Context: an optimization exercise on an open-source flow, tuned for small area and a short achievable clock period. The choices shown serve that exercise and are no tape-out recipe. The RTL was checked by simulation tests, not by an equivalence proof against the original design. The series may have gaps, and a smaller design here may also do less where the tests do not look.

==> run_1/io_fan.png <==
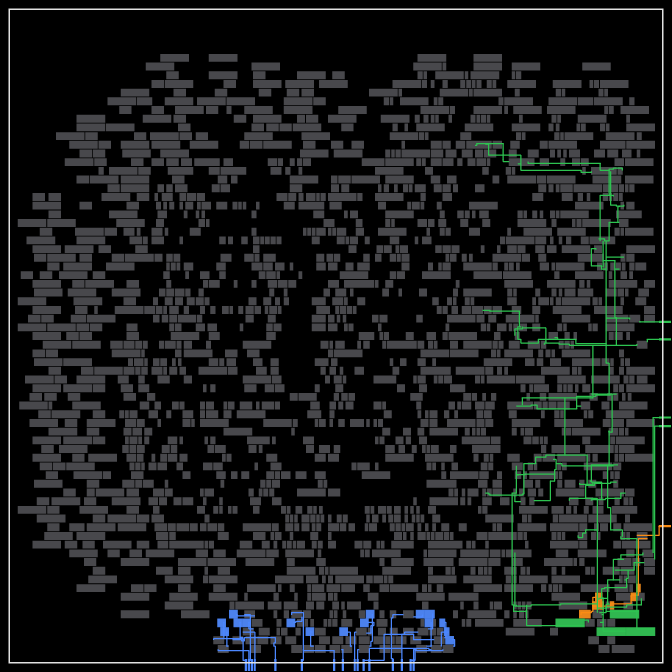
==> run_1/wires.png <==
Two of the layers only.
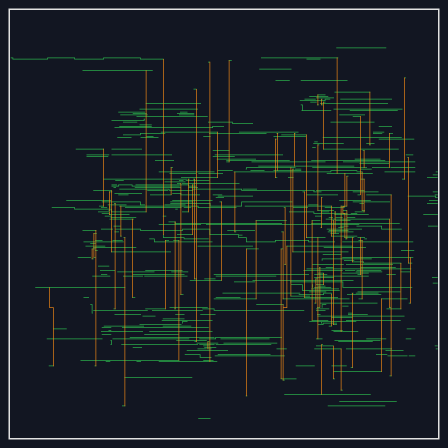
==> run_1/routing.png <==
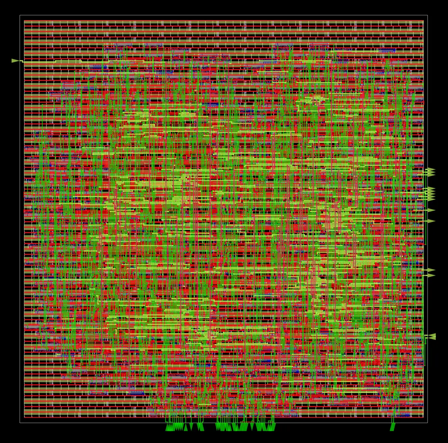
<file path="flow/run.sh">
#!/bin/bash
# synth_recipe.tcl (not shown) runs the flow's synth.tcl, then flattens the netlist and writes it again
# the make line also repeats each setting of config.mk as NAME=value (left out here)
make -C /OpenROAD-flow-scripts/flow DESIGN_CONFIG=/design/flow/config.mk WORK_HOME=/design/flow/orfs CLKGATE_MAP_FILE= SYNTH_SCRIPT=/design/flow/synth_recipe.tcl finish
</file>
<file path="flow/config.mk">
export PLATFORM = sky130hd
export DESIGN_NAME = TopModule
export DESIGN_NICKNAME = TopModule
export VERILOG_FILES = /design/flow/design.v
export SDC_FILE = /design/flow/constraint.sdc
export NUM_CORES = 4
export LEC_CHECK = 0
export CAP_MARGIN = 20
export CORE_MARGIN = 2
export CORE_UTILIZATION = 40
export SLEW_MARGIN = 20
</file>
<file path="flow/constraint.sdc">
create_clock -name core_clock -period 5.0 [get_ports {clk}]
set_input_delay 1.0000 -clock core_clock [delete_from_list [all_inputs] [get_ports {clk}]]
set_output_delay 1.0000 -clock core_clock [all_outputs]
set_load 0.01 [all_outputs]
</file>
<file path="flow/design.v">
`timescale 1ns / 1ps
module alu( input logic aluOP, input logic [7:0] number1, number2, output logic [7:0] sum, output logic equals);
    always_comb
        case ( aluOP)
            1'b1: begin equals = ( number1 == number2); sum = 8'b0; end
            1'b0: begin equals = 0; sum = number1 + number2; end
            default: begin equals = 0; sum = 8'b0; end
        endcase
endmodule
`timescale 1ns / 1ps
module registerFile( input logic clk, reset, writeEnable, input logic [3:0] writeAddress, input logic [7:0] writeData,
                     input logic [3:0] readAddress1, readAddress2,
                     output logic [7:0] readData1, readData2);
    logic [7:0] registers [15:0];
    always_ff @(posedge clk, posedge reset)
        if ( reset) begin
            for ( int i = 0; i < 16; i++) begin
                registers[i] <= 8'b0;
            end
        end
        else if ( writeEnable) begin
            registers[writeAddress] <= writeData;
        end 
    assign readData1 = registers[readAddress1];
    assign readData2 = registers[readAddress2];                           
endmodule
`timescale 1ns / 1ps
module dataMem( input logic clk, reset, writeEnable, input logic [7:0] writeData, input logic [3:0] writeAddress,
                input logic [3:0] readAddress1, readAddress2,
                output logic [7:0] readData1, readData2);
    logic [7:0] memory [15:0];  
    always_ff @( posedge clk, posedge reset)
        if ( reset) begin
            for ( int i = 0; i < 16; i++) begin
                memory[i] <= 8'b0;
            end
        end
        else if ( writeEnable) begin
            memory[writeAddress] <= writeData;
        end
    assign readData1 = memory[readAddress1];
    assign readData2 = memory[readAddress2];              
endmodule
`timescale 1ns / 1ps
module datapath( input logic clk, reset, 
                 input logic [15:0] instruction,
                 input logic [7:0] memReadData,
                 input logic writeEnableReg, writeEnableMem, aluopcode, jumpEnable, stopEnable, loadPC, writeFromMem,
                 input logic addrDst, dataDst,
                 output logic equals,
                 output logic [3:0] memAddress,
                 output logic [7:0] memWriteData,
                 output logic [4:0] insAddress,
                 output logic [3:0] memWriteAddress);
    logic [4:0] nextAddress;
    logic [3:0] regAddr;
    logic [7:0] regWriteData, regRead1, regRead2;  
    logic [7:0] sum; 
    always_ff @( posedge clk, posedge reset)
        if (reset)
            insAddress <= 5'b0;                   
        else if ( ( loadPC && ~stopEnable) || jumpEnable) insAddress <= nextAddress;                   
    assign nextAddress = jumpEnable ? instruction[12:8] : (insAddress + 1);
    registerFile register( clk, reset, writeEnableReg, regAddr, regWriteData, instruction[7:4], instruction[3:0], regRead1, regRead2);
    assign regAddr = addrDst ? instruction[11:8] : instruction[7:4];    
    assign regWriteData = dataDst ? instruction[7:0] : ( writeFromMem ? memReadData : sum);
    alu ALU( aluopcode, regRead1, regRead2, sum, equals);                     
    assign memAddress = instruction[3:0];
    assign memWriteData = dataDst ? instruction[7:0] : regRead2;
    assign memWriteAddress = addrDst ?  instruction[11:8] : instruction[7:4];
endmodule
`timescale 1ns / 1ps
module controller( input logic [2:0] opcode, input logic immBit, equals, nextInstruction,
                   output logic writeEnableReg, writeEnableMem, loadPC, writeFromMem,
                   output logic aluopcode, jumpEnable, 
                   output logic addrDst, dataDst,
                   output logic stopEnable);
    always_comb
        case ( opcode)
            3'b000: begin
                writeEnableMem = 1;
                writeEnableReg = 0;
                aluopcode = 0;
                jumpEnable = 0;
                stopEnable = 0;
                writeFromMem = 0;
                if ( immBit) begin 
                    addrDst = 1;
                    dataDst = 1;
                end 
                else begin
                    addrDst = 0;
                    dataDst = 0;
                end
            end
            3'b001: begin
                writeEnableMem = 0;
                writeEnableReg = 1;
                aluopcode = 0;
                jumpEnable = 0;
                stopEnable = 0;
                if ( immBit) begin
                    addrDst = 1;
                    dataDst = 1;
                    writeFromMem = 0;
                end
                else begin
                    addrDst = 0;
                    dataDst = 0;
                    writeFromMem = 1;
                end
            end
            3'b010: begin
                writeEnableReg = 1;
                aluopcode = 0;
                writeEnableMem = 0;
                jumpEnable = 0;
                addrDst = 1;
                dataDst = 0; 
                stopEnable = 0;
                writeFromMem = 0;               
            end
            3'b101: begin
                writeEnableReg = 0;
                aluopcode = 1;
                writeEnableMem = 0;
                writeFromMem = 0;
                if ( equals)
                    jumpEnable = 1;
                else
                    jumpEnable = 0;
                addrDst = 0;
                dataDst = 0;
                stopEnable = 0;
            end
            3'b111: begin
                writeEnableReg = 0;
                aluopcode = 0;
                writeEnableMem = 0;
                jumpEnable = 0;
                addrDst = 0;
                dataDst = 0; 
                stopEnable = 1;  
                writeFromMem = 0;             
            end
            default: begin
                writeEnableReg = 0;
                aluopcode = 0;
                writeEnableMem = 0;
                jumpEnable = 0;
                addrDst = 0;
                dataDst = 0; 
                stopEnable = 0;  
                writeFromMem = 0;      
            end
        endcase
    assign loadPC = nextInstruction;        
endmodule
`timescale 1ns / 1ps
module processor( input logic clk, reset, nextInstruction,
                  input logic [2:0] opcode,
                  input logic immBit, 
                  input logic [15:0] instruction,
                  input logic [7:0] memReadData,
                  output logic [7:0] memWriteData,
                  output logic [3:0] memAddress,
                  output logic [4:0] insAddress,
                  output logic [3:0] memWriteAddress,
                  output logic stopEnable,
                  output logic writeEnableMem);
    logic equals, writeEnableReg, loadPC, writeFromMem, jumpEnable, addrDst, dataDst, aluopcode;
    controller controls( opcode, immBit, equals, nextInstruction,
                         writeEnableReg, writeEnableMem, loadPC, writeFromMem,
                         aluopcode, jumpEnable,
                         addrDst, dataDst, 
                         stopEnable);
    datapath path( clk, reset, 
                   instruction,
                   memReadData,
                   writeEnableReg, writeEnableMem, aluopcode, jumpEnable, stopEnable, loadPC, writeFromMem,
                   addrDst, dataDst,
                   equals,
                   memAddress,
                   memWriteData,
                   insAddress,
                   memWriteAddress);
endmodule
`timescale 1ns / 1ps
module instructionMem( input [4:0] address, output logic [15:0] instruction);
    always_comb
        case ( address)
            5'b00000: instruction = 16'b001_0_0000_0000_0000;  
            5'b00001: instruction = 16'b001_0_0000_0001_0001;  
            5'b00010: instruction = 16'b001_1_0010_00000000;  
            5'b00011: instruction = 16'b001_1_1111_00000000;  
            5'b00100: instruction = 16'b001_1_0100_00000001;  
            5'b00101: instruction = 16'b101_01001_0010_0001;  
            5'b00110: instruction = 16'b010_0_1111_1111_0000;  
            5'b00111: instruction = 16'b010_0_0010_0010_0100;  
            5'b01000: instruction = 16'b101_00101_0000_0000;  
            5'b01001: instruction = 16'b000_0_1111_1111_1111;  
            default: instruction = 16'b111_0_0000_0000_0000;            
        endcase
endmodule
`timescale 1ns / 1ps
module TopModule( input logic clk, input logic reset,
                  input logic prevMem, nextMem, executeSwitch, executeMem,
                  input logic [15:0] switchInstruction, output logic [15:0] memInst,
                  output logic [7:0] dispData, output logic [3:0] dispAddr,
                  output logic [4:0] pc, output logic halted);
    logic [4:0] insAddress;
    logic [3:0] addressCounter, memAddress;
    logic [15:0] instruction;
    logic writeEnable;
    logic [7:0] memReadData, memWriteData, sevSegData;
    logic [3:0] memWriteAddress;
    logic stopEnable;
    always_ff @( posedge clk, posedge reset)
    begin
        if (reset) begin
            instruction <= 16'b110_0000000000000;
            addressCounter <= 0;
        end
        else if ( nextMem) begin
            addressCounter <= addressCounter + 1;
        end
        else if ( prevMem) begin
            addressCounter <= addressCounter - 1;
        end
        else if ( !stopEnable) begin
            if ( executeSwitch) begin
                instruction <= switchInstruction;
            end
            else if ( executeMem) begin
                instruction <= memInst;
            end
            else begin
                instruction <= 16'b110_0000000000000;
            end
        end
    end
    instructionMem instMem( insAddress, memInst);
    processor process( clk, reset, executeMem, instruction[15:13], instruction[12], instruction, memReadData, memWriteData, memAddress,
                         insAddress, memWriteAddress, stopEnable, writeEnable);
    dataMem datamemory( clk, reset, writeEnable, memWriteData, memWriteAddress, memAddress, 
                        addressCounter, memReadData, sevSegData);
    assign dispData = sevSegData;
    assign dispAddr = addressCounter;
    assign pc = insAddress;
    assign halted = stopEnable;
endmodule
</file>
==> qor.yml, run 1 <==
outcome:
  status: "complete, no violations"
clocking:
  cts_tree: "done"
  cts_setup_buffers: 0
  h-tree-depth: 1
  postCtsResizedCells: 0
sta:
  finalSetupViolations: 0
  fin_tns_setup_ps: 0
  min_period_ps: 4690
  tightestPinTransition_ps: 1150
  skew_ps: 29.0
worst_setup_path:
  critPathSlowestCell: "nor3b_1"
  r2r_start: "instruction[1]"
  crit_type: "reg2reg"
  arrival_ps: 5150
  path_depth: 16
  path_max_fanout: 27
  start_kind: "register"
  r2r-end: "process.path.register.registers[13][7]"
global_routing:
  grt_pass1_wl_um: 97100
  antenna_found_initial: 0
  grt_pass1_vias: 13900
  overflow: 0
place:
  place_inst: 2202
  gp_congestion: 1.00
  place_ws_ps: 407
  placed_area_mm2: 0.0174
synthesis:
  ys_ff_latch: 281
  synth_xor_area_share_pct: 0.547
  synthFlopType: "dfrtp_1"
  seq_area_frac_synth_pct: 44.0
  netlist_instances: 1665
  async_reset_ff_share_pct: 100
  synth-compound-area-share_pct: 21.6
  synth-simple-area-share_pct: 13.0
  synth_top_area_cell: "dfrtp_1"
detailed_routing:
  vias_per_cell: 6.39
  remaining_drc_errors: 0
  final_antenna_net_count: 0
  post_drt_wl_per_cell_um: 28.9
floorplanning:
  start_util_pct: 40.4
  die-area_mm2: 0.0416
finish:
  mostFrequentLayoutCell: "dfrtp_1"
  fill_cells: 3816
  mostFrequentLayoutCells: "275 x dfrtp_1, 177 x nor2_1, 155 x mux2_2"
  layout-drive-gt1-share_pct: 18.8
  nets: 1751
min_path:
  hp-class: "reg2reg"
Notes on io_fan.png above:
blue -> switchInstruction  # bits 16, direction input, end cells 16, buffers 16, wire 335 um
orange -> nextMem  # bits 1, direction input, end cells 7, buffers 1, wire 59.8 um
green -> dispAddr  # bits 4, direction output, end cells 4, buffers 6, wire 1,120 um
I/O Buffers: 55
I/O pin count: 56

Notes on wires.png above:
green -> metal 3  # wire length 5,770 um
orange -> metal 4  # wire length 2,800 um
final wirelength: 65,200 um
vias: 14,400
Total GRT Usage: 31.5%

Notes on routing.png above:
metal3 WL: 5770 um
M1 WL: 27,500 um

run 1: metal layers:
| layer | up-vias | GRT usage, % | part of all wire [%] |
|---|---|---|---|
| li1 | 6270 | - | - |
| met1 | 7172 | 44.4 | 42 |
| met2 | 815 | 48.9 | 45 |
| met3 | 181 | 5.10 | 8.9 |
| met4 | 0 | 11.9 | 4.3 |
| met5 | - | 0 | 0 |
run 1: layout make-up:
cell class                      instances  area (um^2)  area share (%)
Clock buffer                           44          893            4.84
Clock inverter                         11          130           0.704
Inverter                               20         78.8           0.427
Multi-Input combinational cell       1235         8390            45.4
Sequential cell                       281         7040            38.1
Tap cell                              525          657            3.56
Timing Repair Buffer                  142         1280            6.92
run 1: state kept, by name, indices dropped and copies added, names as in the netlist:
signal                           flops
instruction                         16
process.path.register.registers    128
process.path.insAddress              5
addressCounter                       4
datamemory.memory                  128
==> run_1/placement_by_type.png <==
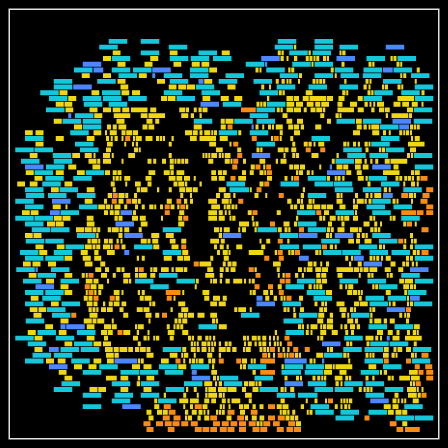

## Run 2: files that changed since run 1, shown whole
==> flow/design.v <==
`timescale 1ns / 1ps
module TopModule( input logic clk, input logic reset,
                  input logic prevMem, nextMem, executeSwitch, executeMem,
                  input logic [15:0] switchInstruction, output logic [15:0] memInst,
                  output logic [7:0] dispData, output logic [3:0] dispAddr,
                  output logic [4:0] pc, output logic halted);
    logic [15:0] ir;
    logic [4:0]  pcr;
    logic [3:0]  ac;
    logic [7:0]  rf [15:0];
    logic [7:0]  dm [15:0];
    logic [15:0] mi;
    logic [7:0]  dd;
    logic        hlt;
    logic [7:0]  opb, opc;
    wire [2:0] op  = ir[15:13];
    wire       imm = ir[12];
    wire [3:0] fa  = ir[11:8];
    wire [3:0] fb  = ir[7:4];
    function automatic logic [15:0] romf(input logic [4:0] a);
        case (a)
            5'd0: romf = 16'b001_0_0000_0000_0000;
            5'd1: romf = 16'b001_0_0000_0001_0001;
            5'd2: romf = 16'b001_1_0010_00000000;
            5'd3: romf = 16'b001_1_1111_00000000;
            5'd4: romf = 16'b001_1_0100_00000001;
            5'd5: romf = 16'b101_01001_0010_0001;
            5'd6: romf = 16'b010_0_1111_1111_0000;
            5'd7: romf = 16'b010_0_0010_0010_0100;
            5'd8: romf = 16'b101_00101_0000_0000;
            5'd9: romf = 16'b000_0_1111_1111_1111;
            default: romf = 16'b111_0_0000_0000_0000;
        endcase
    endfunction
    logic [15:0] da, db;
    always_comb
        for (int i = 0; i < 16; i++) begin
            da[i] = (fa == i);
            db[i] = (fb == i);
        end
    wire [7:0] p = opb ^ opc;
    wire g0 = p[0] ? 1'b0 : opb[0];
    logic [7:0] g1, p1, g2, p2, g3;
    always_comb begin
        for (int i = 0; i < 8; i++) begin
            if (i >= 2)       begin g1[i] = p[i] ? opb[i-1] : opb[i]; p1[i] = p[i] & p[i-1]; end
            else if (i == 1)  begin g1[i] = p[i] ? g0       : opb[i]; p1[i] = 1'b0; end
            else              begin g1[i] = g0;                       p1[i] = 1'b0; end
        end
        for (int i = 0; i < 8; i++) begin
            if (i >= 2) begin g2[i] = p1[i] ? g1[i-2] : g1[i]; p2[i] = p1[i] & p1[i-2]; end
            else        begin g2[i] = g1[i];                   p2[i] = 1'b0; end
        end
        for (int i = 0; i < 8; i++) begin
            if (i >= 4) g3[i] = p2[i] ? g2[i-4] : g2[i];
            else        g3[i] = g2[i];
        end
    end
    wire [7:0] sum = p ^ {g3[6:0], 1'b0};
    wire taken = (op == 3'b101) && (p == 8'b0);
    wire inc   = executeMem && !hlt;
    wire       rf_imm   = (op == 3'b001) &&  imm;
    wire       rf_ld    = (op == 3'b001) && !imm;
    wire       rf_add   = (op == 3'b010);
    wire [7:0] rf_wdata = rf_imm ? ir[7:0] : rf_ld ? opc : sum;
    wire       dm_we    = (op == 3'b000);
    wire [7:0] dm_wdata = imm ? ir[7:0] : opc;
    logic [15:0] rf_en, dm_en;
    always_comb
        for (int i = 0; i < 16; i++) begin
            rf_en[i] = ((rf_imm || rf_add) && da[i]) || (rf_ld && db[i]);
            dm_en[i] = dm_we && (imm ? da[i] : db[i]);
        end
    always_ff @(posedge clk, posedge reset)
        if (reset) begin
            for (int i = 0; i < 16; i++) rf[i] <= 8'b0;
        end else begin
            for (int i = 0; i < 16; i++) if (rf_en[i]) rf[i] <= rf_wdata;
        end
    always_ff @(posedge clk, posedge reset)
        if (reset) begin
            for (int i = 0; i < 16; i++) dm[i] <= 8'b0;
        end else begin
            for (int i = 0; i < 16; i++) if (dm_en[i]) dm[i] <= dm_wdata;
        end
    wire ir_load = !nextMem && !prevMem && !hlt;
    wire [15:0] ir_new  = executeSwitch ? switchInstruction : executeMem ? mi : 16'hC000;
    wire [15:0] ir_next = ir_load ? ir_new : ir;
    wire ld_sw  = ir_load &&  executeSwitch;
    wire ld_mi  = ir_load && !executeSwitch &&  executeMem;
    wire ld_nop = ir_load && !executeSwitch && !executeMem;
    logic [15:0] nb, nc;
    always_comb
        for (int i = 0; i < 16; i++) begin
            nb[i] = (!ir_load && ir[7:4] == i) || (ld_sw && switchInstruction[7:4] == i) ||
                    (ld_mi && mi[7:4] == i) || (ld_nop && i == 0);
            nc[i] = (!ir_load && ir[3:0] == i) || (ld_sw && switchInstruction[3:0] == i) ||
                    (ld_mi && mi[3:0] == i) || (ld_nop && i == 0);
        end
    wire next_ld = (ir_next[15:12] == 4'b0010);
    logic [7:0] rbn, rcn, mcn;
    always_comb begin
        rbn = 8'b0; rcn = 8'b0; mcn = 8'b0;
        for (int i = 0; i < 16; i++) begin
            rbn = rbn | (rf[i] & {8{nb[i]}});
            rcn = rcn | (rf[i] & {8{nc[i]}});
            mcn = mcn | (dm[i] & {8{nc[i]}});
        end
    end
    wire       rf_we    = rf_imm || rf_ld || rf_add;
    wire [3:0] rf_waddr = rf_ld ? fb : fa;
    wire [3:0] dm_waddr = imm ? fa : fb;
    wire fwd_b = rf_we && (rf_waddr == ir_next[7:4]);
    wire fwd_c = next_ld ? (dm_we && (dm_waddr == ir_next[3:0]))
                         : (rf_we && (rf_waddr == ir_next[3:0]));
    wire [7:0] opb_next = fwd_b ? rf_wdata : rbn;
    wire [7:0] opc_next = fwd_c ? (next_ld ? dm_wdata : rf_wdata) : (next_ld ? mcn : rcn);
    always_ff @(posedge clk, posedge reset)
        if (reset) begin
            ir  <= 16'hC000;
            hlt <= 1'b0;
            opb <= 8'b0;
            opc <= 8'b0;
        end else begin
            ir  <= ir_next;
            hlt <= (ir_next[15:13] == 3'b111);
            opb <= opb_next;
            opc <= opc_next;
        end
    logic [15:0] dac, dnx;
    always_comb
        for (int i = 0; i < 16; i++) dac[i] = (ac == i);
    always_comb
        for (int i = 0; i < 16; i++)
            dnx[i] = nextMem ? dac[(i + 15) % 16] : prevMem ? dac[(i + 1) % 16] : dac[i];
    wire [3:0] ac_next = nextMem ? ac + 4'd1 : prevMem ? ac - 4'd1 : ac;
    logic [7:0] dmx;
    always_comb begin
        dmx = 8'b0;
        for (int i = 0; i < 16; i++)
            dmx = dmx | (dm[i] & {8{dnx[i]}});
    end
    wire fwd_d = dm_we && (dm_waddr == ac_next);
    wire [7:0] dnext = fwd_d ? dm_wdata : dmx;
    always_ff @(posedge clk, posedge reset)
        if (reset)         ac <= 4'b0;
        else               ac <= ac_next;
    always_ff @(posedge clk, posedge reset)
        if (reset) dd <= 8'b0;
        else       dd <= dnext;
    wire [4:0]  pc_inc  = pcr + 5'd1;
    wire [15:0] rom_t   = romf(ir[12:8]);
    wire [15:0] rom_inc = romf(pc_inc);
    always_ff @(posedge clk, posedge reset)
        if (reset) begin
            pcr <= 5'b0;
            mi  <= romf(5'd0);
        end else if (taken) begin
            pcr <= ir[12:8];
            mi  <= rom_t;
        end else if (inc) begin
            pcr <= pc_inc;
            mi  <= rom_inc;
        end
    assign memInst  = mi;
    assign dispData = dd;
    assign dispAddr = ac;
    assign pc       = pcr;
    assign halted   = hlt;
endmodule
==> flow/config.mk <==
export PLATFORM = sky130hd
export DESIGN_NAME = TopModule
export DESIGN_NICKNAME = TopModule
export VERILOG_FILES = /design/flow/design.v
export SDC_FILE = /design/flow/constraint.sdc
export NUM_CORES = 4
export LEC_CHECK = 0
export ABC_AREA = 1
export CAP_MARGIN = 20
export CORE_MARGIN = 2
export CORE_UTILIZATION = 40
export SETUP_SLACK_MARGIN = 2.5
export SLEW_MARGIN = 20
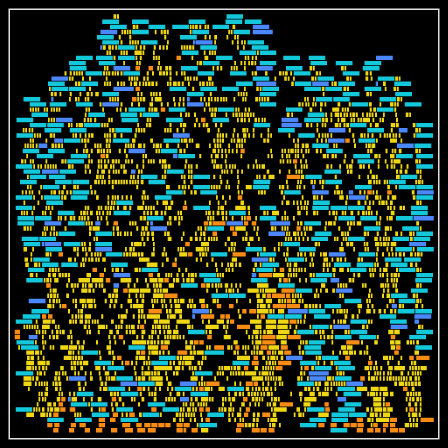
(run_2/placement_by_type.png)
cyan -> flops  # cells 320, share of their area 35%
blue -> clock drivers and dummy loads  # cells 76, share of their area 6.6%
yellow -> combinational and other logic  # cells 2,533, share of their area 51%
orange -> other buffers and delay cells  # cells 178, share of their area 7.6%
row count: 81
fin area: 0.0239 mm^2
Core Region: 0.0486 mm^2
sequential share of cell area: 33.6%

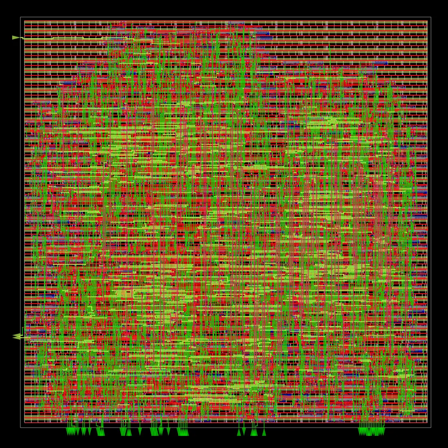
(run_2/routing.png)
M1 WL: 36,600 um
vias: 21,100
top sig layer: met4
Wirelength per Cell: 24.1 um

==> run 2 against run 1 <==
Compared with the run above: synthesized area is 22% higher; via count is 46% higher; largest cell class unchanged; critical endpoint is now opb[6].
==> qor.yml, run 2 <==
clocking:
  cts_tree: "done"
  h-tree-depth: 2  # +1
  postCtsResizedCells: 151  # +151
floorplanning:
  die-area_mm2: 0.0507  # +22%
  start_util_pct: 40.2  # -0.17 points
  num_io_pins: 56  # unchanged
  taps: 622  # +18%
global_routing:
  grt_pass1_wl_um: 131000  # +35%
  grt.met3_usage_pct: 5.40  # +0.30 points
  met1_usage_pct: 47.5  # +3.1 points
  busiest_layer: "met2"
  grt_usage_pct: 35.2  # +3.7 points
  met2_usage_pct: 54.6  # +5.7 points
finish:
  nets: 3113  # +78%
  largest_class: "multi-input gates"
  multi_input_area_share_pct: 45.6  # +0.18 points
  fill_cells: 4967  # +30%
  mostFrequentLayoutCell: "nand2_1"
  inverters: 222  # +1000%
  regArea_mm2: 0.00803  # +14%
  buffers: 178  # +25%
  design.seq.count: 320  # +14%
  nClkBuffers: 55  # +25%
  top_regs: "dm: 128 flops, rf: 128 flops, ir: 16 flops"
  layout-drive-gt1-share_pct: 13.0  # -5.8 points
  multi_input_area_mm2: 0.0109  # +30%
  mostFrequentLayoutCells: "1,355 x nand2_1, 303 x dfrtp_1, 232 x nor2_1"
place:
  place_inst: 3565  # +62%
  port_buffers: 55  # unchanged
detailed_routing:
  wl_met2_um: 39300  # +35%
  vias_per_cell: 5.66  # -11%
  wl_met3_um: 8080  # +40%
  remaining_drc_errors: 0  # unchanged
outcome:
  status: "complete, no violations"
synthesis:
  seq_area_frac_synth_pct: 41.0  # -3.0 points
  synthFlopType: "dfrtp_1"
  synth_top_area_cell: "dfrtp_1"
  async_reset_ff_share_pct: 100  # unchanged
  netlist_instances: 2935  # +76%
worst_setup_path:
  arrival_ps: 2940  # -2210 ps
  critPathSlowestCell: "nor2_8"
  start_kind: "primary input"
  crit_type: "in2reg"
  path_max_fanout: 10  # -63%
  r2r_start: "ir[7]"
sta:
  min_period_ps: 2490  # -2200 ps
  finalSetupViolations: 0  # unchanged
-- run 2: cell types whose count changed in the layout (fill, tap and decap cells not counted), sizes merged, moves of 40 or more --
| cell | before | now |
|---|---|---|
| a22oi | 56 | 16 |
| nor2 | 180 | 274 |
| nand3 | 32 | 161 |
| o21ai | 110 | 252 |
| inv | 20 | 212 |
| a21oi | 151 | 58 |
| nand2 | 145 | 1389 |
| mux2 | 157 | 0 |
| mux2i | 41 | 0 |
| nand4 | 6 | 58 |
-- run 2: through the flow --
step / area, um^2 / setup WS (ps) / setup TNS [ps] / utilization [%]
6_report: 23900 / 2510 / 0 / 49.2
5_1_grt: 23900 / 2470 / 0 / 49.2
3_3_place_gp: 20800 / 488 / 0 / 42.7
4_1_cts: 23400 / 2490 / 0 / 48.1
3_5_place_dp: 20800 / 502 / 0 / 42.7
2_1_floorplan: 19600 / -264 / -83800 / -
-- run 2: logic make-up (layout without fill, tap and decap cells) --
logic type	Yosys count	in the layout	synth area share, %
adder cells (fa/ha/maj)	17	17	1.09
flip-flops	320	320	41.0
AND/OR/NAND/NOR	1895	1903	39.4
AO/OA/AOI/OAI	384	385	11.3
buffers and inverters	313	476	6.86
XOR/XNOR	6	6	0.345
==> run_2/io_fan.png <==
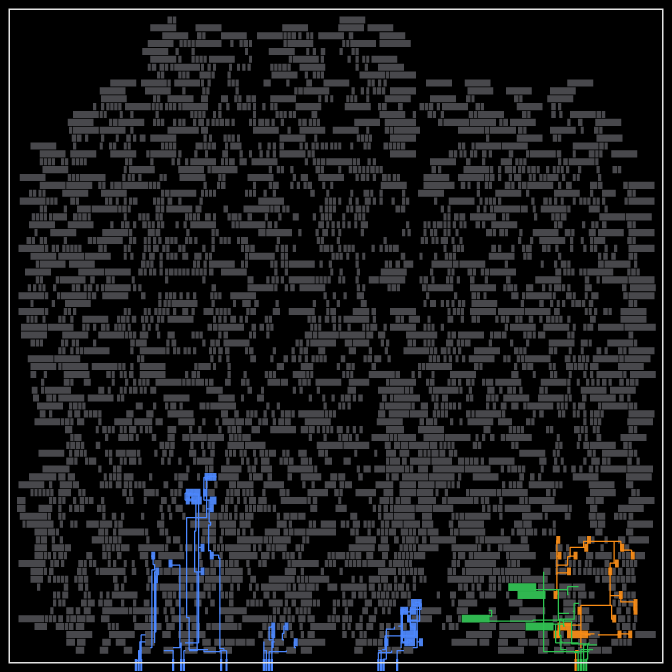

## Run 3: files that changed since run 2, shown whole
==> flow/design.v <==
`timescale 1ns / 1ps
module TopModule( input logic clk, input logic reset,
                  input logic prevMem, nextMem, executeSwitch, executeMem,
                  input logic [15:0] switchInstruction, output logic [15:0] memInst,
                  output logic [7:0] dispData, output logic [3:0] dispAddr,
                  output logic [4:0] pc, output logic halted);
    logic [4:0]  pcr;
    logic [3:0]  ac;
    logic [7:0]  rf [15:0];
    logic [7:0]  dm [15:0];
    logic [15:0] mi;
    logic [7:0]  dd;
    logic        hlt, rf_we, dm_we, is_add, is_br, sfb, sfc, t4;
    logic [3:0]  wa;
    logic [7:0]  opb, opc;
    function automatic logic [15:0] romf(input logic [4:0] a);
        case (a)
            5'd0: romf = 16'b001_0_0000_0000_0000;
            5'd1: romf = 16'b001_0_0000_0001_0001;
            5'd2: romf = 16'b001_1_0010_00000000;
            5'd3: romf = 16'b001_1_1111_00000000;
            5'd4: romf = 16'b001_1_0100_00000001;
            5'd5: romf = 16'b101_01001_0010_0001;
            5'd6: romf = 16'b010_0_1111_1111_0000;
            5'd7: romf = 16'b010_0_0010_0010_0100;
            5'd8: romf = 16'b101_00101_0000_0000;
            5'd9: romf = 16'b000_0_1111_1111_1111;
            default: romf = 16'b111_0_0000_0000_0000;
        endcase
    endfunction
    wire [7:0] p = opb ^ opc;
    wire g0 = p[0] ? 1'b0 : opb[0];
    logic [7:0] g1, p1, g2, p2, g3;
    always_comb begin
        for (int i = 0; i < 8; i++) begin
            if (i >= 2)       begin g1[i] = p[i] ? opb[i-1] : opb[i]; p1[i] = p[i] & p[i-1]; end
            else if (i == 1)  begin g1[i] = p[i] ? g0       : opb[i]; p1[i] = 1'b0; end
            else              begin g1[i] = g0;                       p1[i] = 1'b0; end
        end
        for (int i = 0; i < 8; i++) begin
            if (i >= 2) begin g2[i] = p1[i] ? g1[i-2] : g1[i]; p2[i] = p1[i] & p1[i-2]; end
            else        begin g2[i] = g1[i];                   p2[i] = 1'b0; end
        end
        for (int i = 0; i < 8; i++) begin
            if (i >= 4) g3[i] = p2[i] ? g2[i-4] : g2[i];
            else        g3[i] = g2[i];
        end
    end
    wire [7:0] sum = p ^ {g3[6:0], 1'b0};
    wire taken = is_br && (p == 8'b0);
    wire [7:0] rf_wdata = is_add ? sum : opc;
    wire [7:0] dm_wdata = opc;
    logic [15:0] dwa, rf_en, dm_en;
    always_comb
        for (int i = 0; i < 16; i++) begin
            dwa[i]   = (wa == i);
            rf_en[i] = rf_we && dwa[i];
            dm_en[i] = dm_we && dwa[i];
        end
    always_ff @(posedge clk, posedge reset)
        if (reset) begin
            for (int i = 0; i < 16; i++) rf[i] <= 8'b0;
        end else begin
            for (int i = 0; i < 16; i++) if (rf_en[i]) rf[i] <= rf_wdata;
        end
    always_ff @(posedge clk, posedge reset)
        if (reset) begin
            for (int i = 0; i < 16; i++) dm[i] <= 8'b0;
        end else begin
            for (int i = 0; i < 16; i++) if (dm_en[i]) dm[i] <= dm_wdata;
        end
    wire ir_load = !nextMem && !prevMem && !hlt;
    function automatic logic [13:0] decode(input logic [15:0] w);
        logic [2:0] op;
        op = w[15:13];
        decode = {(op == 3'b001) || (op == 3'b010),
                  (op == 3'b000),
                  (op == 3'b010),
                  (op == 3'b101),
                  (op == 3'b111),
                  (op == 3'b010) && (w[11:8] == w[7:4]),
                  (op == 3'b010) && (w[11:8] == w[3:0]),
                  w[12],
                  (op == 3'b000 || op == 3'b001) &&  w[12],
                  (op == 3'b001) && !w[12],
                  ((op == 3'b000 || op == 3'b001) && !w[12]) ? w[7:4] : w[11:8]};
    endfunction
    wire [15:0] sw = switchInstruction;
    wire [13:0] dsw  = decode(sw);
    wire [13:0] dmi  = decode(mi);
    wire [13:0] dnew = executeSwitch ? dsw : executeMem ? dmi : decode(16'hC000);
    wire dsw_imm = dsw[5], dsw_ld = dsw[4];
    wire dmi_imm = dmi[5], dmi_ld = dmi[4];
    logic [15:0] sb, sc;
    always_comb
        for (int i = 0; i < 16; i++) begin
            sb[i] = (sw[7:4] == i);
            sc[i] = (sw[3:0] == i);
        end
    logic [7:0] rb_sw, rc_sw, mc_sw;
    always_comb begin
        rb_sw = 8'b0; rc_sw = 8'b0; mc_sw = 8'b0;
        for (int i = 0; i < 16; i++) begin
            rb_sw = rb_sw | (rf[i] & {8{sb[i]}});
            rc_sw = rc_sw | (rf[i] & {8{sc[i]}});
            mc_sw = mc_sw | (dm[i] & {8{sc[i]}});
        end
    end
    logic [7:0] rb_mi, rc_mi;
    always_comb begin
        case (mi[7:4])
            4'd1:    rb_mi = rf[1];
            4'd2:    rb_mi = rf[2];
            4'd15:   rb_mi = rf[15];
            default: rb_mi = rf[0];
        endcase
        if (dmi_ld)
            rc_mi = (mi[3:0] == 4'd1) ? dm[1] : dm[0];
        else
            case (mi[3:0])
                4'd1:    rc_mi = rf[1];
                4'd4:    rc_mi = rf[4];
                4'd15:   rc_mi = rf[15];
                default: rc_mi = rf[0];
            endcase
    end
    wire sel_sw  = ir_load &&  executeSwitch;
    wire sel_mi  = ir_load && !executeSwitch &&  executeMem;
    wire sel_nop = ir_load && !executeSwitch && !executeMem;
    wire [7:0] b_base = sel_sw ? rb_sw : sel_mi ? rb_mi : sel_nop ? rf[0] : opb;
    wire       b_fr   = sel_sw  ? rf_we && (wa == sw[7:4]) :
                        sel_mi  ? rf_we && (wa == mi[7:4]) :
                        sel_nop ? rf_we && (wa == 4'd0) : sfb;
    wire [7:0] c_base = sel_sw ? (dsw_imm ? sw[7:0] : dsw_ld ? mc_sw : rc_sw) :
                        sel_mi ? (dmi_imm ? mi[7:0] : rc_mi) :
                        sel_nop ? rf[0] : opc;
    wire       c_fr   = sel_sw  ? !dsw_imm && !dsw_ld && rf_we && (wa == sw[3:0]) :
                        sel_mi  ? !dmi_imm && !dmi_ld && rf_we && (wa == mi[3:0]) :
                        sel_nop ? rf_we && (wa == 4'd0) : sfc;
    wire       c_fd   = sel_sw  ? dsw_ld && dm_we && (wa == sw[3:0]) :
                        sel_mi  ? dmi_ld && dm_we && (wa == mi[3:0]) : 1'b0;
    wire [7:0] opb_next = b_fr ? rf_wdata : b_base;
    wire [7:0] opc_next = c_fr ? rf_wdata : c_fd ? dm_wdata : c_base;
    always_ff @(posedge clk, posedge reset)
        if (reset) begin
            {rf_we, dm_we, is_add, is_br, hlt, sfb, sfc, t4} <= 8'b0;
            wa  <= 4'b0;
        end else if (ir_load) begin
            {rf_we, dm_we, is_add, is_br, hlt, sfb, sfc, t4} <= dnew[13:6];
            wa     <= dnew[3:0];
        end
    always_ff @(posedge clk, posedge reset)
        if (reset) begin
            opb <= 8'b0;
            opc <= 8'b0;
        end else begin
            opb <= opb_next;
            opc <= opc_next;
        end
    logic [15:0] dac, dpm;
    always_comb
        for (int i = 0; i < 16; i++) dac[i] = (ac == i);
    always_comb
        for (int i = 0; i < 16; i++)
            dpm[i] = nextMem ? dac[(i + 15) % 16] : dac[(i + 1) % 16];
    logic [7:0] dm_pm;
    always_comb begin
        dm_pm = 8'b0;
        for (int i = 0; i < 16; i++)
            dm_pm = dm_pm | (dm[i] & {8{dpm[i]}});
    end
    wire [3:0] ac_pm = nextMem ? ac + 4'd1 : ac - 4'd1;
    wire fwd_pm = dm_we && (wa == ac_pm);
    wire fwd_st = dm_we && (wa == ac);
    wire [7:0] dd_next = (nextMem || prevMem) ? (fwd_pm ? dm_wdata : dm_pm)
                                             : (fwd_st ? dm_wdata : dd);
    always_ff @(posedge clk, posedge reset)
        if (reset) begin
            ac <= 4'b0;
            dd <= 8'b0;
        end else begin
            if (nextMem || prevMem) ac <= ac_pm;
            dd <= dd_next;
        end
    wire [4:0]  t       = {t4, wa};
    wire [4:0]  pc_inc  = pcr + 5'd1;
    wire        inc     = executeMem && !hlt;
    always_ff @(posedge clk, posedge reset)
        if (reset) begin
            pcr <= 5'b0;
            mi  <= romf(5'd0);
        end else if (taken) begin
            pcr <= t;
            mi  <= romf(t);
        end else if (inc) begin
            pcr <= pc_inc;
            mi  <= romf(pc_inc);
        end
    assign memInst  = mi;
    assign dispData = dd;
    assign dispAddr = ac;
    assign pc       = pcr;
    assign halted   = hlt;
endmodule
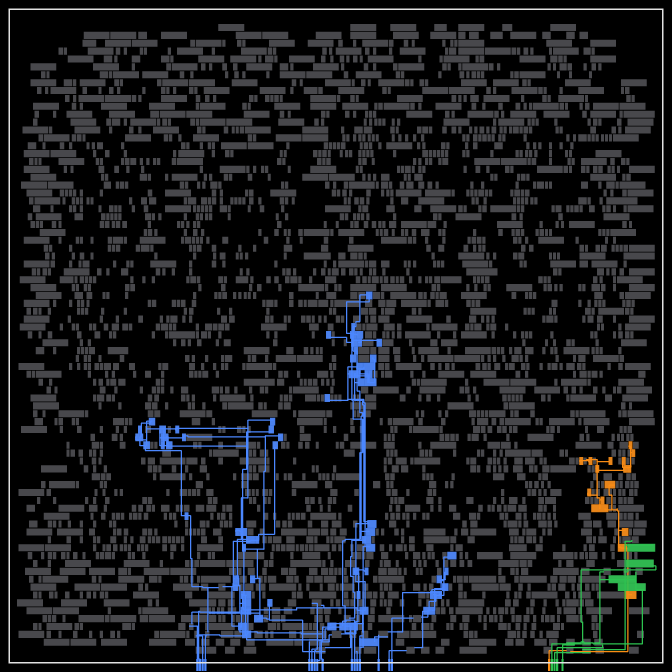
(run_3/io_fan.png)
blue -> switchInstruction  # bits 16, direction input, end cells 73, buffers 17, wire 1,730 um
green -> dispAddr  # bits 4, direction output, end cells 4, buffers 4, wire 281 um
orange -> nextMem  # bits 1, direction input, end cells 16, buffers 1, wire 161 um

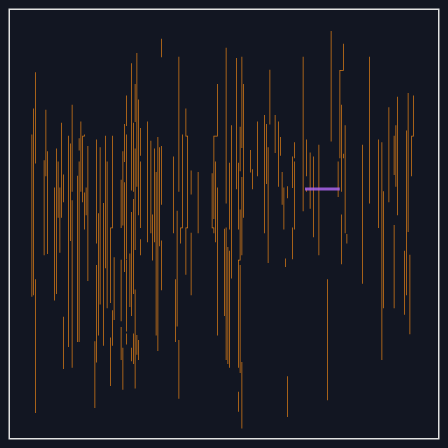
(run_3/wires.png)
Two of the layers only.
purple -> metal 5  # wire length 16.6 um
orange -> metal 4  # wire length 6,930 um
Total GRT Usage: 39.0%
final wirelength: 99,100 um
vias: 21,300

==> run 3 against run 2 <==
Compared with the run above: maximum frequency shrank 0.63%; sequential share of layout area grew 1.2 points; first-iteration DRC count shrank 6.1%; global-route usage grew 3.8 points; wire length grew 10%; via count grew 0.85%.
==> qor.yml, run 3 <==
worst_setup_path:
  path_max_fanout: 8  # -2
  critPathSlowestCell: "clkdlybuf4s50_1"
  crit_type: "in2reg"
  arrival_ps: 2960  # +20 ps
finish:
  nets: 2935  # -5.7%
  mostFrequentLayoutCell: "nand2_1"
  top_regs: "dm: 128 flops, rf: 128 flops, mi: 14 flops"
  mostFrequentLayoutCells: "1,002 x nand2_1, 313 x o21ai_0, 290 x dfrtp_1"
detailed_routing:
  remaining_drc_errors: 0  # unchanged
  post_drt_wl_per_cell_um: 28.0  # +16%
  vias_per_cell: 6.01  # +6.2%
  top_layer: "met5"
place:
  place_inst: 3410  # -4.3%
  place_ws_ps: 834  # +333 ps
  placed_area_mm2: 0.0205  # -1.1%
synthesis:
  synth_top_area_cell: "dfrtp_1"
  synthFlopType: "dfrtp_1"
sta:
  worst_slack_ps: 2500  # -15.8 ps
  finalSetupViolations: 0  # unchanged
  fin_tns_setup_ps: 0  # unchanged
clocking:
  h-tree-depth: 2  # unchanged
  cts_tree: "done"
outcome:
  status: "complete, no violations"
floorplanning:
  start_util_pct: 40.7  # +0.55 points
  die-area_mm2: 0.0506  # about the same
-- run 3: path summary, 6_finish.rpt --
kind                                            start         to  slack (ps)
worst max-delay path            switchInstruction[12]     opc[4]        2500
worst min-delay path                         rf[2][1]   rf[2][1]         480
worst max register to register                  wa[0]  dm[15][3]        2510
worst min register to register               rf[2][1]   rf[2][1]         480
max in group asynchronous                       reset   rf[8][2]        3020
min in group asynchronous                       reset     pcr[0]         930
-- run 3: logic make-up after synthesis --
family / Yosys count / synth area share, %
AND/OR/NAND/NOR: 1549 / 33.4
AO/OA/AOI/OAI: 545 / 15.7
buffers and inverters: 356 / 7.88
flip-flops: 315 / 40.4
XOR/XNOR: 35 / 1.57
adder cells (fa/ha/maj): 16 / 1.02
multiplexers: 1 / 0.0512
-- run 3: layout make-up --
type	count	area (um^2)
diodes	2	5.00
clock buffers	48	1060
clock inverters	21	287
fillers	4949	25200
inverters	242	970
multi-input cells	2147	10400
flip-flops and latches	315	7920
well taps	615	769
repair buffers	152	1330
-- run 3: layer usage --
metal	GRT usage (%)	vias to the layer above
li1	-	9342
met1	51.0	10300
met2	60.9	1354
met3	6.68	345
met4	22.9	2
met5	0	-
==> run_3/placement_by_type.png <==
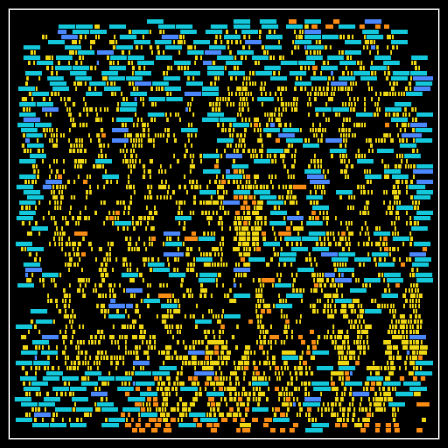

==> run 4: changes to the inputs <==
--- a/flow/config.mk
+++ b/flow/config.mk
@@ -9,5 +9,5 @@
 export CAP_MARGIN = 20
 export CORE_MARGIN = 2
 export CORE_UTILIZATION = 40
-export SETUP_SLACK_MARGIN = 2.5
+export SETUP_SLACK_MARGIN = 2.65
 export SLEW_MARGIN = 20
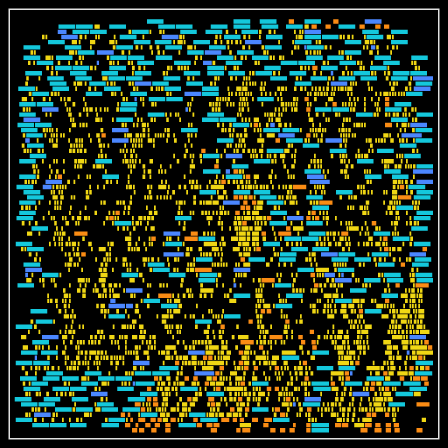
(run_4/placement_by_type.png)
fin area: 0.0234 mm^2
sequential share of cell area: 33.8%
Final Util: 48.9%

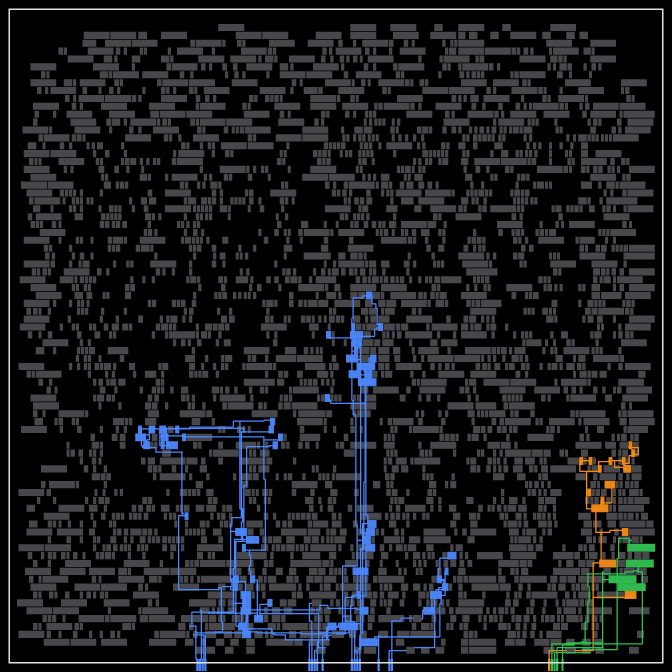
(run_4/io_fan.png)
orange -> nextMem  # bits 1, direction input, end cells 16, buffers 1, wire 175 um
blue -> switchInstruction  # bits 16, direction input, end cells 73, buffers 17, wire 1,720 um
green -> dispAddr  # bits 4, direction output, end cells 4, buffers 4, wire 277 um

==> run 4 against run 3 <==
Compared with the run above: first-iteration DRC count is 3.0% lower; sequential cell count stayed put; count of clock-buffer cells in the layout unchanged; die area unchanged; register-to-register slack better by 150 ps; via count up 0.94%; utilization grew 1.4 points; final cell count up 0.90%; non-clock buffer count grew 33; critical path type unchanged; critical endpoint is now opb[2].
==> qor.yml, run 4 <==
worst_setup_path:
  r2r-end: "opc[1]"
  crit_type: "in2reg"
  arrival_ps: 2890  # -70 ps
  startpoint: "switchInstruction[6]"
finish:
  fill_cells: 4884  # -1.3%
  inverters: 242  # unchanged
  top_regs: "dm: 128 flops, rf: 128 flops, mi: 14 flops"
  nClkBuffers: 48  # unchanged
  clkCellAreaFrac_pct: 5.75  # -0.17 points
  mostFrequentLayoutCells: "982 x nand2_1, 309 x o21ai_0, 287 x dfrtp_1"
  antennaDiodeCount: 1  # -1
sta:
  finalSetupViolations: 0  # unchanged
  worst_slack_ps: 2550  # +50.4 ps
clocking:
  cts_tree: "done"
  h-tree-depth: 2  # unchanged
global_routing:
  grt_usage_pct: 39.0  # about the same
outcome:
  status: "complete, no violations"
detailed_routing:
  vias: 21500  # +0.94%
  post_drt_wl_per_cell_um: 27.9  # -0.17%
place:
  place_ws_ps: 834  # unchanged
synthesis:
  synth_top_family_by_area: "simple AND/OR/NAND/NOR gates"
  synth_fa_ha_area_share_pct: 1.02  # unchanged
-- run 4: routing by layer --
| layer | wire (um) | vias to the layer above | GRT usage, % |
|---|---|---|---|
| met5 | 16 | - | 0 |
| met4 | 7170 | 2 | 22.9 |
| met3 | 9180 | 378 | 6.74 |
| met2 | 43800 | 1384 | 61.1 |
| met1 | 39700 | 10300 | 50.7 |
| li1 | - | 9412 | - |
-- run 4: critical path, stage by stage --
cell and delay [ps]:
clkdlybuf4s15_2 310, inv_1 140, nand2_1 220, nor2_1 100, buf_4 180, o2bb2ai_1 210
nor2_1 130, nand3_1 120, o211ai_1 390, nand2_1 90
-- run 4: how the worst min path moves through the flow --
stage	cells after the start	end	slack (ps)	start
CTS	2	rf[2][1]	490	rf[2][1]
detailed placement	2	rf[2][1]	480	rf[2][1]
global route	2	dm[9][2]	510	dm[9][2]
global placement	2	dm[0][4]	470	dm[0][4]
floorplan	2	dm[0][2]	450	dm[0][2]
finish	2	rf[2][1]	480	rf[2][1]
-- run 4: timing repair --
action | CTS | global route
setup buffers | 50 | 42
pin swaps | 14 | 33
endpoints found under the setup margin | 322 | 112
gates cloned | 0 | 2
resized for setup | 187 | 135
==> run_4/logic_types.png <==
Scale bar: 50 um.
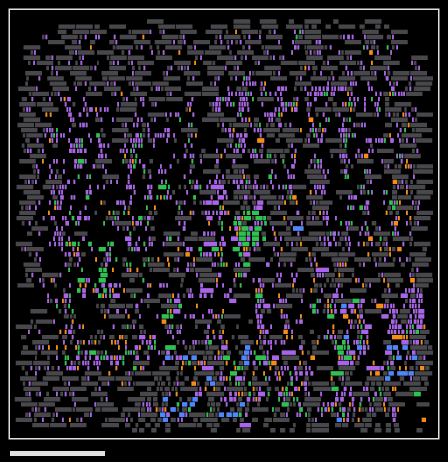

==> run 5: changes to the inputs <==
--- a/flow/config.mk
+++ b/flow/config.mk
@@ -9,5 +9,5 @@
 export CAP_MARGIN = 20
 export CORE_MARGIN = 2
 export CORE_UTILIZATION = 40
-export SETUP_SLACK_MARGIN = 2.65
+export SETUP_SLACK_MARGIN = 2.8
 export SLEW_MARGIN = 20
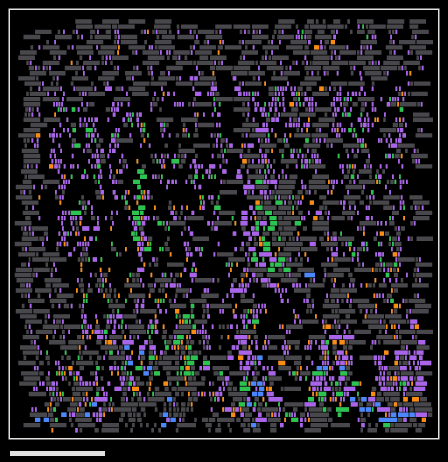
(run_5/logic_types.png)
Scale bar: 50 um.
purple -> NAND gates  # cells 1,273, where all over the die
orange -> inverters  # cells 245, where all over the die
blue -> XOR/XNOR gates  # cells 35, where a band across the bottom
green -> NOR gates  # cells 273, where all over the die
commonest non-fill, non-tap cell in the layout: nand2_1
final non-filler cell total: 3,644
fraction of area in multi-input gates: 45.8%

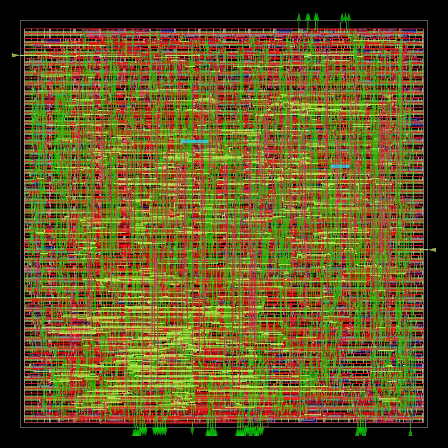
(run_5/routing.png)
Total GRT Usage: 39.6%
Met2 Routed Length: 45,200 um
final wirelength: 102,000 um

==> run 5 against run 4 <==
Compared with the run above: still clean on timing, DRC and antenna; global-route usage grew 0.55 points; design area grew 5.6%; critical path type unchanged; highest routed layer unchanged.
==> qor.yml, run 5 <==
finish:
  postLayoutCoreUtil_pct: 51.6  # +2.7 points
  clkCellAreaFrac_pct: 5.14  # -0.61 points
  top_regs: "dm: 128 flops, rf: 128 flops, mi: 14 flops"
  inverters: 245  # +1.2%
  mostFrequentLayoutCells: "949 x nand2_1, 299 x o21ai_0, 284 x dfrtp_1"
  seq_share_pct: 32.1  # -1.7 points
  antennaDiodeCount: 0  # -1
  fill_cells: 4770  # -2.3%
  nClkBuffers: 52  # +8.3%
worst_setup_path:
  crit_type: "in2reg"
  path_depth: 10  # unchanged
  max_stage_delay_ps: 470  # +80 ps
  worst-path-buf-inv: 3  # unchanged
  crit_family: "simple AND/OR/NAND/NOR gates"
  crit_path_cell_trace: "buf_2, inv_1, nand2_2, inv_1, nand2_1, o2bb2ai_1, nor2_2, nand3_1, o211ai_1, nand2_1"
  arrival_ps: 2770  # -120 ps
  startpoint: "switchInstruction[7]"
detailed_routing:
  post_drt_wl_per_cell_um: 28.1  # +0.60%
  top_layer: "met5"
  wl_met3_um: 8950  # -2.4%
  vias: 21700  # +0.76%
outcome:
  status: "complete, no violations"
clocking:
  cts_tree: "done"
  h-tree-depth: 2  # unchanged
min_path:
  hp-start: "dm[10][2]"
  min_path_cells: 2  # unchanged
[run 5: cells by family (layout without fill, tap and decap cells)]
family                     Yosys count  count (layout)  share of synthesized area [%]
and+or+nand+nor                   1549            1552                           33.4
AOI/OAI and AO/OA                  545             545                           15.7
buffers and inverters              356             565                           7.88
DFF                                315             315                           40.4
xor gates and xnor gates            35              35                           1.57
adders and majority gates           16              16                           1.02
muxes                                1               1                         0.0512
[run 5: timing repair]
action / 4_1_cts / 5_1_grt
gates cloned: 4 / 3
pin swaps: 38 / 78
endpoints found under the setup margin: 338 / 154
gates resized for setup: 419 / 198
buffers inserted: 92 / 65
[run 5: stage by stage]
step | cell area (um^2) | setup TNS [ps] | worst slack (ps)
after floorplan | 19600 | -61560 | -196
after global placement | 20600 | 0 | 691
after detailed placement | 20600 | 0 | 710
after CTS | 23500 | 0 | 2700
after global routing | 24800 | 0 | 2700
final | 24800 | 0 | 2680
[run 5: routing by layer]
metal  GRT usage, %  vias to the layer above
met3           7.48                      374
met1           51.1                    10400
met4           23.5                        4
met5              0                        -
met2           61.7                     1273
li1               -                     9580
==> run_5/placement_by_type.png <==
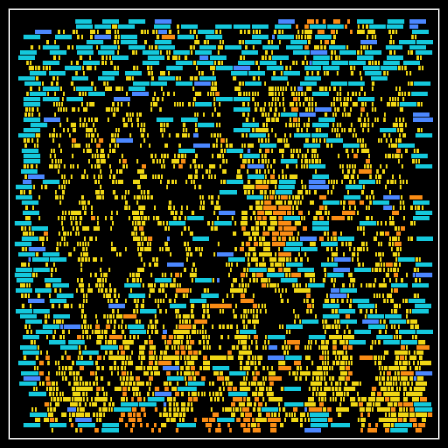

==> run 6: changes to the inputs <==
--- a/flow/design.v
+++ b/flow/design.v
@@ -185,16 +185,14 @@
     wire [4:0]  t       = {t4, wa};
     wire [4:0]  pc_inc  = pcr + 5'd1;
     wire        inc     = executeMem && !hlt;
+    wire [4:0] pc_next = taken ? t : inc ? pc_inc : pcr;
     always_ff @(posedge clk, posedge reset)
         if (reset) begin
             pcr <= 5'b0;
             mi  <= romf(5'd0);
-        end else if (taken) begin
-            pcr <= t;
-            mi  <= romf(t);
-        end else if (inc) begin
-            pcr <= pc_inc;
-            mi  <= romf(pc_inc);
+        end else begin
+            pcr <= pc_next;
+            mi  <= romf(pc_next);
         end
     assign memInst  = mi;
     assign dispData = dd;
--- a/flow/config.mk
+++ b/flow/config.mk
@@ -9,5 +9,5 @@
 export CAP_MARGIN = 20
 export CORE_MARGIN = 2
 export CORE_UTILIZATION = 40
-export SETUP_SLACK_MARGIN = 2.8
+export SETUP_SLACK_MARGIN = 2.4
 export SLEW_MARGIN = 20
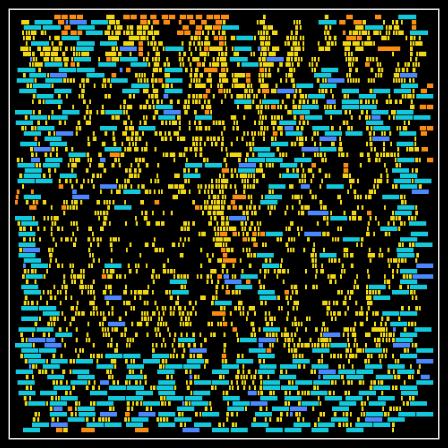
(run_6/placement_by_type.png)
orange -> other buffers and delay cells  # cells 124, share of their area 5.6%
yellow -> combinational and other logic  # cells 2,241, share of their area 51%
cyan -> flops  # cells 315, share of their area 38%
blue -> clock drivers and dummy loads  # cells 67, share of their area 6.0%
fin area: 0.0217 mm^2
Final Util: 46.9%
row count: 79
sequential share of cell area: 36.5%
Core Region: 0.0463 mm^2

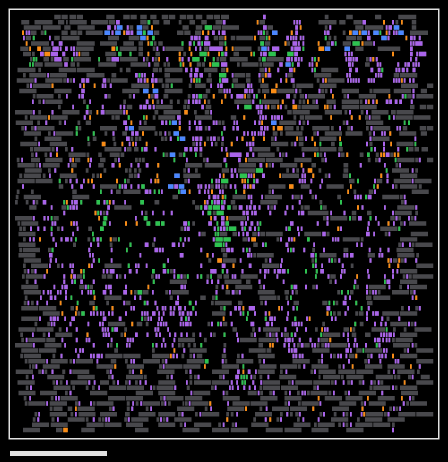
(run_6/logic_types.png)
Scale bar: 50 um.
fraction of area in multi-input gates: 44.6%
final non-filler cell total: 3,356

==> run 6 against run 5 <==
Compared with the run above: utilization is 4.8 points lower; global-route usage decreased by 0.065 points; non-clock buffer count shrank 131; synthesized cell count decreased by 5.9%; setup slack got worse by 270 ps; count of clock-buffer cells in the layout increased by 2; wire length fell by 7.5%; register-to-register slack got worse by 310 ps; via count decreased by 8.6%; critical endpoint is now opc[6]; highest routed layer unchanged.
==> qor.yml, run 6 <==
finish:
  mostFrequentLayoutCells: "954 x nand2_1, 329 x o21ai_0, 293 x dfrtp_1"
  top_regs: "dm: 128 flops, rf: 128 flops, mi: 14 flops"
  mostFrequentLayoutCell: "nand2_1"
global_routing:
  antenna_found_initial: 2
  grt_usage_pct: 39.5  # -0.065 points
worst_setup_path:
  r2r_start: "ac[0]"
  arrival_ps: 3050  # +280 ps
  crit_type: "in2reg"
  path_max_fanout: 12
  r2r_slack_ps: 2460
synthesis:
  synth-simple-area-share_pct: 31.8  # -1.6 points
  synth_top_area_cell: "dfrtp_1"
  synth_top_family_by_area: "simple AND/OR/NAND/NOR gates"
  synth.area.mux_share_pct: 0.0537  # +0.0025 points
  syn_area_mm2: 0.0186
  synth-compound-area-share_pct: 16.3  # +0.65 points
  synth_fa_ha_area_share_pct: 0.739  # -0.29 points
  netlist_instances: 2652
  synth_xor_area_share_pct: 1.41  # -0.16 points
sta:
  worst_slack_ps: 2410  # -270 ps
  fin_tns_setup_ps: 0  # unchanged
clocking:
  h-tree-depth: 2  # unchanged
  clock-sinks: 315
  cts-root-buf: "clkbuf_16"
detailed_routing:
  drt-total-wl_um: 94700  # -7.5%
  post_drt_wl_per_cell_um: 28.2  # +0.44%
  drt_iter0_drc: 2264
min_path:
  hp-start: "dm[5][5]"
place:
  place_ws_ps: 1110  # +402 ps
floorplanning:
  dieHeight_um: 220
outcome:
  status: "complete, no violations"
[run 6: kinds of logic (layout without fill, tap and decap cells)]
group           after synthesis  in the layout
flops                       315            315
fa+ha+maj                    11             11
other cells                   0              2
xor+xnor                     30             30
simple gates               1427           1427
compound gates              541            541
mux                           1              1
buf+inv                     327            422
[run 6: critical path, stage by stage]
cell and delay [ps]:
clkdlybuf4s15_2 360, inv_2 100, nand2_1 190, nor2_1 90, buf_6 180, nand2_1 140, nand4_1 220, nor2_2 230
nand2_1 100, nand2_1 80, nand2_1 90, nand2_1 80, nand2_1 60, nand2_1 70, nor2_1 40
[run 6: repair_timing]
item	4_1_cts	5_1_grt
setup buffers	21	13
resized for setup	86	74
gates cloned	1	0
endpoints found under the setup margin	133	120
pin swaps	8	6
[run 6: cell type report]
cell class,count,area [um^2]
clock inverters,13,130
multi-input cells,2010,9660
repair buffers,124,1160
clock buffers,54,1130
diodes,2,5.00
fillers,4825,24600
inverters,231,921
well taps,607,759
flip-flops and latches,315,7910
[run 6: per-layer routing]
layer,wire length [um],track usage (%)
met5,11,0
met3,8190,7.78
met4,6710,24.3
met2,42000,61.6
met1,37800,50.5
==> run_6/io_fan.png <==
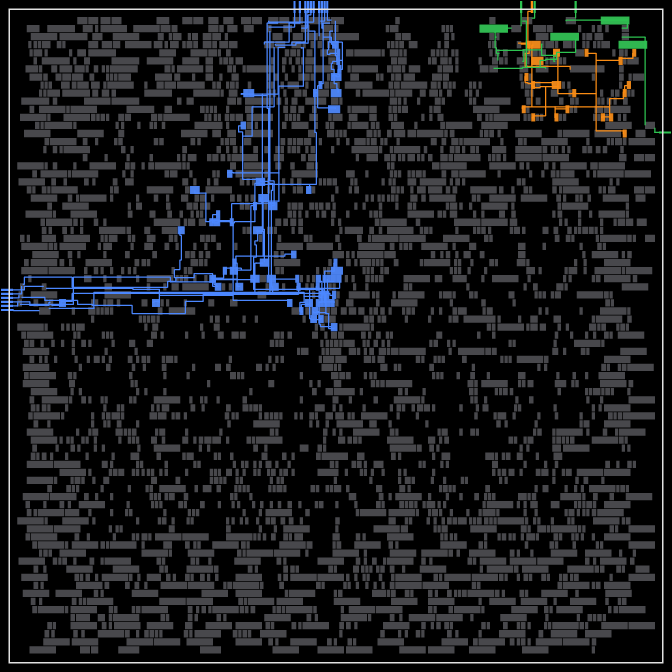

==> run 7: changes to the inputs <==
--- a/flow/config.mk
+++ b/flow/config.mk
@@ -9,5 +9,5 @@
 export CAP_MARGIN = 20
 export CORE_MARGIN = 2
 export CORE_UTILIZATION = 40
-export SETUP_SLACK_MARGIN = 2.4
+export SETUP_SLACK_MARGIN = 2.8
 export SLEW_MARGIN = 20
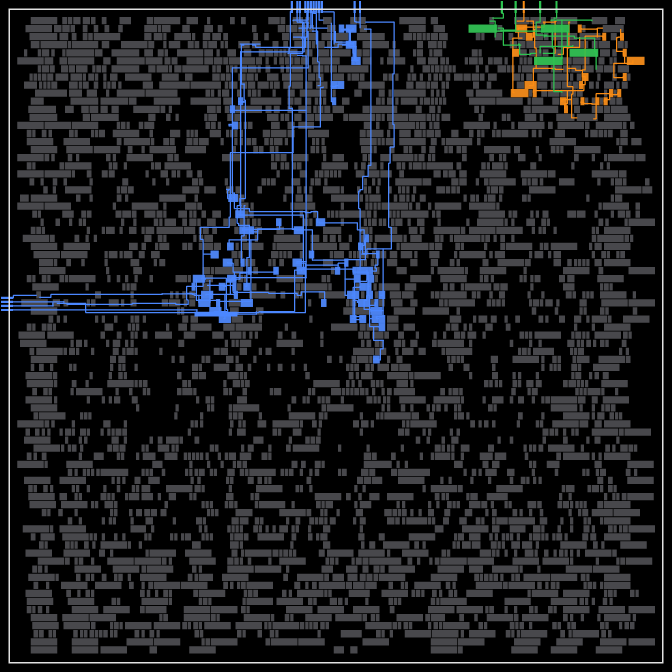
(run_7/io_fan.png)
orange -> nextMem  # bits 1, direction input, end cells 21, buffers 10, wire 283 um
green -> dispAddr  # bits 4, direction output, end cells 4, buffers 5, wire 189 um
blue -> switchInstruction  # bits 16, direction input, end cells 67, buffers 24, wire 2,030 um

==> run 7 against run 6 <==
Compared with the run above: largest cell class unchanged; sequential share of layout area down 3.6 points; sequential cell count unchanged; still clean on timing, DRC and antenna; critical path depth down 13; setup slack better by 270 ps.
==> qor.yml, run 7 <==
outcome:
  status: "complete, no violations"
finish:
  mostFrequentLayoutCell: "nand2_1"
  postLayoutCellArea_mm2: 0.0241  # +11%
  fill_cells: 4589  # -4.9%
  antennaDiodeCount: 0  # -2
  top_regs: "dm: 128 flops, rf: 128 flops, mi: 14 flops"
  postLayoutCoreUtil_pct: 52.1  # +5.3 points
  nets: 2883
worst_setup_path:
  arrival_ps: 1330  # -1720 ps
  crit_type: "reg2out"
  r2r_start: "mi[1]"
global_routing:
  met1_usage_pct: 51.7  # +1.2 points
  busiest_layer: "met2"
  met2_usage_pct: 61.9  # +0.30 points
  grt.met3_usage_pct: 6.40  # -1.4 points
sta:
  fin_tns_setup_ps: 0  # unchanged
clocking:
  cts-root-buf: "clkbuf_16"
  postCtsResizedCells: 413  # +380%
  cts_setup_buffers: 107  # +410%
  clock-sinks: 315  # unchanged
  h-tree-depth: 2  # unchanged
synthesis:
  syn_area_mm2: 0.0186  # unchanged
  synth_top_area_cell: "dfrtp_1"
detailed_routing:
  wl_met3_um: 7830  # -4.3%
  wl_met2_um: 42700  # +1.6%
  met1_length_um: 38300  # +1.4%
  top_layer: "met5"
floorplanning:
  core_area_mm2: 0.0463  # unchanged
  dieHeight_um: 220  # unchanged
  row_count: 79  # unchanged
min_path:
  hp-start: "dm[6][7]"
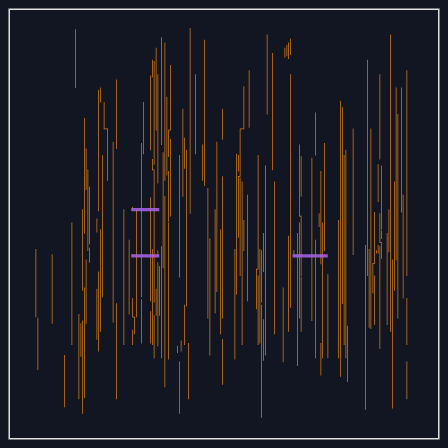
(run_7/wires.png)
Two of the layers only.
purple -> metal 5  # wire length 42.3 um
orange -> metal 4  # wire length 7,310 um
Wirelength per Cell: 27.6 um
final wirelength: 96,200 um
Total GRT Usage: 39.7%
vias: 20,500

-- run 7: cell counts after synthesis --
Identical to the previous run, type by type.
-- run 7: kinds of logic after synthesis --
logic type | Yosys count | share of synthesized area [%]
flip-flops | 315 | 42.3
multiplexers | 1 | 0.0537
buffers and inverters | 327 | 7.27
XOR/XNOR | 30 | 1.41
adder cells (fa/ha/maj) | 11 | 0.739
AND/OR/NAND/NOR | 1427 | 31.8
AO/OA/AOI/OAI | 541 | 16.3
-- run 7: path summary, 6_finish.rpt --
kind                       slack [ps]  depth (start not counted)          end
setup / recovery                 2670                          2  dispAddr[0]
setup reg to reg                 2680                         12       opc[5]
hold reg to reg                   480                          2     dm[6][7]
min in group asynchronous         800                          2     dm[5][4]
max in group asynchronous        3210                          4        mi[4]
hold / removal                    480                          2     dm[6][7]
-- run 7: cell type report --
cell class,count,area [um^2],share of cell area (%)
clock inverter,23,290,1.20
clock buffer,48,1100,4.57
tap,607,759,3.15
inverter,231,1050,4.37
sequential,315,7930,32.9
timing repair buffer,251,2250,9.32
multi-input combinational,2011,10700,44.5
timing repair inverter,1,6.26,0.0259
-- run 7: critical path: stages (launching register included) --
cell	delay (ps)
dfrtp_2	480
buf_4	160
buf_2	130
==> run_7/routing.png <==
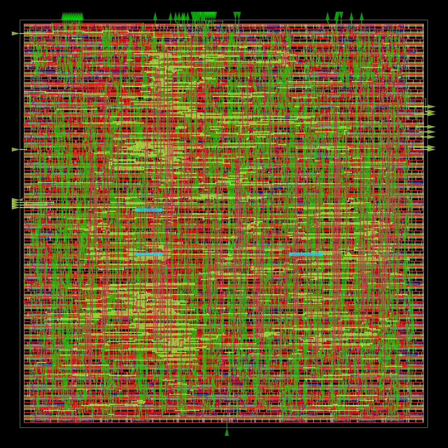

==> run 8: changes to the inputs <==
--- a/flow/config.mk
+++ b/flow/config.mk
@@ -9,5 +9,6 @@
 export CAP_MARGIN = 20
 export CORE_MARGIN = 2
 export CORE_UTILIZATION = 40
-export SETUP_SLACK_MARGIN = 2.8
+export PLACE_DENSITY = 0.75
+export SETUP_SLACK_MARGIN = 2.6
 export SLEW_MARGIN = 20
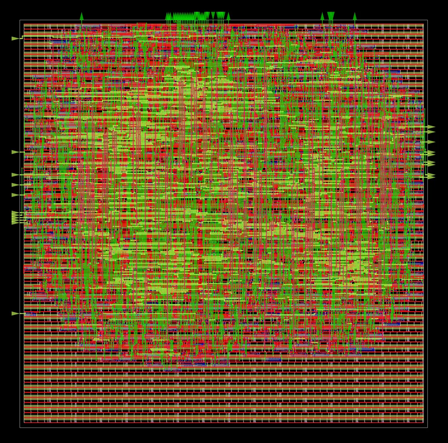
(run_8/routing.png)
metal3 WL: 8890 um
Wirelength per Cell: 24.7 um

==> run 8 against run 7 <==
Compared with the run above: still clean; register-to-register slack worse by 140 ps; wire length shrank 14%; sequential cell count is the same; first-iteration DRC count is 2.9% higher; synthesized cell count stayed put; via count down 3.6%; global-route usage fell by 5.6 points; setup slack got worse by 140 ps; sequential share of layout area increased by 3.6 points; largest cell class unchanged.
==> qor.yml, run 8 <==
worst_setup_path:
  critPathSlowestCell: "nand3_1"
  r2r_slack_ps: 2540  # -140 ps
  arrival_ps: 2890  # +1560 ps
  reg2regPathDepth: 12  # unchanged
  max_stage_delay_ps: 410  # -70 ps
  crit_family: "simple AND/OR/NAND/NOR gates"
  r2r-end: "opc[5]"
  crit_top_cell: "nand2_1"
  crit_type: "reg2reg"
  r2r_start: "mi[1]"
clocking:
  clock-sinks: 315  # unchanged
  postCtsResizedCells: 188  # -54%
  cts_setup_buffers: 34  # -68%
  cts-root-buf: "clkbuf_16"
  h-tree-depth: 2  # unchanged
detailed_routing:
  drt-total-wl_um: 82800  # -14%
  met1_length_um: 33300  # -13%
  top_layer: "met4"
  wl_met2_um: 34700  # -19%
  final_antenna_net_count: 0
  vias_per_cell: 5.90
synthesis:
  syn_area_mm2: 0.0186  # unchanged
  ys_ff_latch: 315
  synth_top_area_cell: "dfrtp_1"
  synth_edf_count: 0
sta:
  fin_tns_setup_ps: 0  # unchanged
  tightestPinTransition_ps: 860
  relSlewSlack_pct: 42.7
global_routing:
  grt.met3_usage_pct: 7.88  # +1.5 points
  grt_max_degree: 99
  met2_usage_pct: 50.5  # -11 points
  met1_usage_pct: 46.1  # -5.6 points
job:
  drv_cap: 0
finish:
  postLayoutCoreUtil_pct: 46.9  # -5.2 points
  nets: 2748  # -4.7%
  regArea_mm2: 0.00791  # -0.22%
  multi_input_area_mm2: 0.00983  # -8.4%
  fill_cells: 4672  # +1.8%
  top_regs: "dm: 128 flops, rf: 128 flops, mi: 14 flops"
  postLayoutCellArea_mm2: 0.0217  # -10%
floorplanning:
  die-area_mm2: 0.0483
  dieHeight_um: 220  # unchanged
min_path:
  hold_end: "dm[5][3]"
  hp-start: "dm[5][3]"
  min_path_cells: 2  # unchanged
outcome:
  status: "complete, no violations"
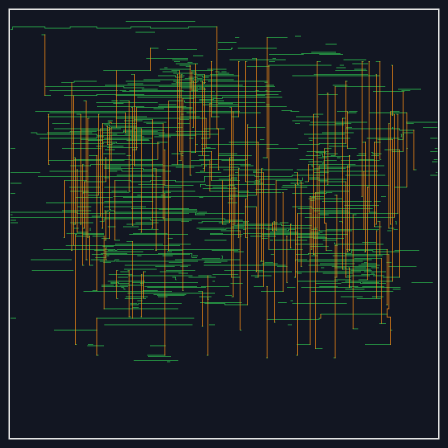
(run_8/wires.png)
Two of the layers only.
orange -> metal 4  # wire length 5,900 um
green -> metal 3  # wire length 8,890 um
vias: 19,800
Total GRT Usage: 34.1%

run 8: cell counts after synthesis:
Identical to the previous run, type by type.
run 8: final cells by class:
| type | instances | share of cell area [%] |
|---|---|---|
| antenna | 2 | 0.0230 |
| clock buffer | 55 | 5.08 |
| clock inverter | 7 | 0.323 |
| inverter | 231 | 4.30 |
| multi-input combinational | 2010 | 45.3 |
| sequential | 315 | 36.4 |
| tap | 607 | 3.50 |
| timing repair buffer | 121 | 5.05 |
| timing repair inverter | 1 | 0.0346 |
run 8: kinds of logic (layout without fill, tap and decap cells):
group	after synthesis	count (layout)	synth area share [%]
AO/OA/AOI/OAI	541	541	16.3
multiplexers	1	1	0.0537
XOR/XNOR	30	30	1.41
adder cells (fa/ha/maj)	11	11	0.739
other	0	2	0
AND/OR/NAND/NOR	1427	1427	31.8
buffers and inverters	327	415	7.27
flip-flops	315	315	42.3
run 8: worst max path at each step:
| stage | startpoint | cells past startpoint | end |
|---|---|---|---|
| floorplan | reset | 1 | ac[0] |
| detailed placement | switchInstruction[0] | 11 | opc[7] |
| CTS | switchInstruction[14] | 15 | opc[6] |
| global placement | switchInstruction[0] | 11 | opc[7] |
| global route | wa[0] | 12 | opc[5] |
| finish | mi[1] | 12 | opc[5] |
==> run_8/io_fan.png <==
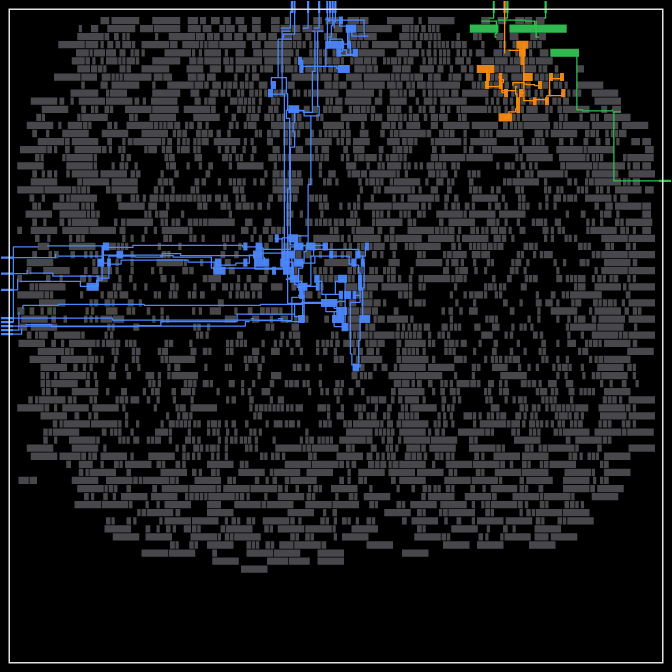

==> run 9: changes to the inputs <==
--- a/flow/config.mk
+++ b/flow/config.mk
@@ -9,6 +9,5 @@
 export CAP_MARGIN = 20
 export CORE_MARGIN = 2
 export CORE_UTILIZATION = 40
-export PLACE_DENSITY = 0.75
 export SETUP_SLACK_MARGIN = 2.6
 export SLEW_MARGIN = 20
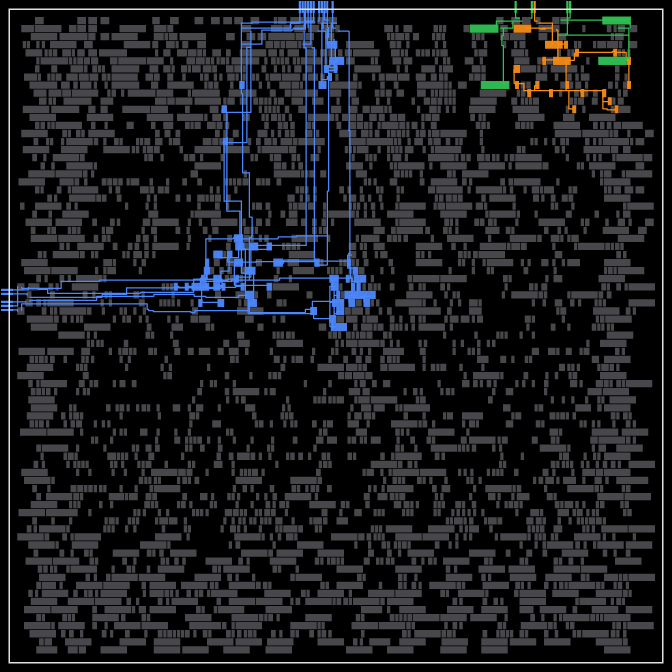
(run_9/io_fan.png)
green -> dispAddr  # bits 4, direction output, end cells 4, buffers 4, wire 120 um
blue -> switchInstruction  # bits 16, direction input, end cells 67, buffers 17, wire 1,720 um
orange -> nextMem  # bits 1, direction input, end cells 21, buffers 2, wire 155 um

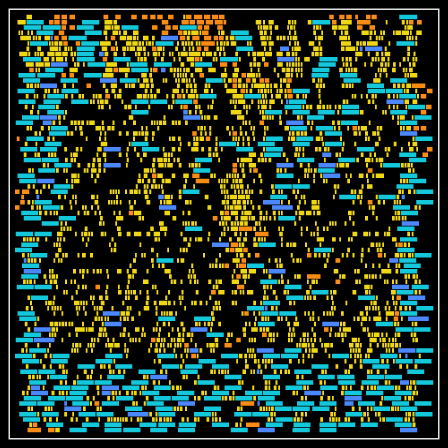
(run_9/placement_by_type.png)
cyan -> flops  # cells 315, share of their area 37%
blue -> clock drivers and dummy loads  # cells 69, share of their area 6.3%
orange -> other buffers and delay cells  # cells 157, share of their area 6.6%
yellow -> combinational and other logic  # cells 2,241, share of their area 50%
Final Util: 48.1%
sequential share of cell area: 35.5%
fin area: 0.0223 mm^2

==> run 9 against run 8 <==
Compared with the run above: count of clock-buffer cells in the layout fell by 1; first-iteration DRC count shrank 7.6%; utilization up 1.2 points; final cell count increased by 1.2%.
==> qor.yml, run 9 <==
floorplanning:
  start_util_pct: 40.3
  dieHeight_um: 220  # unchanged
synthesis:
  synth_top_family_by_area: "simple AND/OR/NAND/NOR gates"
  syn_area_mm2: 0.0186  # unchanged
  synth_xor_area_share_pct: 1.41  # unchanged
  synth.area.mux_share_pct: 0.0537  # unchanged
  synth_edf_count: 0  # unchanged
  synth-simple-area-share_pct: 31.8  # unchanged
  synth_fp_nets: 2685
  synth_fa_ha_area_share_pct: 0.739  # unchanged
  synth-compound-area-share_pct: 16.3  # unchanged
  synth_top_area_cell: "dfrtp_1"
  synthFlopType: "dfrtp_1"
  ys_ff_latch: 315  # unchanged
finish:
  regArea_mm2: 0.00791  # about the same
  fill_cells: 4723  # +1.1%
  top_regs: "dm: 128 flops, rf: 128 flops, mi: 14 flops"
  nets: 2787  # +1.4%
  multi_input_area_mm2: 0.00988  # +0.52%
  antennaDiodeCount: 0  # -2
clocking:
  cts-root-buf: "clkbuf_16"
  clock-sinks: 315  # unchanged
  h-tree-depth: 2  # unchanged
sta:
  tightestPinTransition_ps: 855  # -5.07 ps
  finalHoldViolCount: 0
  relSlewSlack_pct: 42.9  # +0.18 points
  fin_tns_setup_ps: 0  # unchanged
min_path:
  min_path_cells: 2  # unchanged
  hold_end: "dm[1][3]"
  hp-start: "dm[1][3]"
outcome:
  status: "complete, no violations"
worst_setup_path:
  r2r_slack_ps: 2630  # +90 ps
  crit_end: "opc[6]"
  r2r_start: "wa[2]"
  crit_type: "in2reg"
  arrival_ps: 2860  # -30 ps
  r2r-end: "opb[2]"
detailed_routing:
  vias: 19900  # +0.77%
  vias_per_cell: 5.87  # -0.42%
  post_drt_wl_per_cell_um: 27.5  # +11%
  drt-total-wl_um: 93300  # +13%
  final_antenna_net_count: 0  # unchanged
  drtPass1Iterations: 6
job:
  drv_cap: 0  # unchanged
global_routing:
  grt_max_degree: 91  # -8.1%
  grt_usage_pct: 39.0  # +4.9 points
==> run 9: repair_timing <==
item	4_1_cts	5_1_grt
resized for setup	212	80
pin swaps	21	20
setup endpoints to repair	257	124
gates cloned	0	0
buffers inserted	50	18
==> run 9: per-layer routing <==
layer	vias to the layer above	part of all wire, %	track usage [%]	wire [um]
li1	8873	-	-	-
met1	9574	40	50.9	37400
met2	1166	45	61.0	41600
met3	292	8.3	6.05	7740
met4	0	7.1	23.5	6610
met5	-	0	0	0
==> run 9: critical path, cell delays in order <==
cell	delay, ps
buf_2	240
inv_2	110
nand2_2	160
nor2_4	90
buf_4	180
nand2_1	130
nand4_1	250
nor2_2	220
nand2_1	70
nand2_1	60
nand2_1	80
nand2_2	100
nand2_2	70
nand2_1	60
nor2_1	40
==> run 9: cell type report <==
| cell class | count | share of cell area [%] |
|---|---|---|
| multi-input combinational | 2010 | 44.4 |
| clock inverter | 15 | 0.838 |
| tap | 607 | 3.41 |
| timing repair buffer | 157 | 6.33 |
| inverter | 231 | 4.25 |
| clock buffer | 54 | 5.24 |
| sequential | 315 | 35.5 |
==> run_9/wires.png <==
Two of the layers only.
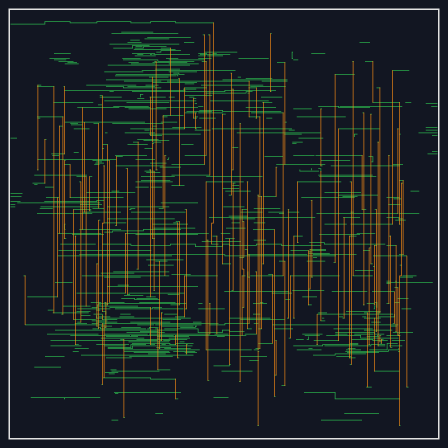

==> run 10: changes to the inputs <==
--- a/flow/config.mk
+++ b/flow/config.mk
@@ -8,6 +8,6 @@
 export ABC_AREA = 1
 export CAP_MARGIN = 20
 export CORE_MARGIN = 2
-export CORE_UTILIZATION = 40
+export CORE_UTILIZATION = 55
 export SETUP_SLACK_MARGIN = 2.6
 export SLEW_MARGIN = 20
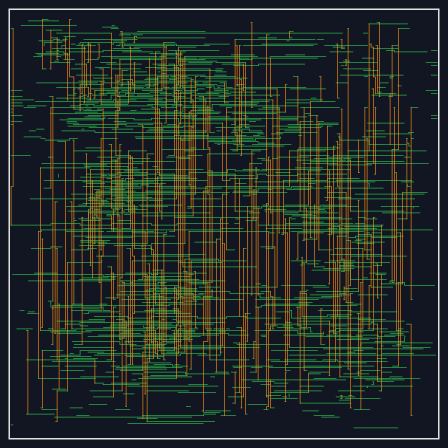
(run_10/wires.png)
Two of the layers only.
orange -> metal 4  # wire length 9,290 um
green -> metal 3  # wire length 12,400 um
Total GRT Usage: 51.2%
final wirelength: 91,000 um

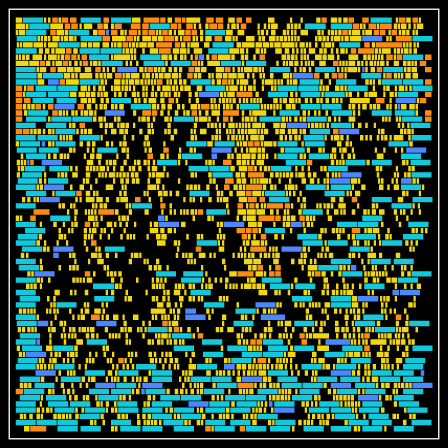
(run_10/placement_by_type.png)
orange -> other buffers and delay cells  # cells 186, share of their area 8.0%
cyan -> flops  # cells 315, share of their area 36%
blue -> clock drivers and dummy loads  # cells 60, share of their area 5.3%
yellow -> combinational and other logic  # cells 2,243, share of their area 50%
fin area: 0.0223 mm^2
row count: 67

==> run 10 against run 9 <==
Compared with the run above: synthesized area unchanged; count of clock-buffer cells in the layout down 8; hold slack better by 1.0 ps; critical path type is now reg2reg; highest routed layer unchanged.
==> qor.yml, run 10 <==
synthesis:
  synth_top_area_cell: "dfrtp_1"
  synthFlopType: "dfrtp_1"
  ys_ff_latch: 315  # unchanged
  synth-compound-area-share_pct: 16.3  # unchanged
  synth_edf_count: 0  # unchanged
  synth_top_family_by_area: "simple AND/OR/NAND/NOR gates"
  synth-simple-area-share_pct: 31.8  # unchanged
sta:
  fin_tns_setup_ps: 0  # unchanged
  tightestPinTransition_ps: 857  # +1.86 ps
  relSlewSlack_pct: 42.8  # about the same
  finalHoldViolCount: 0  # unchanged
global_routing:
  met1_usage_pct: 62.4  # +11 points
  met2_usage_pct: 77.1  # +16 points
  busiest_layer: "met2"
finish:
  postLayoutCoreUtil_pct: 66.7  # +19 points
  top_regs: "dm: 128 flops, rf: 128 flops, mi: 14 flops"
  nets: 2815  # +1.0%
clocking:
  cts-root-buf: "clkbuf_16"
  cts_setup_buffers: 69  # +38%
  clock-sinks: 315  # unchanged
worst_setup_path:
  max_stage_delay_ps: 700  # +450 ps
  arrival_ps: 2910  # +50 ps
  crit_path_cell_trace: "inv_6, nor2_2, nand3_1, nand2_1, o21ai_0"
  r2r_slack_ps: 2500  # -130 ps
  path_depth: 5  # -10
  crit_family: "simple AND/OR/NAND/NOR gates"
  r2r_start: "wa[2]"
  crit_type: "reg2reg"
detailed_routing:
  top_layer: "met4"
  post_drt_wl_per_cell_um: 28.0  # +1.5%
  final_antenna_net_count: 0  # unchanged
  vias: 21400  # +7.5%
  drtPass1Iterations: 7  # +1
  met1_length_um: 30900  # -17%
  vias_per_cell: 6.58  # +12%
floorplanning:
  start_util_pct: 55.7  # +15 points
  dieHeight_um: 188  # -14%
outcome:
  status: "complete, no violations"
## run 10: layout make-up
| class | count | area, um^2 |
|---|---|---|
| timing repair inverter | 2 | 12.5 |
| multi-input combinational | 2010 | 9970 |
| timing repair buffer | 186 | 1740 |
| fill | 2854 | 11100 |
| inverter | 231 | 956 |
| clock buffer | 46 | 1020 |
| antenna | 2 | 5.00 |
| tap | 448 | 561 |
| sequential | 315 | 7910 |
| clock inverter | 14 | 138 |
## run 10: worst min-delay path by stage
stage                          from         to  slack (ps)  depth (start not counted)
after floorplan            dm[0][0]   dm[0][0]         450                          2
after global placement    dm[15][4]  dm[15][4]         470                          2
after detailed placement  rf[10][2]  rf[10][2]         470                          2
after CTS                 dm[10][3]  dm[10][3]         490                          2
after global routing      rf[10][2]  rf[10][2]         510                          2
final                     dm[14][7]  dm[14][7]         480                          2
## run 10: logic make-up (layout without fill, tap and decap cells)
group	after synthesis	in the layout
compound gates	541	541
xor+xnor	30	30
fa+ha+maj	11	11
buf+inv	327	479
flops	315	315
mux	1	1
other cells	0	2
simple gates	1427	1427
==> run_10/io_fan.png <==
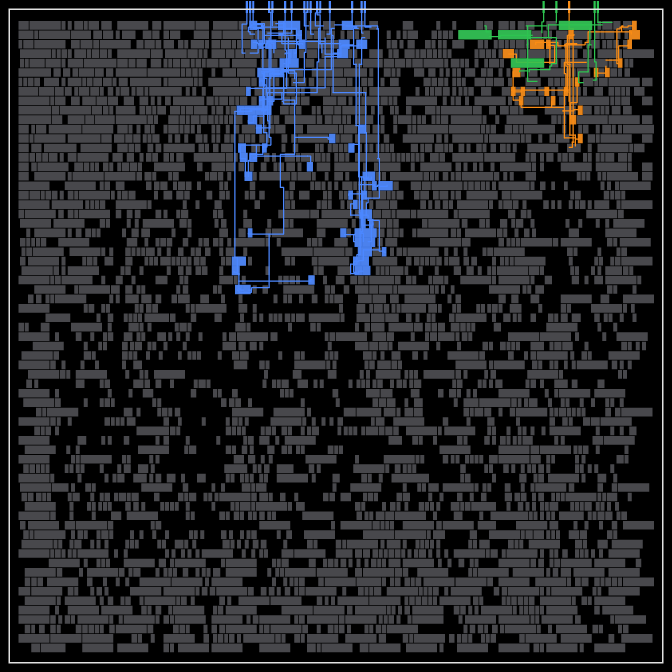

==> run 11: changes to the inputs <==
--- a/flow/design.v
+++ b/flow/design.v
@@ -13,20 +13,17 @@
     logic        hlt, rf_we, dm_we, is_add, is_br, sfb, sfc, t4;
     logic [3:0]  wa;
     logic [7:0]  opb, opc;
+    localparam logic [159:0] ROMW = {16'h0FFF, 16'hA500, 16'h4224, 16'h4FF0, 16'hA921,
+                                     16'h3401, 16'h3F00, 16'h3200, 16'h2011, 16'h2000};
     function automatic logic [15:0] romf(input logic [4:0] a);
-        case (a)
-            5'd0: romf = 16'b001_0_0000_0000_0000;
-            5'd1: romf = 16'b001_0_0000_0001_0001;
-            5'd2: romf = 16'b001_1_0010_00000000;
-            5'd3: romf = 16'b001_1_1111_00000000;
-            5'd4: romf = 16'b001_1_0100_00000001;
-            5'd5: romf = 16'b101_01001_0010_0001;
-            5'd6: romf = 16'b010_0_1111_1111_0000;
-            5'd7: romf = 16'b010_0_0010_0010_0100;
-            5'd8: romf = 16'b101_00101_0000_0000;
-            5'd9: romf = 16'b000_0_1111_1111_1111;
-            default: romf = 16'b111_0_0000_0000_0000;
-        endcase
+        logic [9:0] wl;
+        logic       stp;
+        stp = a[4] || (a[3] && (a[2] || a[1]));
+        for (int k = 0; k < 10; k++) wl[k] = (a[3:0] == k) && !a[4];
+        for (int j = 0; j < 16; j++) begin
+            romf[j] = stp && ((16'hE000 >> j) & 1);
+            for (int k = 0; k < 10; k++) romf[j] = romf[j] || (wl[k] && ROMW[k*16+j]);
+        end
     endfunction
     wire [7:0] p = opb ^ opc;
     wire g0 = p[0] ? 1'b0 : opb[0];
--- a/flow/config.mk
+++ b/flow/config.mk
@@ -8,6 +8,7 @@
 export ABC_AREA = 1
 export CAP_MARGIN = 20
 export CORE_MARGIN = 2
-export CORE_UTILIZATION = 55
-export SETUP_SLACK_MARGIN = 2.6
+export CORE_UTILIZATION = 40
+export PLACE_DENSITY = 0.85
+export SETUP_SLACK_MARGIN = 2.8
 export SLEW_MARGIN = 20
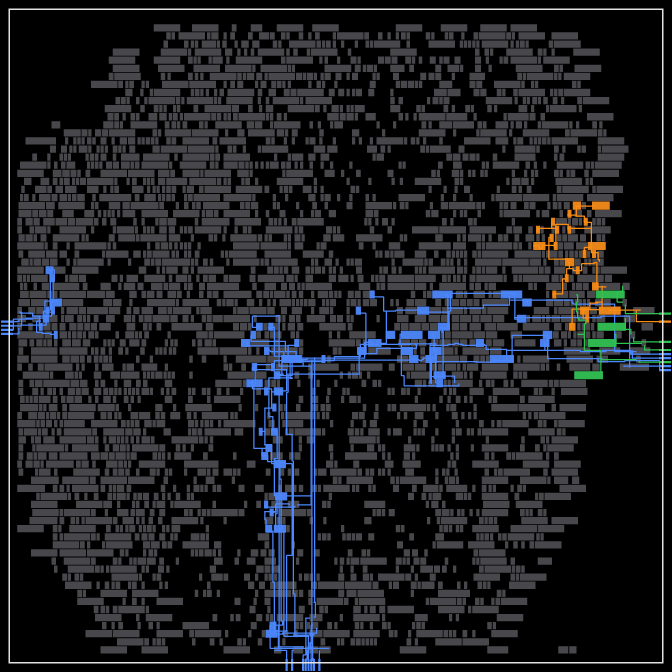
(run_11/io_fan.png)

==> run 11 against run 10 <==
Compared with the run above: critical path depth decreased by 1; design area increased by 8.2%; non-clock buffer count increased by 36; global-route usage decreased by 13 points; sequential share of layout area decreased by 2.6 points; die area increased by 36%; register-to-register slack improved by 80 ps.
==> qor.yml, run 11 <==
outcome:
  status: "complete, no violations"
worst_setup_path:
  crit_type: "reg2reg"
  arrival_ps: 2890  # -20 ps
  crit_family: "simple AND/OR/NAND/NOR gates"
  max_stage_delay_ps: 690  # about the same
finish:
  inverters: 297  # +27%
  fill_cells: 4295  # +50%
  postLayoutCellArea_mm2: 0.0241  # +8.2%
  buffers: 222  # +19%
  antennaDiodeCount: 2  # unchanged
  nets: 2858  # +1.5%
  design.seq.count: 315  # unchanged
  clkCellAreaFrac_pct: 5.80  # +0.61 points
  top_regs: "dm: 128 flops, rf: 128 flops, mi: 14 flops"
  postLayoutCoreUtil_pct: 53.0  # -14 points
  regArea_mm2: 0.00792  # +0.24%
  largest_class: "multi-input gates"
  multi_input_area_share_pct: 44.6  # -0.057 points
  layout.nonclk_buf_share_pct: 8.46  # +0.65 points
  seq_share_pct: 32.8  # -2.6 points
detailed_routing:
  drtPass1Iterations: 8  # +1
  final_antenna_net_count: 0  # unchanged
  post_drt_wl_per_cell_um: 26.6  # -4.9%
floorplanning:
  dieHeight_um: 220  # +17%
  start_util_pct: 40.8  # -15 points
  taps: 600  # +34%
sta:
  finalHoldViolCount: 0  # unchanged
  fin_tns_setup_ps: 0  # unchanged
  relSlewSlack_pct: 44.8  # +2.0 points
  tightestPinTransition_ps: 826  # -31.0 ps
synthesis:
  synth_edf_count: 0  # unchanged
  ys_ff_latch: 315  # unchanged
  synth-compound-area-share_pct: 18.2  # +1.8 points
  synthFlopType: "dfrtp_1"
  synth-simple-area-share_pct: 29.3  # -2.5 points
  synth_top_area_cell: "dfrtp_1"
  synth_top_family_by_area: "simple AND/OR/NAND/NOR gates"
clocking:
  cts-root-buf: "clkbuf_16"
  clock-sinks: 315  # unchanged
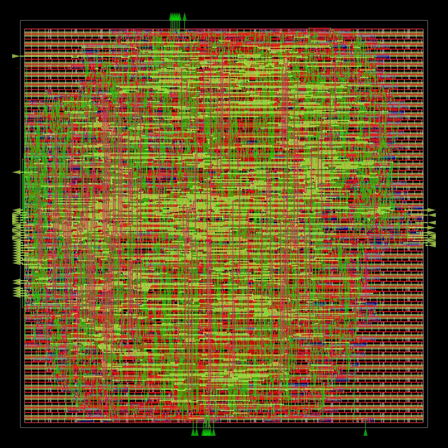
(run_11/routing.png)
Total GRT Usage: 37.9%
M1 WL: 37,200 um
vias: 21,000
final wirelength: 92,000 um
metal3 WL: 12,300 um

[run 11: per-layer routing]
layer / up-vias / global-route usage (%)
li1: 9057 / -
met1: 9995 / 52.9
met2: 1601 / 52.4
met3: 344 / 11.8
met4: 0 / 19.6
met5: - / 0
[run 11: path summary, 6_finish.rpt]
kind,start,end,slack (ps),cells past startpoint
setup / recovery,wa[3],dm[12][3],2580,4
hold / removal,rf[5][6],rf[5][6],490,2
setup reg to reg,wa[3],dm[12][3],2580,4
hold reg to reg,rf[5][6],rf[5][6],490,2
max in group asynchronous,reset,mi[15],3070,3
min in group asynchronous,reset,rf[7][6],890,2
[run 11: worst register-to-register path: cells and delay by family (launching register included)]
kind            cells  cell delay [ps]
compound gates      1              410
buf+inv             1              260
flops               1              690
simple gates        2              940
[run 11: repair_timing]
action / CTS / global route
buffers inserted: 78 / 62
gates cloned: 6 / 1
gates resized for setup: 481 / 254
pin swaps: 52 / 117
setup endpoints to repair: 328 / 232
==> run_11/placement_by_type.png <==
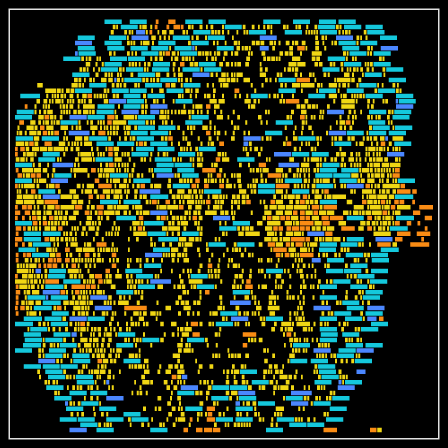

==> run 12: changes to the inputs <==
--- a/flow/config.mk
+++ b/flow/config.mk
@@ -9,6 +9,6 @@
 export CAP_MARGIN = 20
 export CORE_MARGIN = 2
 export CORE_UTILIZATION = 40
-export PLACE_DENSITY = 0.85
-export SETUP_SLACK_MARGIN = 2.8
+export PLACE_DENSITY = 0.75
+export SETUP_SLACK_MARGIN = 2.6
 export SLEW_MARGIN = 20
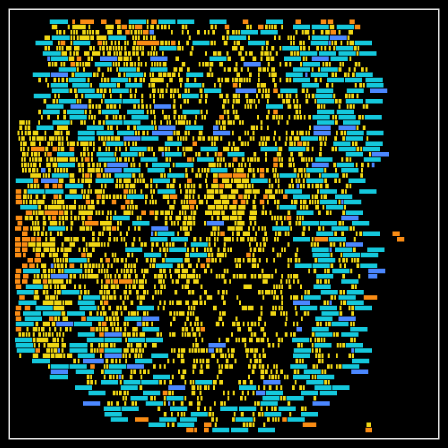
(run_12/placement_by_type.png)
yellow -> combinational and other logic  # cells 2,248, share of their area 51%
blue -> clock drivers and dummy loads  # cells 66, share of their area 5.8%
cyan -> flops  # cells 315, share of their area 37%
orange -> other buffers and delay cells  # cells 148, share of their area 6.3%
row count: 78
Final Util: 48.8%
Core Region: 0.0456 mm^2
sequential share of cell area: 35.6%

==> run 12 against run 11 <==
Compared with the run above: still clean; sequential cell count unchanged; synthesized area did not move; design area down 7.9%; global-route usage fell by 2.6 points; largest cell class unchanged.
==> qor.yml, run 12 <==
outcome:
  status: "complete, no violations"
finish:
  layout.nonclk_buf_share_pct: 6.13  # -2.3 points
  clkCellAreaFrac_pct: 5.56  # -0.24 points
  regArea_mm2: 0.00792  # about the same
  fill_cells: 4503  # +4.8%
  top_regs: "dm: 128 flops, rf: 128 flops, mi: 14 flops"
  design.seq.count: 315  # unchanged
  inverters: 296  # -0.34%
  buffers: 148  # -33%
  largest_class: "multi-input gates"
  nets: 2778  # -2.8%
  multi_input_area_share_pct: 44.0  # -0.60 points
synthesis:
  synthFlopType: "dfrtp_1"
  synth_edf_count: 0  # unchanged
  synth_top_area_cell: "dfrtp_1"
  synth-simple-area-share_pct: 29.3  # unchanged
  synth_top_family_by_area: "simple AND/OR/NAND/NOR gates"
  ys_ff_latch: 315  # unchanged
  synth-compound-area-share_pct: 18.2  # unchanged
floorplanning:
  start_util_pct: 40.8  # unchanged
  dieHeight_um: 220  # unchanged
worst_setup_path:
  r2r-end: "dm[6][2]"
  crit_end: "opb[7]"
  reg2regPathDepth: 6  # +2
  r2r_slack_ps: 2550  # -30 ps
  crit_type: "in2reg"
  arrival_ps: 2940  # +50 ps
  startpoint: "switchInstruction[6]"
global_routing:
  grt_usage_pct: 35.3  # -2.6 points
  met1_usage_pct: 48.6  # -4.3 points
  busiest_layer: "met1"
  grt.met3_usage_pct: 10.8  # -1.0 points
  met2_usage_pct: 48.5  # -3.8 points
clocking:
  clock-sinks: 315  # unchanged
  cts-root-buf: "clkbuf_16"
sta:
  finalSetupViolations: 0
  fin_tns_setup_ps: 0  # unchanged
  rsz0062_at_grt: "true"
  finalHoldViolCount: 0  # unchanged
detailed_routing:
  met1_length_um: 34700  # -6.8%
  wl_met3_um: 10900  # -12%
  drtPass1Iterations: 7  # -1
  final_antenna_net_count: 0  # unchanged
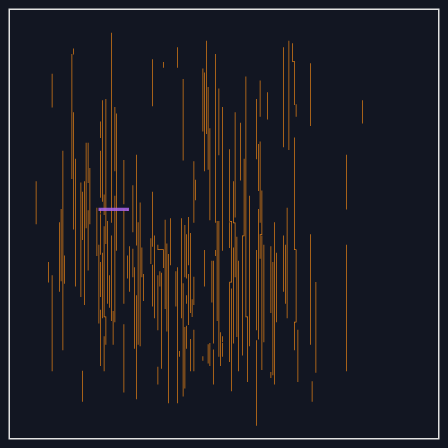
(run_12/wires.png)
Two of the layers only.
Wirelength per Cell: 25.3 um
final wirelength: 85,400 um
vias: 20,400

==> run 12: stage by stage <==
stage / cell area [um^2]
floorplan: 18600
global placement: 19600
detailed placement: 19600
CTS: 21700
global route: 22200
finish: 22200
==> run 12: timing repair <==
item | in CTS | in global routing
pin swaps | 16 | 30
resized for setup | 220 | 106
gates cloned | 2 | 0
setup buffers | 48 | 30
endpoints found under the setup margin | 274 | 147
==> run 12: how the worst min path moves through the flow <==
| stage | startpoint | endpoint | slack, ps | cells past startpoint |
|---|---|---|---|---|
| 2_1_floorplan | t4 | t4 | 450 | 2 |
| 3_3_place_gp | dm[13][0] | dm[13][0] | 470 | 2 |
| 3_5_place_dp | rf[1][4] | rf[1][4] | 470 | 2 |
| 4_1_cts | rf[1][4] | rf[1][4] | 490 | 2 |
| 5_1_grt | rf[1][0] | rf[1][0] | 510 | 2 |
| 6_report | dm[9][1] | dm[9][1] | 490 | 2 |
==> run 12: critical path, cell delays in order <==
cell and delay, ps:
clkdlybuf4s15_2 280, inv_2 170, nor2_1 110, nand2_2 190, inv_1 80, nand2_1 140
o2111ai_1 130, nor2_1 300, nand3_1 210, nand3_1 220, nand3_1 100
==> run_12/logic_types.png <==
Scale bar: 50 um.
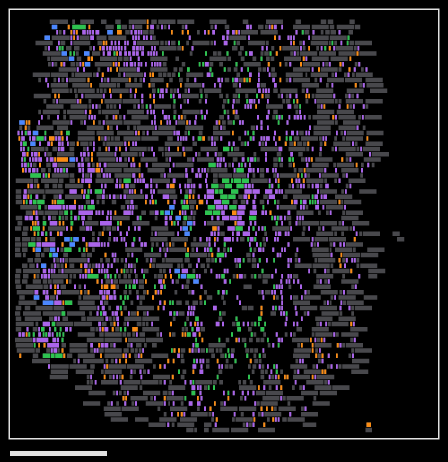

==> run 13: changes to the inputs <==
--- a/flow/design.v
+++ b/flow/design.v
@@ -124,20 +124,31 @@
     wire sel_sw  = ir_load &&  executeSwitch;
     wire sel_mi  = ir_load && !executeSwitch &&  executeMem;
     wire sel_nop = ir_load && !executeSwitch && !executeMem;
-    wire [7:0] b_base = sel_sw ? rb_sw : sel_mi ? rb_mi : sel_nop ? rf[0] : opb;
-    wire       b_fr   = sel_sw  ? rf_we && (wa == sw[7:4]) :
-                        sel_mi  ? rf_we && (wa == mi[7:4]) :
-                        sel_nop ? rf_we && (wa == 4'd0) : sfb;
-    wire [7:0] c_base = sel_sw ? (dsw_imm ? sw[7:0] : dsw_ld ? mc_sw : rc_sw) :
-                        sel_mi ? (dmi_imm ? mi[7:0] : rc_mi) :
-                        sel_nop ? rf[0] : opc;
-    wire       c_fr   = sel_sw  ? !dsw_imm && !dsw_ld && rf_we && (wa == sw[3:0]) :
-                        sel_mi  ? !dmi_imm && !dmi_ld && rf_we && (wa == mi[3:0]) :
-                        sel_nop ? rf_we && (wa == 4'd0) : sfc;
-    wire       c_fd   = sel_sw  ? dsw_ld && dm_we && (wa == sw[3:0]) :
-                        sel_mi  ? dmi_ld && dm_we && (wa == mi[3:0]) : 1'b0;
-    wire [7:0] opb_next = b_fr ? rf_wdata : b_base;
-    wire [7:0] opc_next = c_fr ? rf_wdata : c_fd ? dm_wdata : c_base;
+    wire hold    = !ir_load;
+    wire fb_sw  = rf_we && (wa == sw[7:4]);
+    wire fb_mi  = rf_we && (wa == mi[7:4]);
+    wire f0     = rf_we && (wa == 4'd0);
+    wire fc_sw  = dsw_ld ? dm_we && (wa == sw[3:0]) : rf_we && (wa == sw[3:0]);
+    wire fc_mi  = dmi_ld ? dm_we && (wa == mi[3:0]) : rf_we && (wa == mi[3:0]);
+    wire b_sw = sel_sw  && !fb_sw;
+    wire b_mi = sel_mi  && !fb_mi;
+    wire b_0  = sel_nop && !f0;
+    wire b_st = hold    && !sfb;
+    wire b_fr = (sel_sw && fb_sw) || (sel_mi && fb_mi) || (sel_nop && f0) || (hold && sfb);
+    wire c_swi = sel_sw && dsw_imm;
+    wire c_swm = sel_sw && dsw_ld && !fc_sw;
+    wire c_swr = sel_sw && !dsw_imm && !dsw_ld && !fc_sw;
+    wire c_mii = sel_mi && dmi_imm;
+    wire c_mir = sel_mi && !dmi_imm && !fc_mi;
+    wire c_0   = sel_nop && !f0;
+    wire c_st  = (hold && !sfc) || (sel_sw && dsw_ld && fc_sw) || (sel_mi && dmi_ld && fc_mi);
+    wire c_fr  = (sel_sw && !dsw_imm && !dsw_ld && fc_sw) || (sel_mi && !dmi_imm && !dmi_ld && fc_mi) ||
+                 (sel_nop && f0) || (hold && sfc);
+    wire [7:0] opb_next = (rb_sw    & {8{b_sw}}) | (rb_mi & {8{b_mi}}) | (rf[0] & {8{b_0}}) |
+                          (opb      & {8{b_st}}) | (rf_wdata & {8{b_fr}});
+    wire [7:0] opc_next = (sw[7:0]  & {8{c_swi}}) | (mc_sw & {8{c_swm}}) | (rc_sw & {8{c_swr}}) |
+                          (mi[7:0]  & {8{c_mii}}) | (rc_mi & {8{c_mir}}) | (rf[0] & {8{c_0}}) |
+                          (opc      & {8{c_st}})  | (rf_wdata & {8{c_fr}});
     always_ff @(posedge clk, posedge reset)
         if (reset) begin
             {rf_we, dm_we, is_add, is_br, hlt, sfb, sfc, t4} <= 8'b0;
--- a/flow/config.mk
+++ b/flow/config.mk
@@ -9,6 +9,5 @@
 export CAP_MARGIN = 20
 export CORE_MARGIN = 2
 export CORE_UTILIZATION = 40
-export PLACE_DENSITY = 0.75
 export SETUP_SLACK_MARGIN = 2.6
 export SLEW_MARGIN = 20
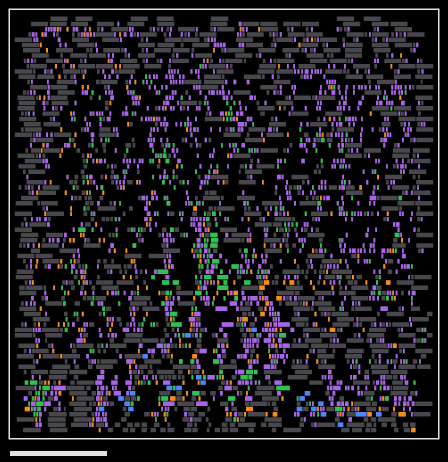
(run_13/logic_types.png)
Scale bar: 50 um.
fraction of area in multi-input gates: 45.3%
final non-filler cell total: 3,468

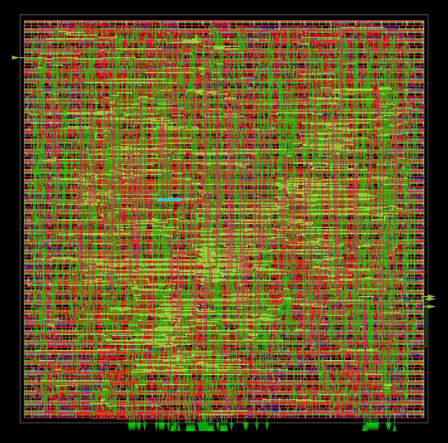
(run_13/routing.png)
M1 WL: 38,300 um
Met2 Routed Length: 43,600 um
vias: 20,600

==> run 13 against run 12 <==
Compared with the run above: synthesized area increased by 1.1%; critical path type unchanged; still clean; count of clock-buffer cells in the layout grew 7; first-iteration DRC count fell by 19%; maximum frequency is 4.3% higher; clock skew grew 8.6 ps; utilization is 1.0 points lower; setup slack better by 100 ps; sequential cell count did not move; register-to-register slack better by 100 ps; global-route usage is 4.5 points higher.
==> qor.yml, run 13 <==
detailed_routing:
  drtPass1Iterations: 8  # +1
  post_drt_wl_per_cell_um: 28.0  # +11%
  wl_met3_um: 8110  # -25%
  final_antenna_net_count: 0  # unchanged
worst_setup_path:
  max_stage_delay_ps: 470  # +170 ps
  crit_top_cell: "o21ai_0"
  critPathSlowestCell: "o21ai_0"
  crit_path_cell_trace: "clkdlybuf4s15_2, nor2_2, nand2_1, o21ai_0, nor2_1, nand4_1, o21ai_0, nand3_1"
  reg2regPathDepth: 13  # +7
  crit_family: "simple AND/OR/NAND/NOR gates"
  crit_type: "in2reg"
  arrival_ps: 2900  # -40 ps
synthesis:
  synth_top_area_cell: "dfrtp_1"
  synth_edf_count: 0  # unchanged
  synth_top_family_by_area: "simple AND/OR/NAND/NOR gates"
  synth-simple-area-share_pct: 34.3  # +5.0 points
  synthFlopType: "dfrtp_1"
  ys_ff_latch: 315  # unchanged
  synth-compound-area-share_pct: 14.4  # -3.8 points
outcome:
  status: "complete, no violations"
global_routing:
  grt_usage_pct: 39.8  # +4.5 points
  busiest_layer: "met2"
  met1_usage_pct: 51.4  # +2.8 points
  met2_usage_pct: 62.6  # +14 points
  grt.met3_usage_pct: 5.98  # -4.8 points
sta:
  finalHoldViolCount: 0  # unchanged
  finalSetupViolations: 0  # unchanged
floorplanning:
  core_area_mm2: 0.0465  # +1.9%
  start_util_pct: 40.4  # -0.33 points
finish:
  nets: 2861  # +3.0%
  top_regs: "dm: 128 flops, rf: 128 flops, mi: 14 flops"
  postLayoutCoreUtil_pct: 47.7  # -1.0 points
place:
  dp_hpwl_um: 73400
  placed_area_mm2: 0.0199  # +1.4%
clocking:
  cts.clk_slew.worst_paths_ps: 60
  clock-sinks: 315  # unchanged
[run 13: changes by cell type after synthesis, moves of 14 or more]
cell	delta
a21oi_1	-20
clkbuf_1	-16
inv_1	-35
nand2_1	+162
nand3_1	+18
nand4_1	+14
nor2_1	+32
o21ai_0	-22
o22ai_1	-33
[run 13: path summary, 6_finish.rpt]
check	startpoint	end	slack [ps]
max in group asynchronous	reset	rf[9][1]	3140
max	switchInstruction[5]	opb[0]	2610
min	rf[4][4]	rf[4][4]	480
min in group asynchronous	reset	dd[1]	840
max reg2reg	ac[0]	dd[4]	2650
min reg2reg	rf[4][4]	rf[4][4]	480
[run 13: repair_timing]
| item | CTS | global route |
|---|---|---|
| cloned | 1 | 0 |
| buffers inserted | 25 | 13 |
| setup endpoints to repair | 257 | 128 |
| pin swaps | 17 | 25 |
| resized for setup | 209 | 114 |
[run 13: layout make-up]
type	instances	area [um^2]
Fill cell	4826	24300
Inverter	272	1110
Clock buffer	58	1160
Timing Repair inverter	1	5.00
Timing Repair Buffer	118	1020
Clock inverter	11	145
Antenna cell	2	5.00
Multi-Input combinational cell	2084	10000
Tap cell	607	759
Sequential cell	315	7930
==> run_13/io_fan.png <==
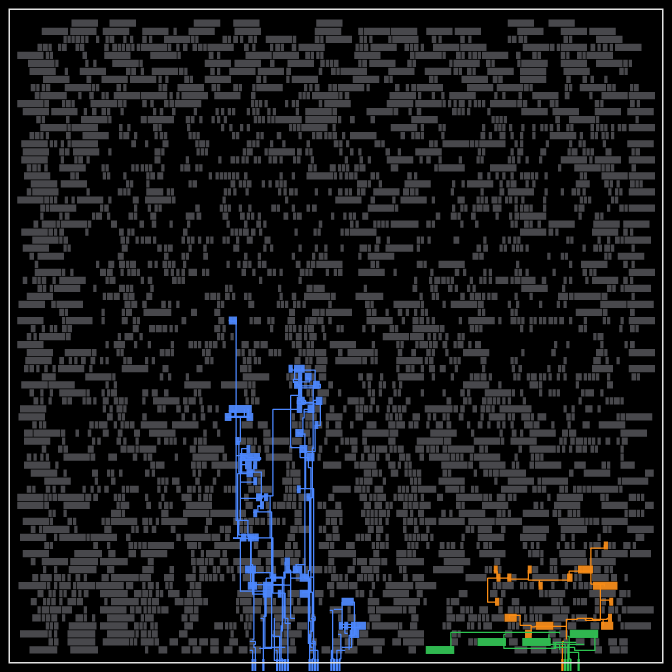

==> run 14: changes to the inputs <==
--- a/flow/config.mk
+++ b/flow/config.mk
@@ -9,5 +9,6 @@
 export CAP_MARGIN = 20
 export CORE_MARGIN = 2
 export CORE_UTILIZATION = 40
-export SETUP_SLACK_MARGIN = 2.6
+export PLACE_DENSITY = 0.75
+export SETUP_SLACK_MARGIN = 3.0
 export SLEW_MARGIN = 20
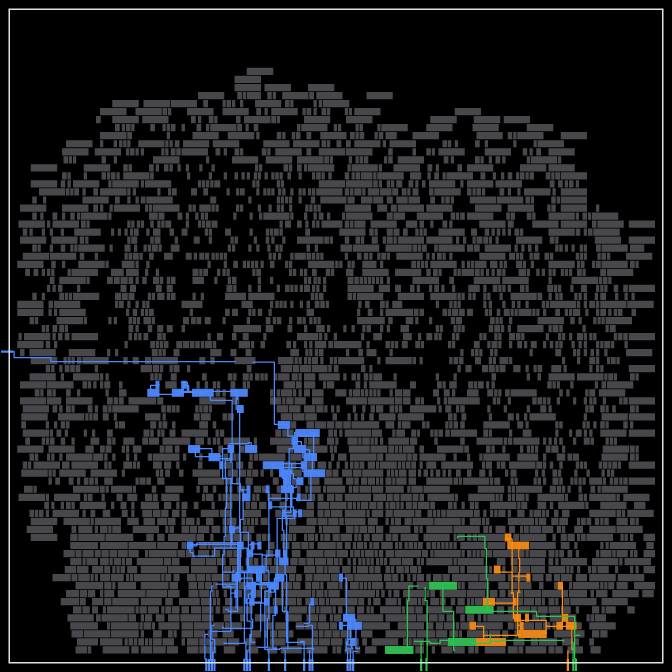
(run_14/io_fan.png)
blue -> switchInstruction  # bits 16, direction input, end cells 64, buffers 20, wire 1,460 um
orange -> nextMem  # bits 1, direction input, end cells 17, buffers 2, wire 158 um
green -> dispAddr  # bits 4, direction output, end cells 4, buffers 4, wire 230 um

==> run 14 against run 13 <==
Compared with the run above: still clean; count of clock-buffer cells in the layout down 9; first-iteration DRC count grew 36%; non-clock buffer count rose by 140; synthesized area is the same; via count rose by 7.2%.
==> qor.yml, run 14 <==
place:
  placed_area_mm2: 0.0201  # +1.1%
  dp_hpwl_um: 65800  # -10%
  place_ws_ps: 1430
worst_setup_path:
  max_stage_delay_ps: 430  # -40 ps
  r2r-end: "dd[0]"
  crit_path_cell_trace: "buf_6, buf_6, inv_8, buf_12, ha_4, nand2_2, o21ai_4, xor2_1, nand2_1, nand2_1, inv_2, nand2_4, nand2_8, inv_8, o21ai_1, nand2_1"
  critPathSlowestCell: "dfrtp_2"
  r2r_start: "ac[0]"
  crit_type: "reg2reg"
  arrival_ps: 2780  # -120 ps
  crit_top_cell: "nand2_1"
clocking:
  clock_path_buffers: 3
  clock-sinks: 315  # unchanged
  cts_buffers: 36
  cts.clk_slew.worst_paths_ps: 60  # about the same
synthesis:
  synth-compound-area-share_pct: 14.4  # unchanged
  synth_top_family_by_area: "simple AND/OR/NAND/NOR gates"
  synth_edf_count: 0  # unchanged
  synth_top_area_cell: "dfrtp_1"
  async_reset_ff_share_pct: 100
  synth-simple-area-share_pct: 34.3  # unchanged
  ys_ff_latch: 315  # unchanged
  synthFlopType: "dfrtp_1"
floorplanning:
  core_area_mm2: 0.0465  # unchanged
  die_width_um: 221
detailed_routing:
  final_antenna_net_count: 0  # unchanged
  drtPass1Iterations: 8  # unchanged
min_path:
  hp-start: "rf[9][7]"
  hold_end: "rf[9][7]"
finish:
  postLayoutCoreUtil_pct: 54.4  # +6.7 points
  top_regs: "dm: 128 flops, rf: 128 flops, mi: 14 flops"
  fin_cells: 3603  # +3.9%
outcome:
  status: "complete, no violations"
sta:
  finalHoldViolCount: 0  # unchanged
  finalSetupViolations: 0  # unchanged
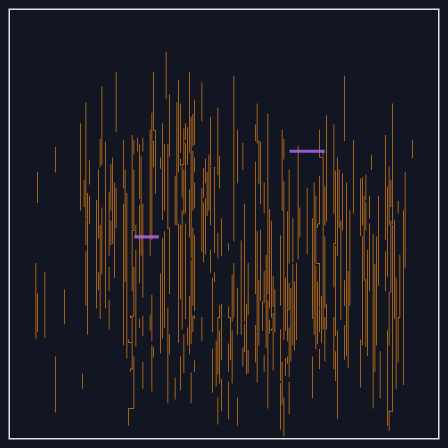
(run_14/wires.png)
Two of the layers only.
orange -> metal 4  # wire length 8,660 um
purple -> metal 5  # wire length 27.6 um
final wirelength: 97,100 um
vias: 22,100
Total GRT Usage: 37.4%
Wirelength per Cell: 26.9 um

==> run 14: cell counts after synthesis <==
No cell type changed its count.
==> run 14: cell type report <==
class                   count  area, um^2
diodes                      3        7.51
clock inverters            12         125
clock buffers              49        1040
multi-input cells        2087       11600
inverters                 272        1240
well taps                 607         759
flip-flops and latches    315        7930
fillers                  4221       21200
repair buffers            258        2540
==> run 14: worst max path at each step <==
stage                               from           to  slack [ps]  depth (start not counted)
global placement    switchInstruction[3]       opc[6]        1200                         12
global route                       ac[0]        dd[0]        2680                         15
CTS                               mi[13]  memInst[13]        2740                          1
floorplan                          reset        ac[0]        -200                          1
finish                             ac[0]        dd[0]        2740                         16
detailed placement               nextMem        dd[0]        1430                         12
==> run 14: what timing repair did <==
action / in CTS / in global routing
pin swaps: 74 / 132
gates cloned: 2 / 9
resized for setup: 551 / 359
endpoints found under the hold margin: 0 / 0
endpoints found under the setup margin: 324 / 234
setup buffers: 93 / 77
==> run 14: worst min-delay path, stage by stage, from the launching register on <==
cell,delay [ps]
dfrtp_1,340
nand2_1,50
nand2_1,60
==> run 14: layer usage <==
metal	GRT usage [%]	wire length (um)
met5	0	27
met1	47.4	34600
met2	56.2	41100
met4	24.3	8660
met3	10.1	12600
==> run_14/placement_by_type.png <==
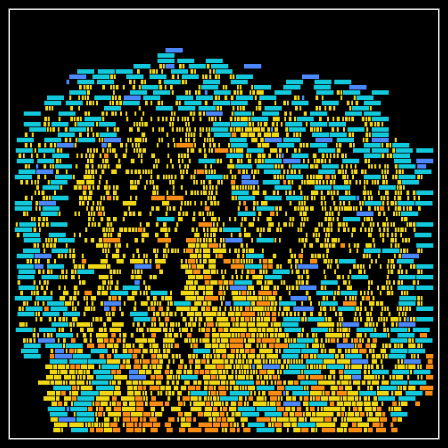

==> run 15: changes to the inputs <==
--- a/flow/config.mk
+++ b/flow/config.mk
@@ -10,5 +10,5 @@
 export CORE_MARGIN = 2
 export CORE_UTILIZATION = 40
 export PLACE_DENSITY = 0.75
-export SETUP_SLACK_MARGIN = 3.0
+export SETUP_SLACK_MARGIN = 2.8
 export SLEW_MARGIN = 20
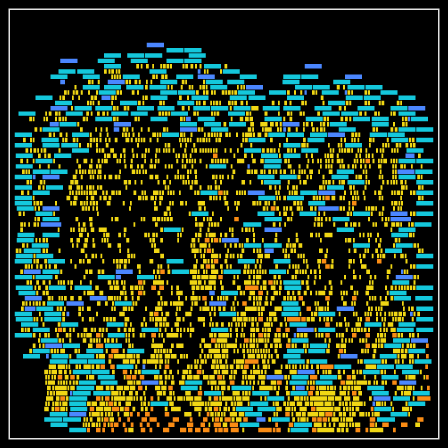
(run_15/placement_by_type.png)
blue -> clock drivers and dummy loads  # cells 69, share of their area 5.8%
yellow -> combinational and other logic  # cells 2,359, share of their area 52%
orange -> other buffers and delay cells  # cells 164, share of their area 5.9%
cyan -> flops  # cells 315, share of their area 36%
Final Util: 49.1%
Core Region: 0.0465 mm^2
sequential share of cell area: 34.7%
row count: 79
fin area: 0.0228 mm^2

==> run 15 against run 14 <==
Compared with the run above: critical path depth is 4 lower; hold slack improved by 2.6 ps; critical endpoint is now opc[1]; largest cell class unchanged; die area is the same; first-iteration DRC count shrank 17%; utilization fell by 5.3 points; setup slack got worse by 51 ps; still clean on timing, DRC and antenna; via count decreased by 7.0%; register-to-register slack better by 30 ps; global-route usage fell by 0.85 points.
==> qor.yml, run 15 <==
outcome:
  status: "complete, no violations"
worst_setup_path:
  critPathSlowestCell: "nor2_1"
  crit_family: "simple AND/OR/NAND/NOR gates"
  crit_end: "opc[1]"
  arrival_ps: 2770  # about the same
  r2r_start: "wa[2]"
  crit_path_cell_trace: "clkbuf_4, inv_2, nand2_2, inv_1, nand2_2, o21ai_0, nor2_1, nand2_1, nor2_1, nor2_1, nor2_1, nand3_1"
  r2r-end: "opb[3]"
  path_depth: 12  # -4
  startpoint: "switchInstruction[3]"
  max_stage_delay_ps: 240  # -190 ps
  crit_top_cell: "nor2_1"
clocking:
  cts.clk_slew.worst_paths_ps: 60  # about the same
  cts_buffers: 38  # +5.6%
  clock_path_buffers: 3  # unchanged
  clock-sinks: 315  # unchanged
detailed_routing:
  drt-total-wl_um: 89700  # -7.5%
  top_layer: "met5"
  post_drt_wl_per_cell_um: 25.5  # -5.2%
  drtPass1Iterations: 8  # unchanged
  wl_met2_um: 38700  # -6.1%
synthesis:
  synth_top_area_cell: "dfrtp_1"
  synthFlopType: "dfrtp_1"
  yosys_warnings: 3
  synth_edf_count: 0  # unchanged
  synth.avg_cell_area_um2: 6.79
  ys_ff_latch: 315  # unchanged
  async_reset_ff_share_pct: 100  # unchanged
place:
  placed_area_mm2: 0.0200  # -0.80%
  place_ws_ps: 1280  # -151 ps
  dp_hpwl_um: 65700  # -0.13%
min_path:
  hp-start: "rf[13][1]"
  hold_end: "rf[13][1]"
sta:
  finalSetupViolations: 0  # unchanged
  finalHoldViolCount: 0  # unchanged
global_routing:
  antenna_found_initial: 3
  grt.met3_usage_pct: 8.18  # -1.9 points
  met2_usage_pct: 55.7  # -0.53 points
  grt_pass1_wl_um: 129000
  met1_usage_pct: 47.1  # -0.30 points
floorplanning:
  die_width_um: 221  # unchanged
  start_util_pct: 40.4
  dieHeight_um: 221
finish:
  fin_cells: 3515  # -2.4%
  top_regs: "dm: 128 flops, rf: 128 flops, mi: 14 flops"
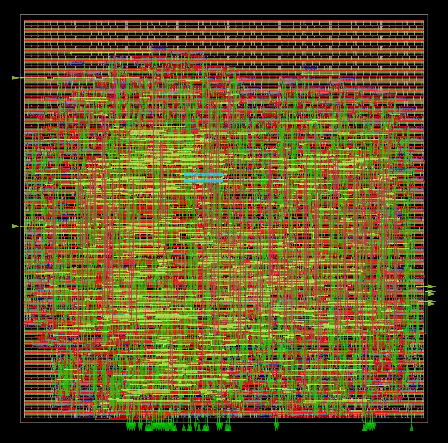
(run_15/routing.png)
Total GRT Usage: 36.6%
M1 WL: 34,500 um
metal3 WL: 9650 um
vias: 20,500

run 15: cell type report:
class                      instances  area, um^2
clock buffer                      52        1080
tap                              607         759
clock inverter                    17         188
fill                            4678       23600
sequential                       315        7920
multi-input combinational       2087       10400
inverter                         272        1130
timing repair buffer             164        1290
antenna                            1        2.50
run 15: logic make-up (layout without fill, tap and decap cells):
| kind of cell | Yosys count | count (layout) | synth area share, % |
|---|---|---|---|
| buffers and inverters | 366 | 505 | 7.80 |
| muxes | 2 | 2 | 0.107 |
| AOI/OAI and AO/OA | 496 | 496 | 14.4 |
| DFF | 315 | 315 | 42.0 |
| adders and majority gates | 7 | 7 | 0.466 |
| other | 0 | 1 | 0 |
| xor gates and xnor gates | 21 | 21 | 0.979 |
| and+or+nand+nor | 1558 | 1561 | 34.3 |
run 15: what timing repair did:
item,4_1_cts,5_1_grt
resized for setup,325,182
buffers inserted,47,40
cloned,1,2
endpoints found under the setup margin,265,181
pin swaps,29,40
hold buffers,0,0
run 15: worst min-delay path, cell delays in order (launching register included):
cell,delay [ps]
dfrtp_1,340
nand2_1,50
o21ai_0,60
==> run_15/wires.png <==
Two of the layers only.
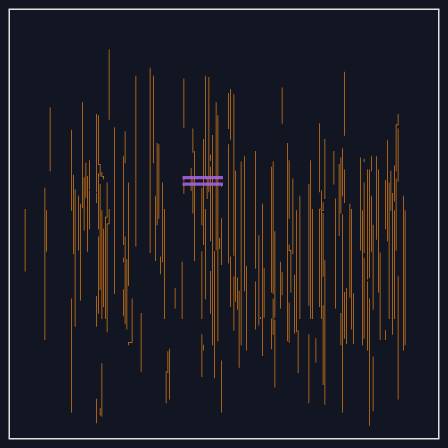

==> run 16: changes to the inputs <==
==> flow/flow/run.sh (new file) <==
#!/bin/bash
set -euo pipefail
bash standard.sh synth > synth.log 2>&1
bash standard.sh SETUP_SLACK_MARGIN=3.0 floorplan place cts > place_cts.log 2>&1
bash standard.sh SETUP_SLACK_MARGIN=2.6 finish > route_finish.log 2>&1
==> flow/standard.sh (new file) <==
#!/bin/bash
# synth_recipe.tcl (not shown) runs the flow's synth.tcl, then flattens the netlist and writes it again
# the make line also repeats each setting of config.mk as NAME=value (left out here)
make -C /OpenROAD-flow-scripts/flow DESIGN_CONFIG=/design/flow/config.mk WORK_HOME=/design/flow/orfs CLKGATE_MAP_FILE= SYNTH_SCRIPT=/design/flow/synth_recipe.tcl "${@:-finish}"
--- a/flow/config.mk
+++ b/flow/config.mk
@@ -10,5 +10,5 @@
 export CORE_MARGIN = 2
 export CORE_UTILIZATION = 40
 export PLACE_DENSITY = 0.75
-export SETUP_SLACK_MARGIN = 2.8
+export SETUP_SLACK_MARGIN = 2.6
 export SLEW_MARGIN = 20
removed: flow/run.sh
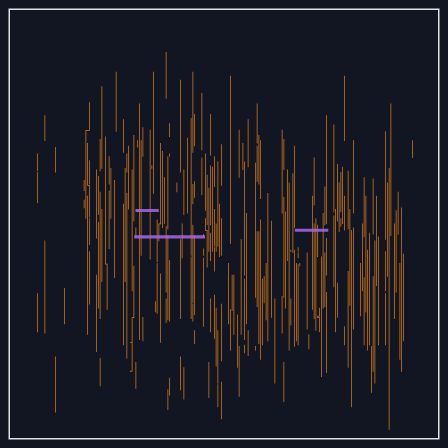
(run_16/wires.png)
Two of the layers only.
Wirelength per Cell: 25.7 um
vias: 21,000

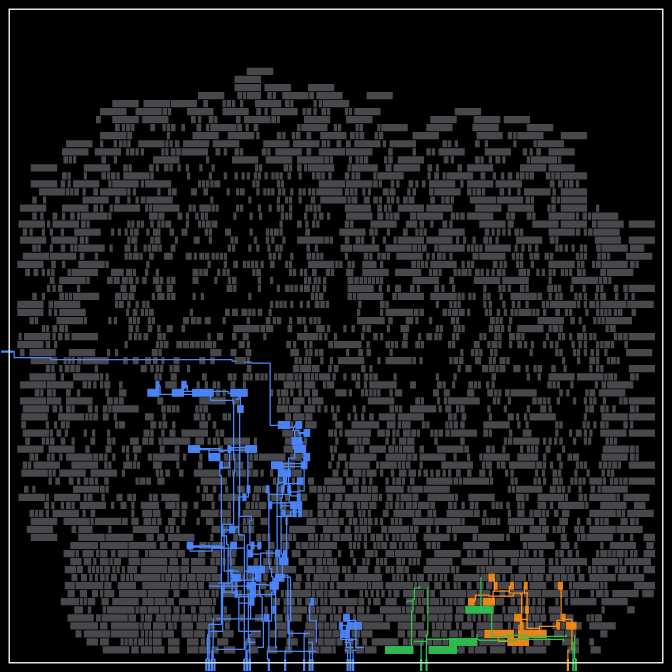
(run_16/io_fan.png)
blue -> switchInstruction  # bits 16, direction input, end cells 64, buffers 20, wire 1,390 um
green -> dispAddr  # bits 4, direction output, end cells 4, buffers 4, wire 176 um
orange -> nextMem  # bits 1, direction input, end cells 17, buffers 2, wire 132 um

==> run 16 against run 15 <==
Compared with the run above: final cell count about the same; hold slack worse by 3.0 ps; synthesized area unchanged; maximum frequency up 1.6%; register-to-register slack worse by 20 ps; sequential share of layout area down 0.50 points; sequential cell count unchanged; die area unchanged.
==> qor.yml, run 16 <==
synthesis:
  synth_top_area_cell: "dfrtp_1"
  synth-compound-area-share_pct: 14.4  # unchanged
  synthFlopType: "dfrtp_1"
  synth-simple-area-share_pct: 34.3  # unchanged
  synth_fa_ha_area_share_pct: 0.466  # unchanged
  synth_edf_count: 0  # unchanged
  yosys_warnings: 3  # unchanged
clocking:
  postCtsHoldBufs: 0  # unchanged
  cts.clk_slew.worst_paths_ps: 50  # about the same
  clock-sinks: 315  # unchanged
finish:
  multi_input_area_mm2: 0.0106  # +1.4%
  postLayoutCoreUtil_pct: 49.9  # +0.76 points
  regArea_mm2: 0.00792  # about the same
  top_regs: "dm: 128 flops, rf: 128 flops, mi: 14 flops"
place:
  dp_hpwl_um: 65800  # +0.13%
worst_setup_path:
  startpoint: "mi[13]"
  crit_path_cell_trace: "buf_6"
  crit_end: "memInst[13]"
  arrival_ps: 1270  # -1500 ps
  critPathSlowestCell: "dfstp_2"
  max_stage_delay_ps: 580  # +340 ps
floorplanning:
  row_count: 79  # unchanged
  die_width_um: 221  # unchanged
outcome:
  status: "complete, no violations"
sta:
  finalSetupViolations: 0  # unchanged
  finalHoldViolCount: 0  # unchanged
min_path:
  hp-start: "rf[6][7]"
global_routing:
  grt_usage_pct: 37.4  # +0.85 points
==> run 16: metal layers <==
layer	track usage (%)	wire length [um]	up-vias
met3	10.1	10900	478
met1	47.4	33500	9781
met5	0	60	-
li1	-	-	9190
met2	56.2	38400	1522
met4	24.3	7380	6
==> run 16: layout make-up <==
type                    instances  share of cell area (%)
clock buffers                  49                    4.49
multi-input cells            2086                    45.7
repair buffers                173                    6.78
clock inverters                12                   0.540
flip-flops and latches        315                    34.2
well taps                     607                    3.28
inverters                     272                    5.02
==> run 16: repair_timing <==
action	CTS	global route
setup endpoints to repair	324	0
buffers inserted	93	0
resized for setup	551	0
==> run 16: metrics by stage <==
step / cell area, um^2 / TNS [ps] / std cells
after floorplan: 19100 / -61560 / 2765
after global placement: 20100 / 0 / 3357
after detailed placement: 20100 / 0 / 3358
after CTS: 23200 / 0 / 3514
after global routing: 23200 / 0 / 3514
final: 23200 / 0 / 3514

what the ideal ports hide:
How much do the figures lean on ideal ports? The routed layouts below were timed once more, with nothing changed but the port constraints. Step 1: set_driving_cell puts a clkbuf_16 on clk and a buf_2 on each other input, an assumption about the parent block. Step 2 moves the port delays by t, midway between the first and last clock arrival at a register: inputs arrive t later, outputs are due t later. That takes back most of the time a late clock gives input paths. a / b / c = no drivers / after step 1 / after step 2; a / b = the first two.
| run | t (ns) | setup slack, ns | worst hold slack (ns) | pins driven straight from the clock port |
|---|---|---|---|---|
| run 1 | 0.641 | 0.311 / 0.311 / 0.311 | 0.510 / 0.510 / 0.510 | 1 |
| run 2 | 0.633 | 2.511 / 2.473 / 1.914 | 0.485 / 0.485 / 0.485 | 1 |
| run 3 | 0.626 | 2.495 / 2.472 / 1.897 | 0.483 / 0.483 / 0.483 | 1 |
| run 4 | 0.625 | 2.546 / 2.539 / 1.953 | 0.483 / 0.483 / 0.483 | 1 |
| run 5 | 0.629 | 2.677 / 2.697 / 2.077 | 0.489 / 0.489 / 0.489 | 1 |
| run 6 | 0.621 | 2.407 / 2.354 / 1.824 | 0.487 / 0.487 / 0.487 | 1 |
| run 7 | 0.629 | 2.674 / 2.613 / 2.028 | 0.483 / 0.483 / 0.483 | 1 |
| run 8 | 0.587 | 2.538 / 2.538 / 2.018 | 0.486 / 0.486 / 0.486 | 1 |
| run 9 | 0.615 | 2.571 / 2.577 / 1.995 | 0.484 / 0.484 / 0.484 | 1 |
| run 10 | 0.621 | 2.502 / 2.502 / 1.911 | 0.485 / 0.485 / 0.485 | 1 |
| run 11 | 0.633 | 2.579 / 2.579 / 2.035 | 0.487 / 0.487 / 0.487 | 1 |
| run 12 | 0.632 | 2.508 / 2.549 / 1.917 | 0.489 / 0.489 / 0.489 | 1 |
| run 13 | 0.641 | 2.611 / 2.596 / 2.009 | 0.484 / 0.484 / 0.484 | 1 |
| run 14 | 0.639 | 2.742 / 2.681 / 2.243 | 0.482 / 0.482 / 0.482 | 1 |
| run 15 | 0.625 | 2.691 / 2.662 / 2.097 | 0.484 / 0.484 / 0.484 | 1 |
| run 16 | 0.635 | 2.728 / 2.668 / 2.229 | 0.481 / 0.481 / 0.481 | 1 |
After both steps setup and hold are still met in every run listed. For run 7, which loses most, drivers alone change the setup slack by -0.061 ns; drivers and shift together by -0.646 ns.
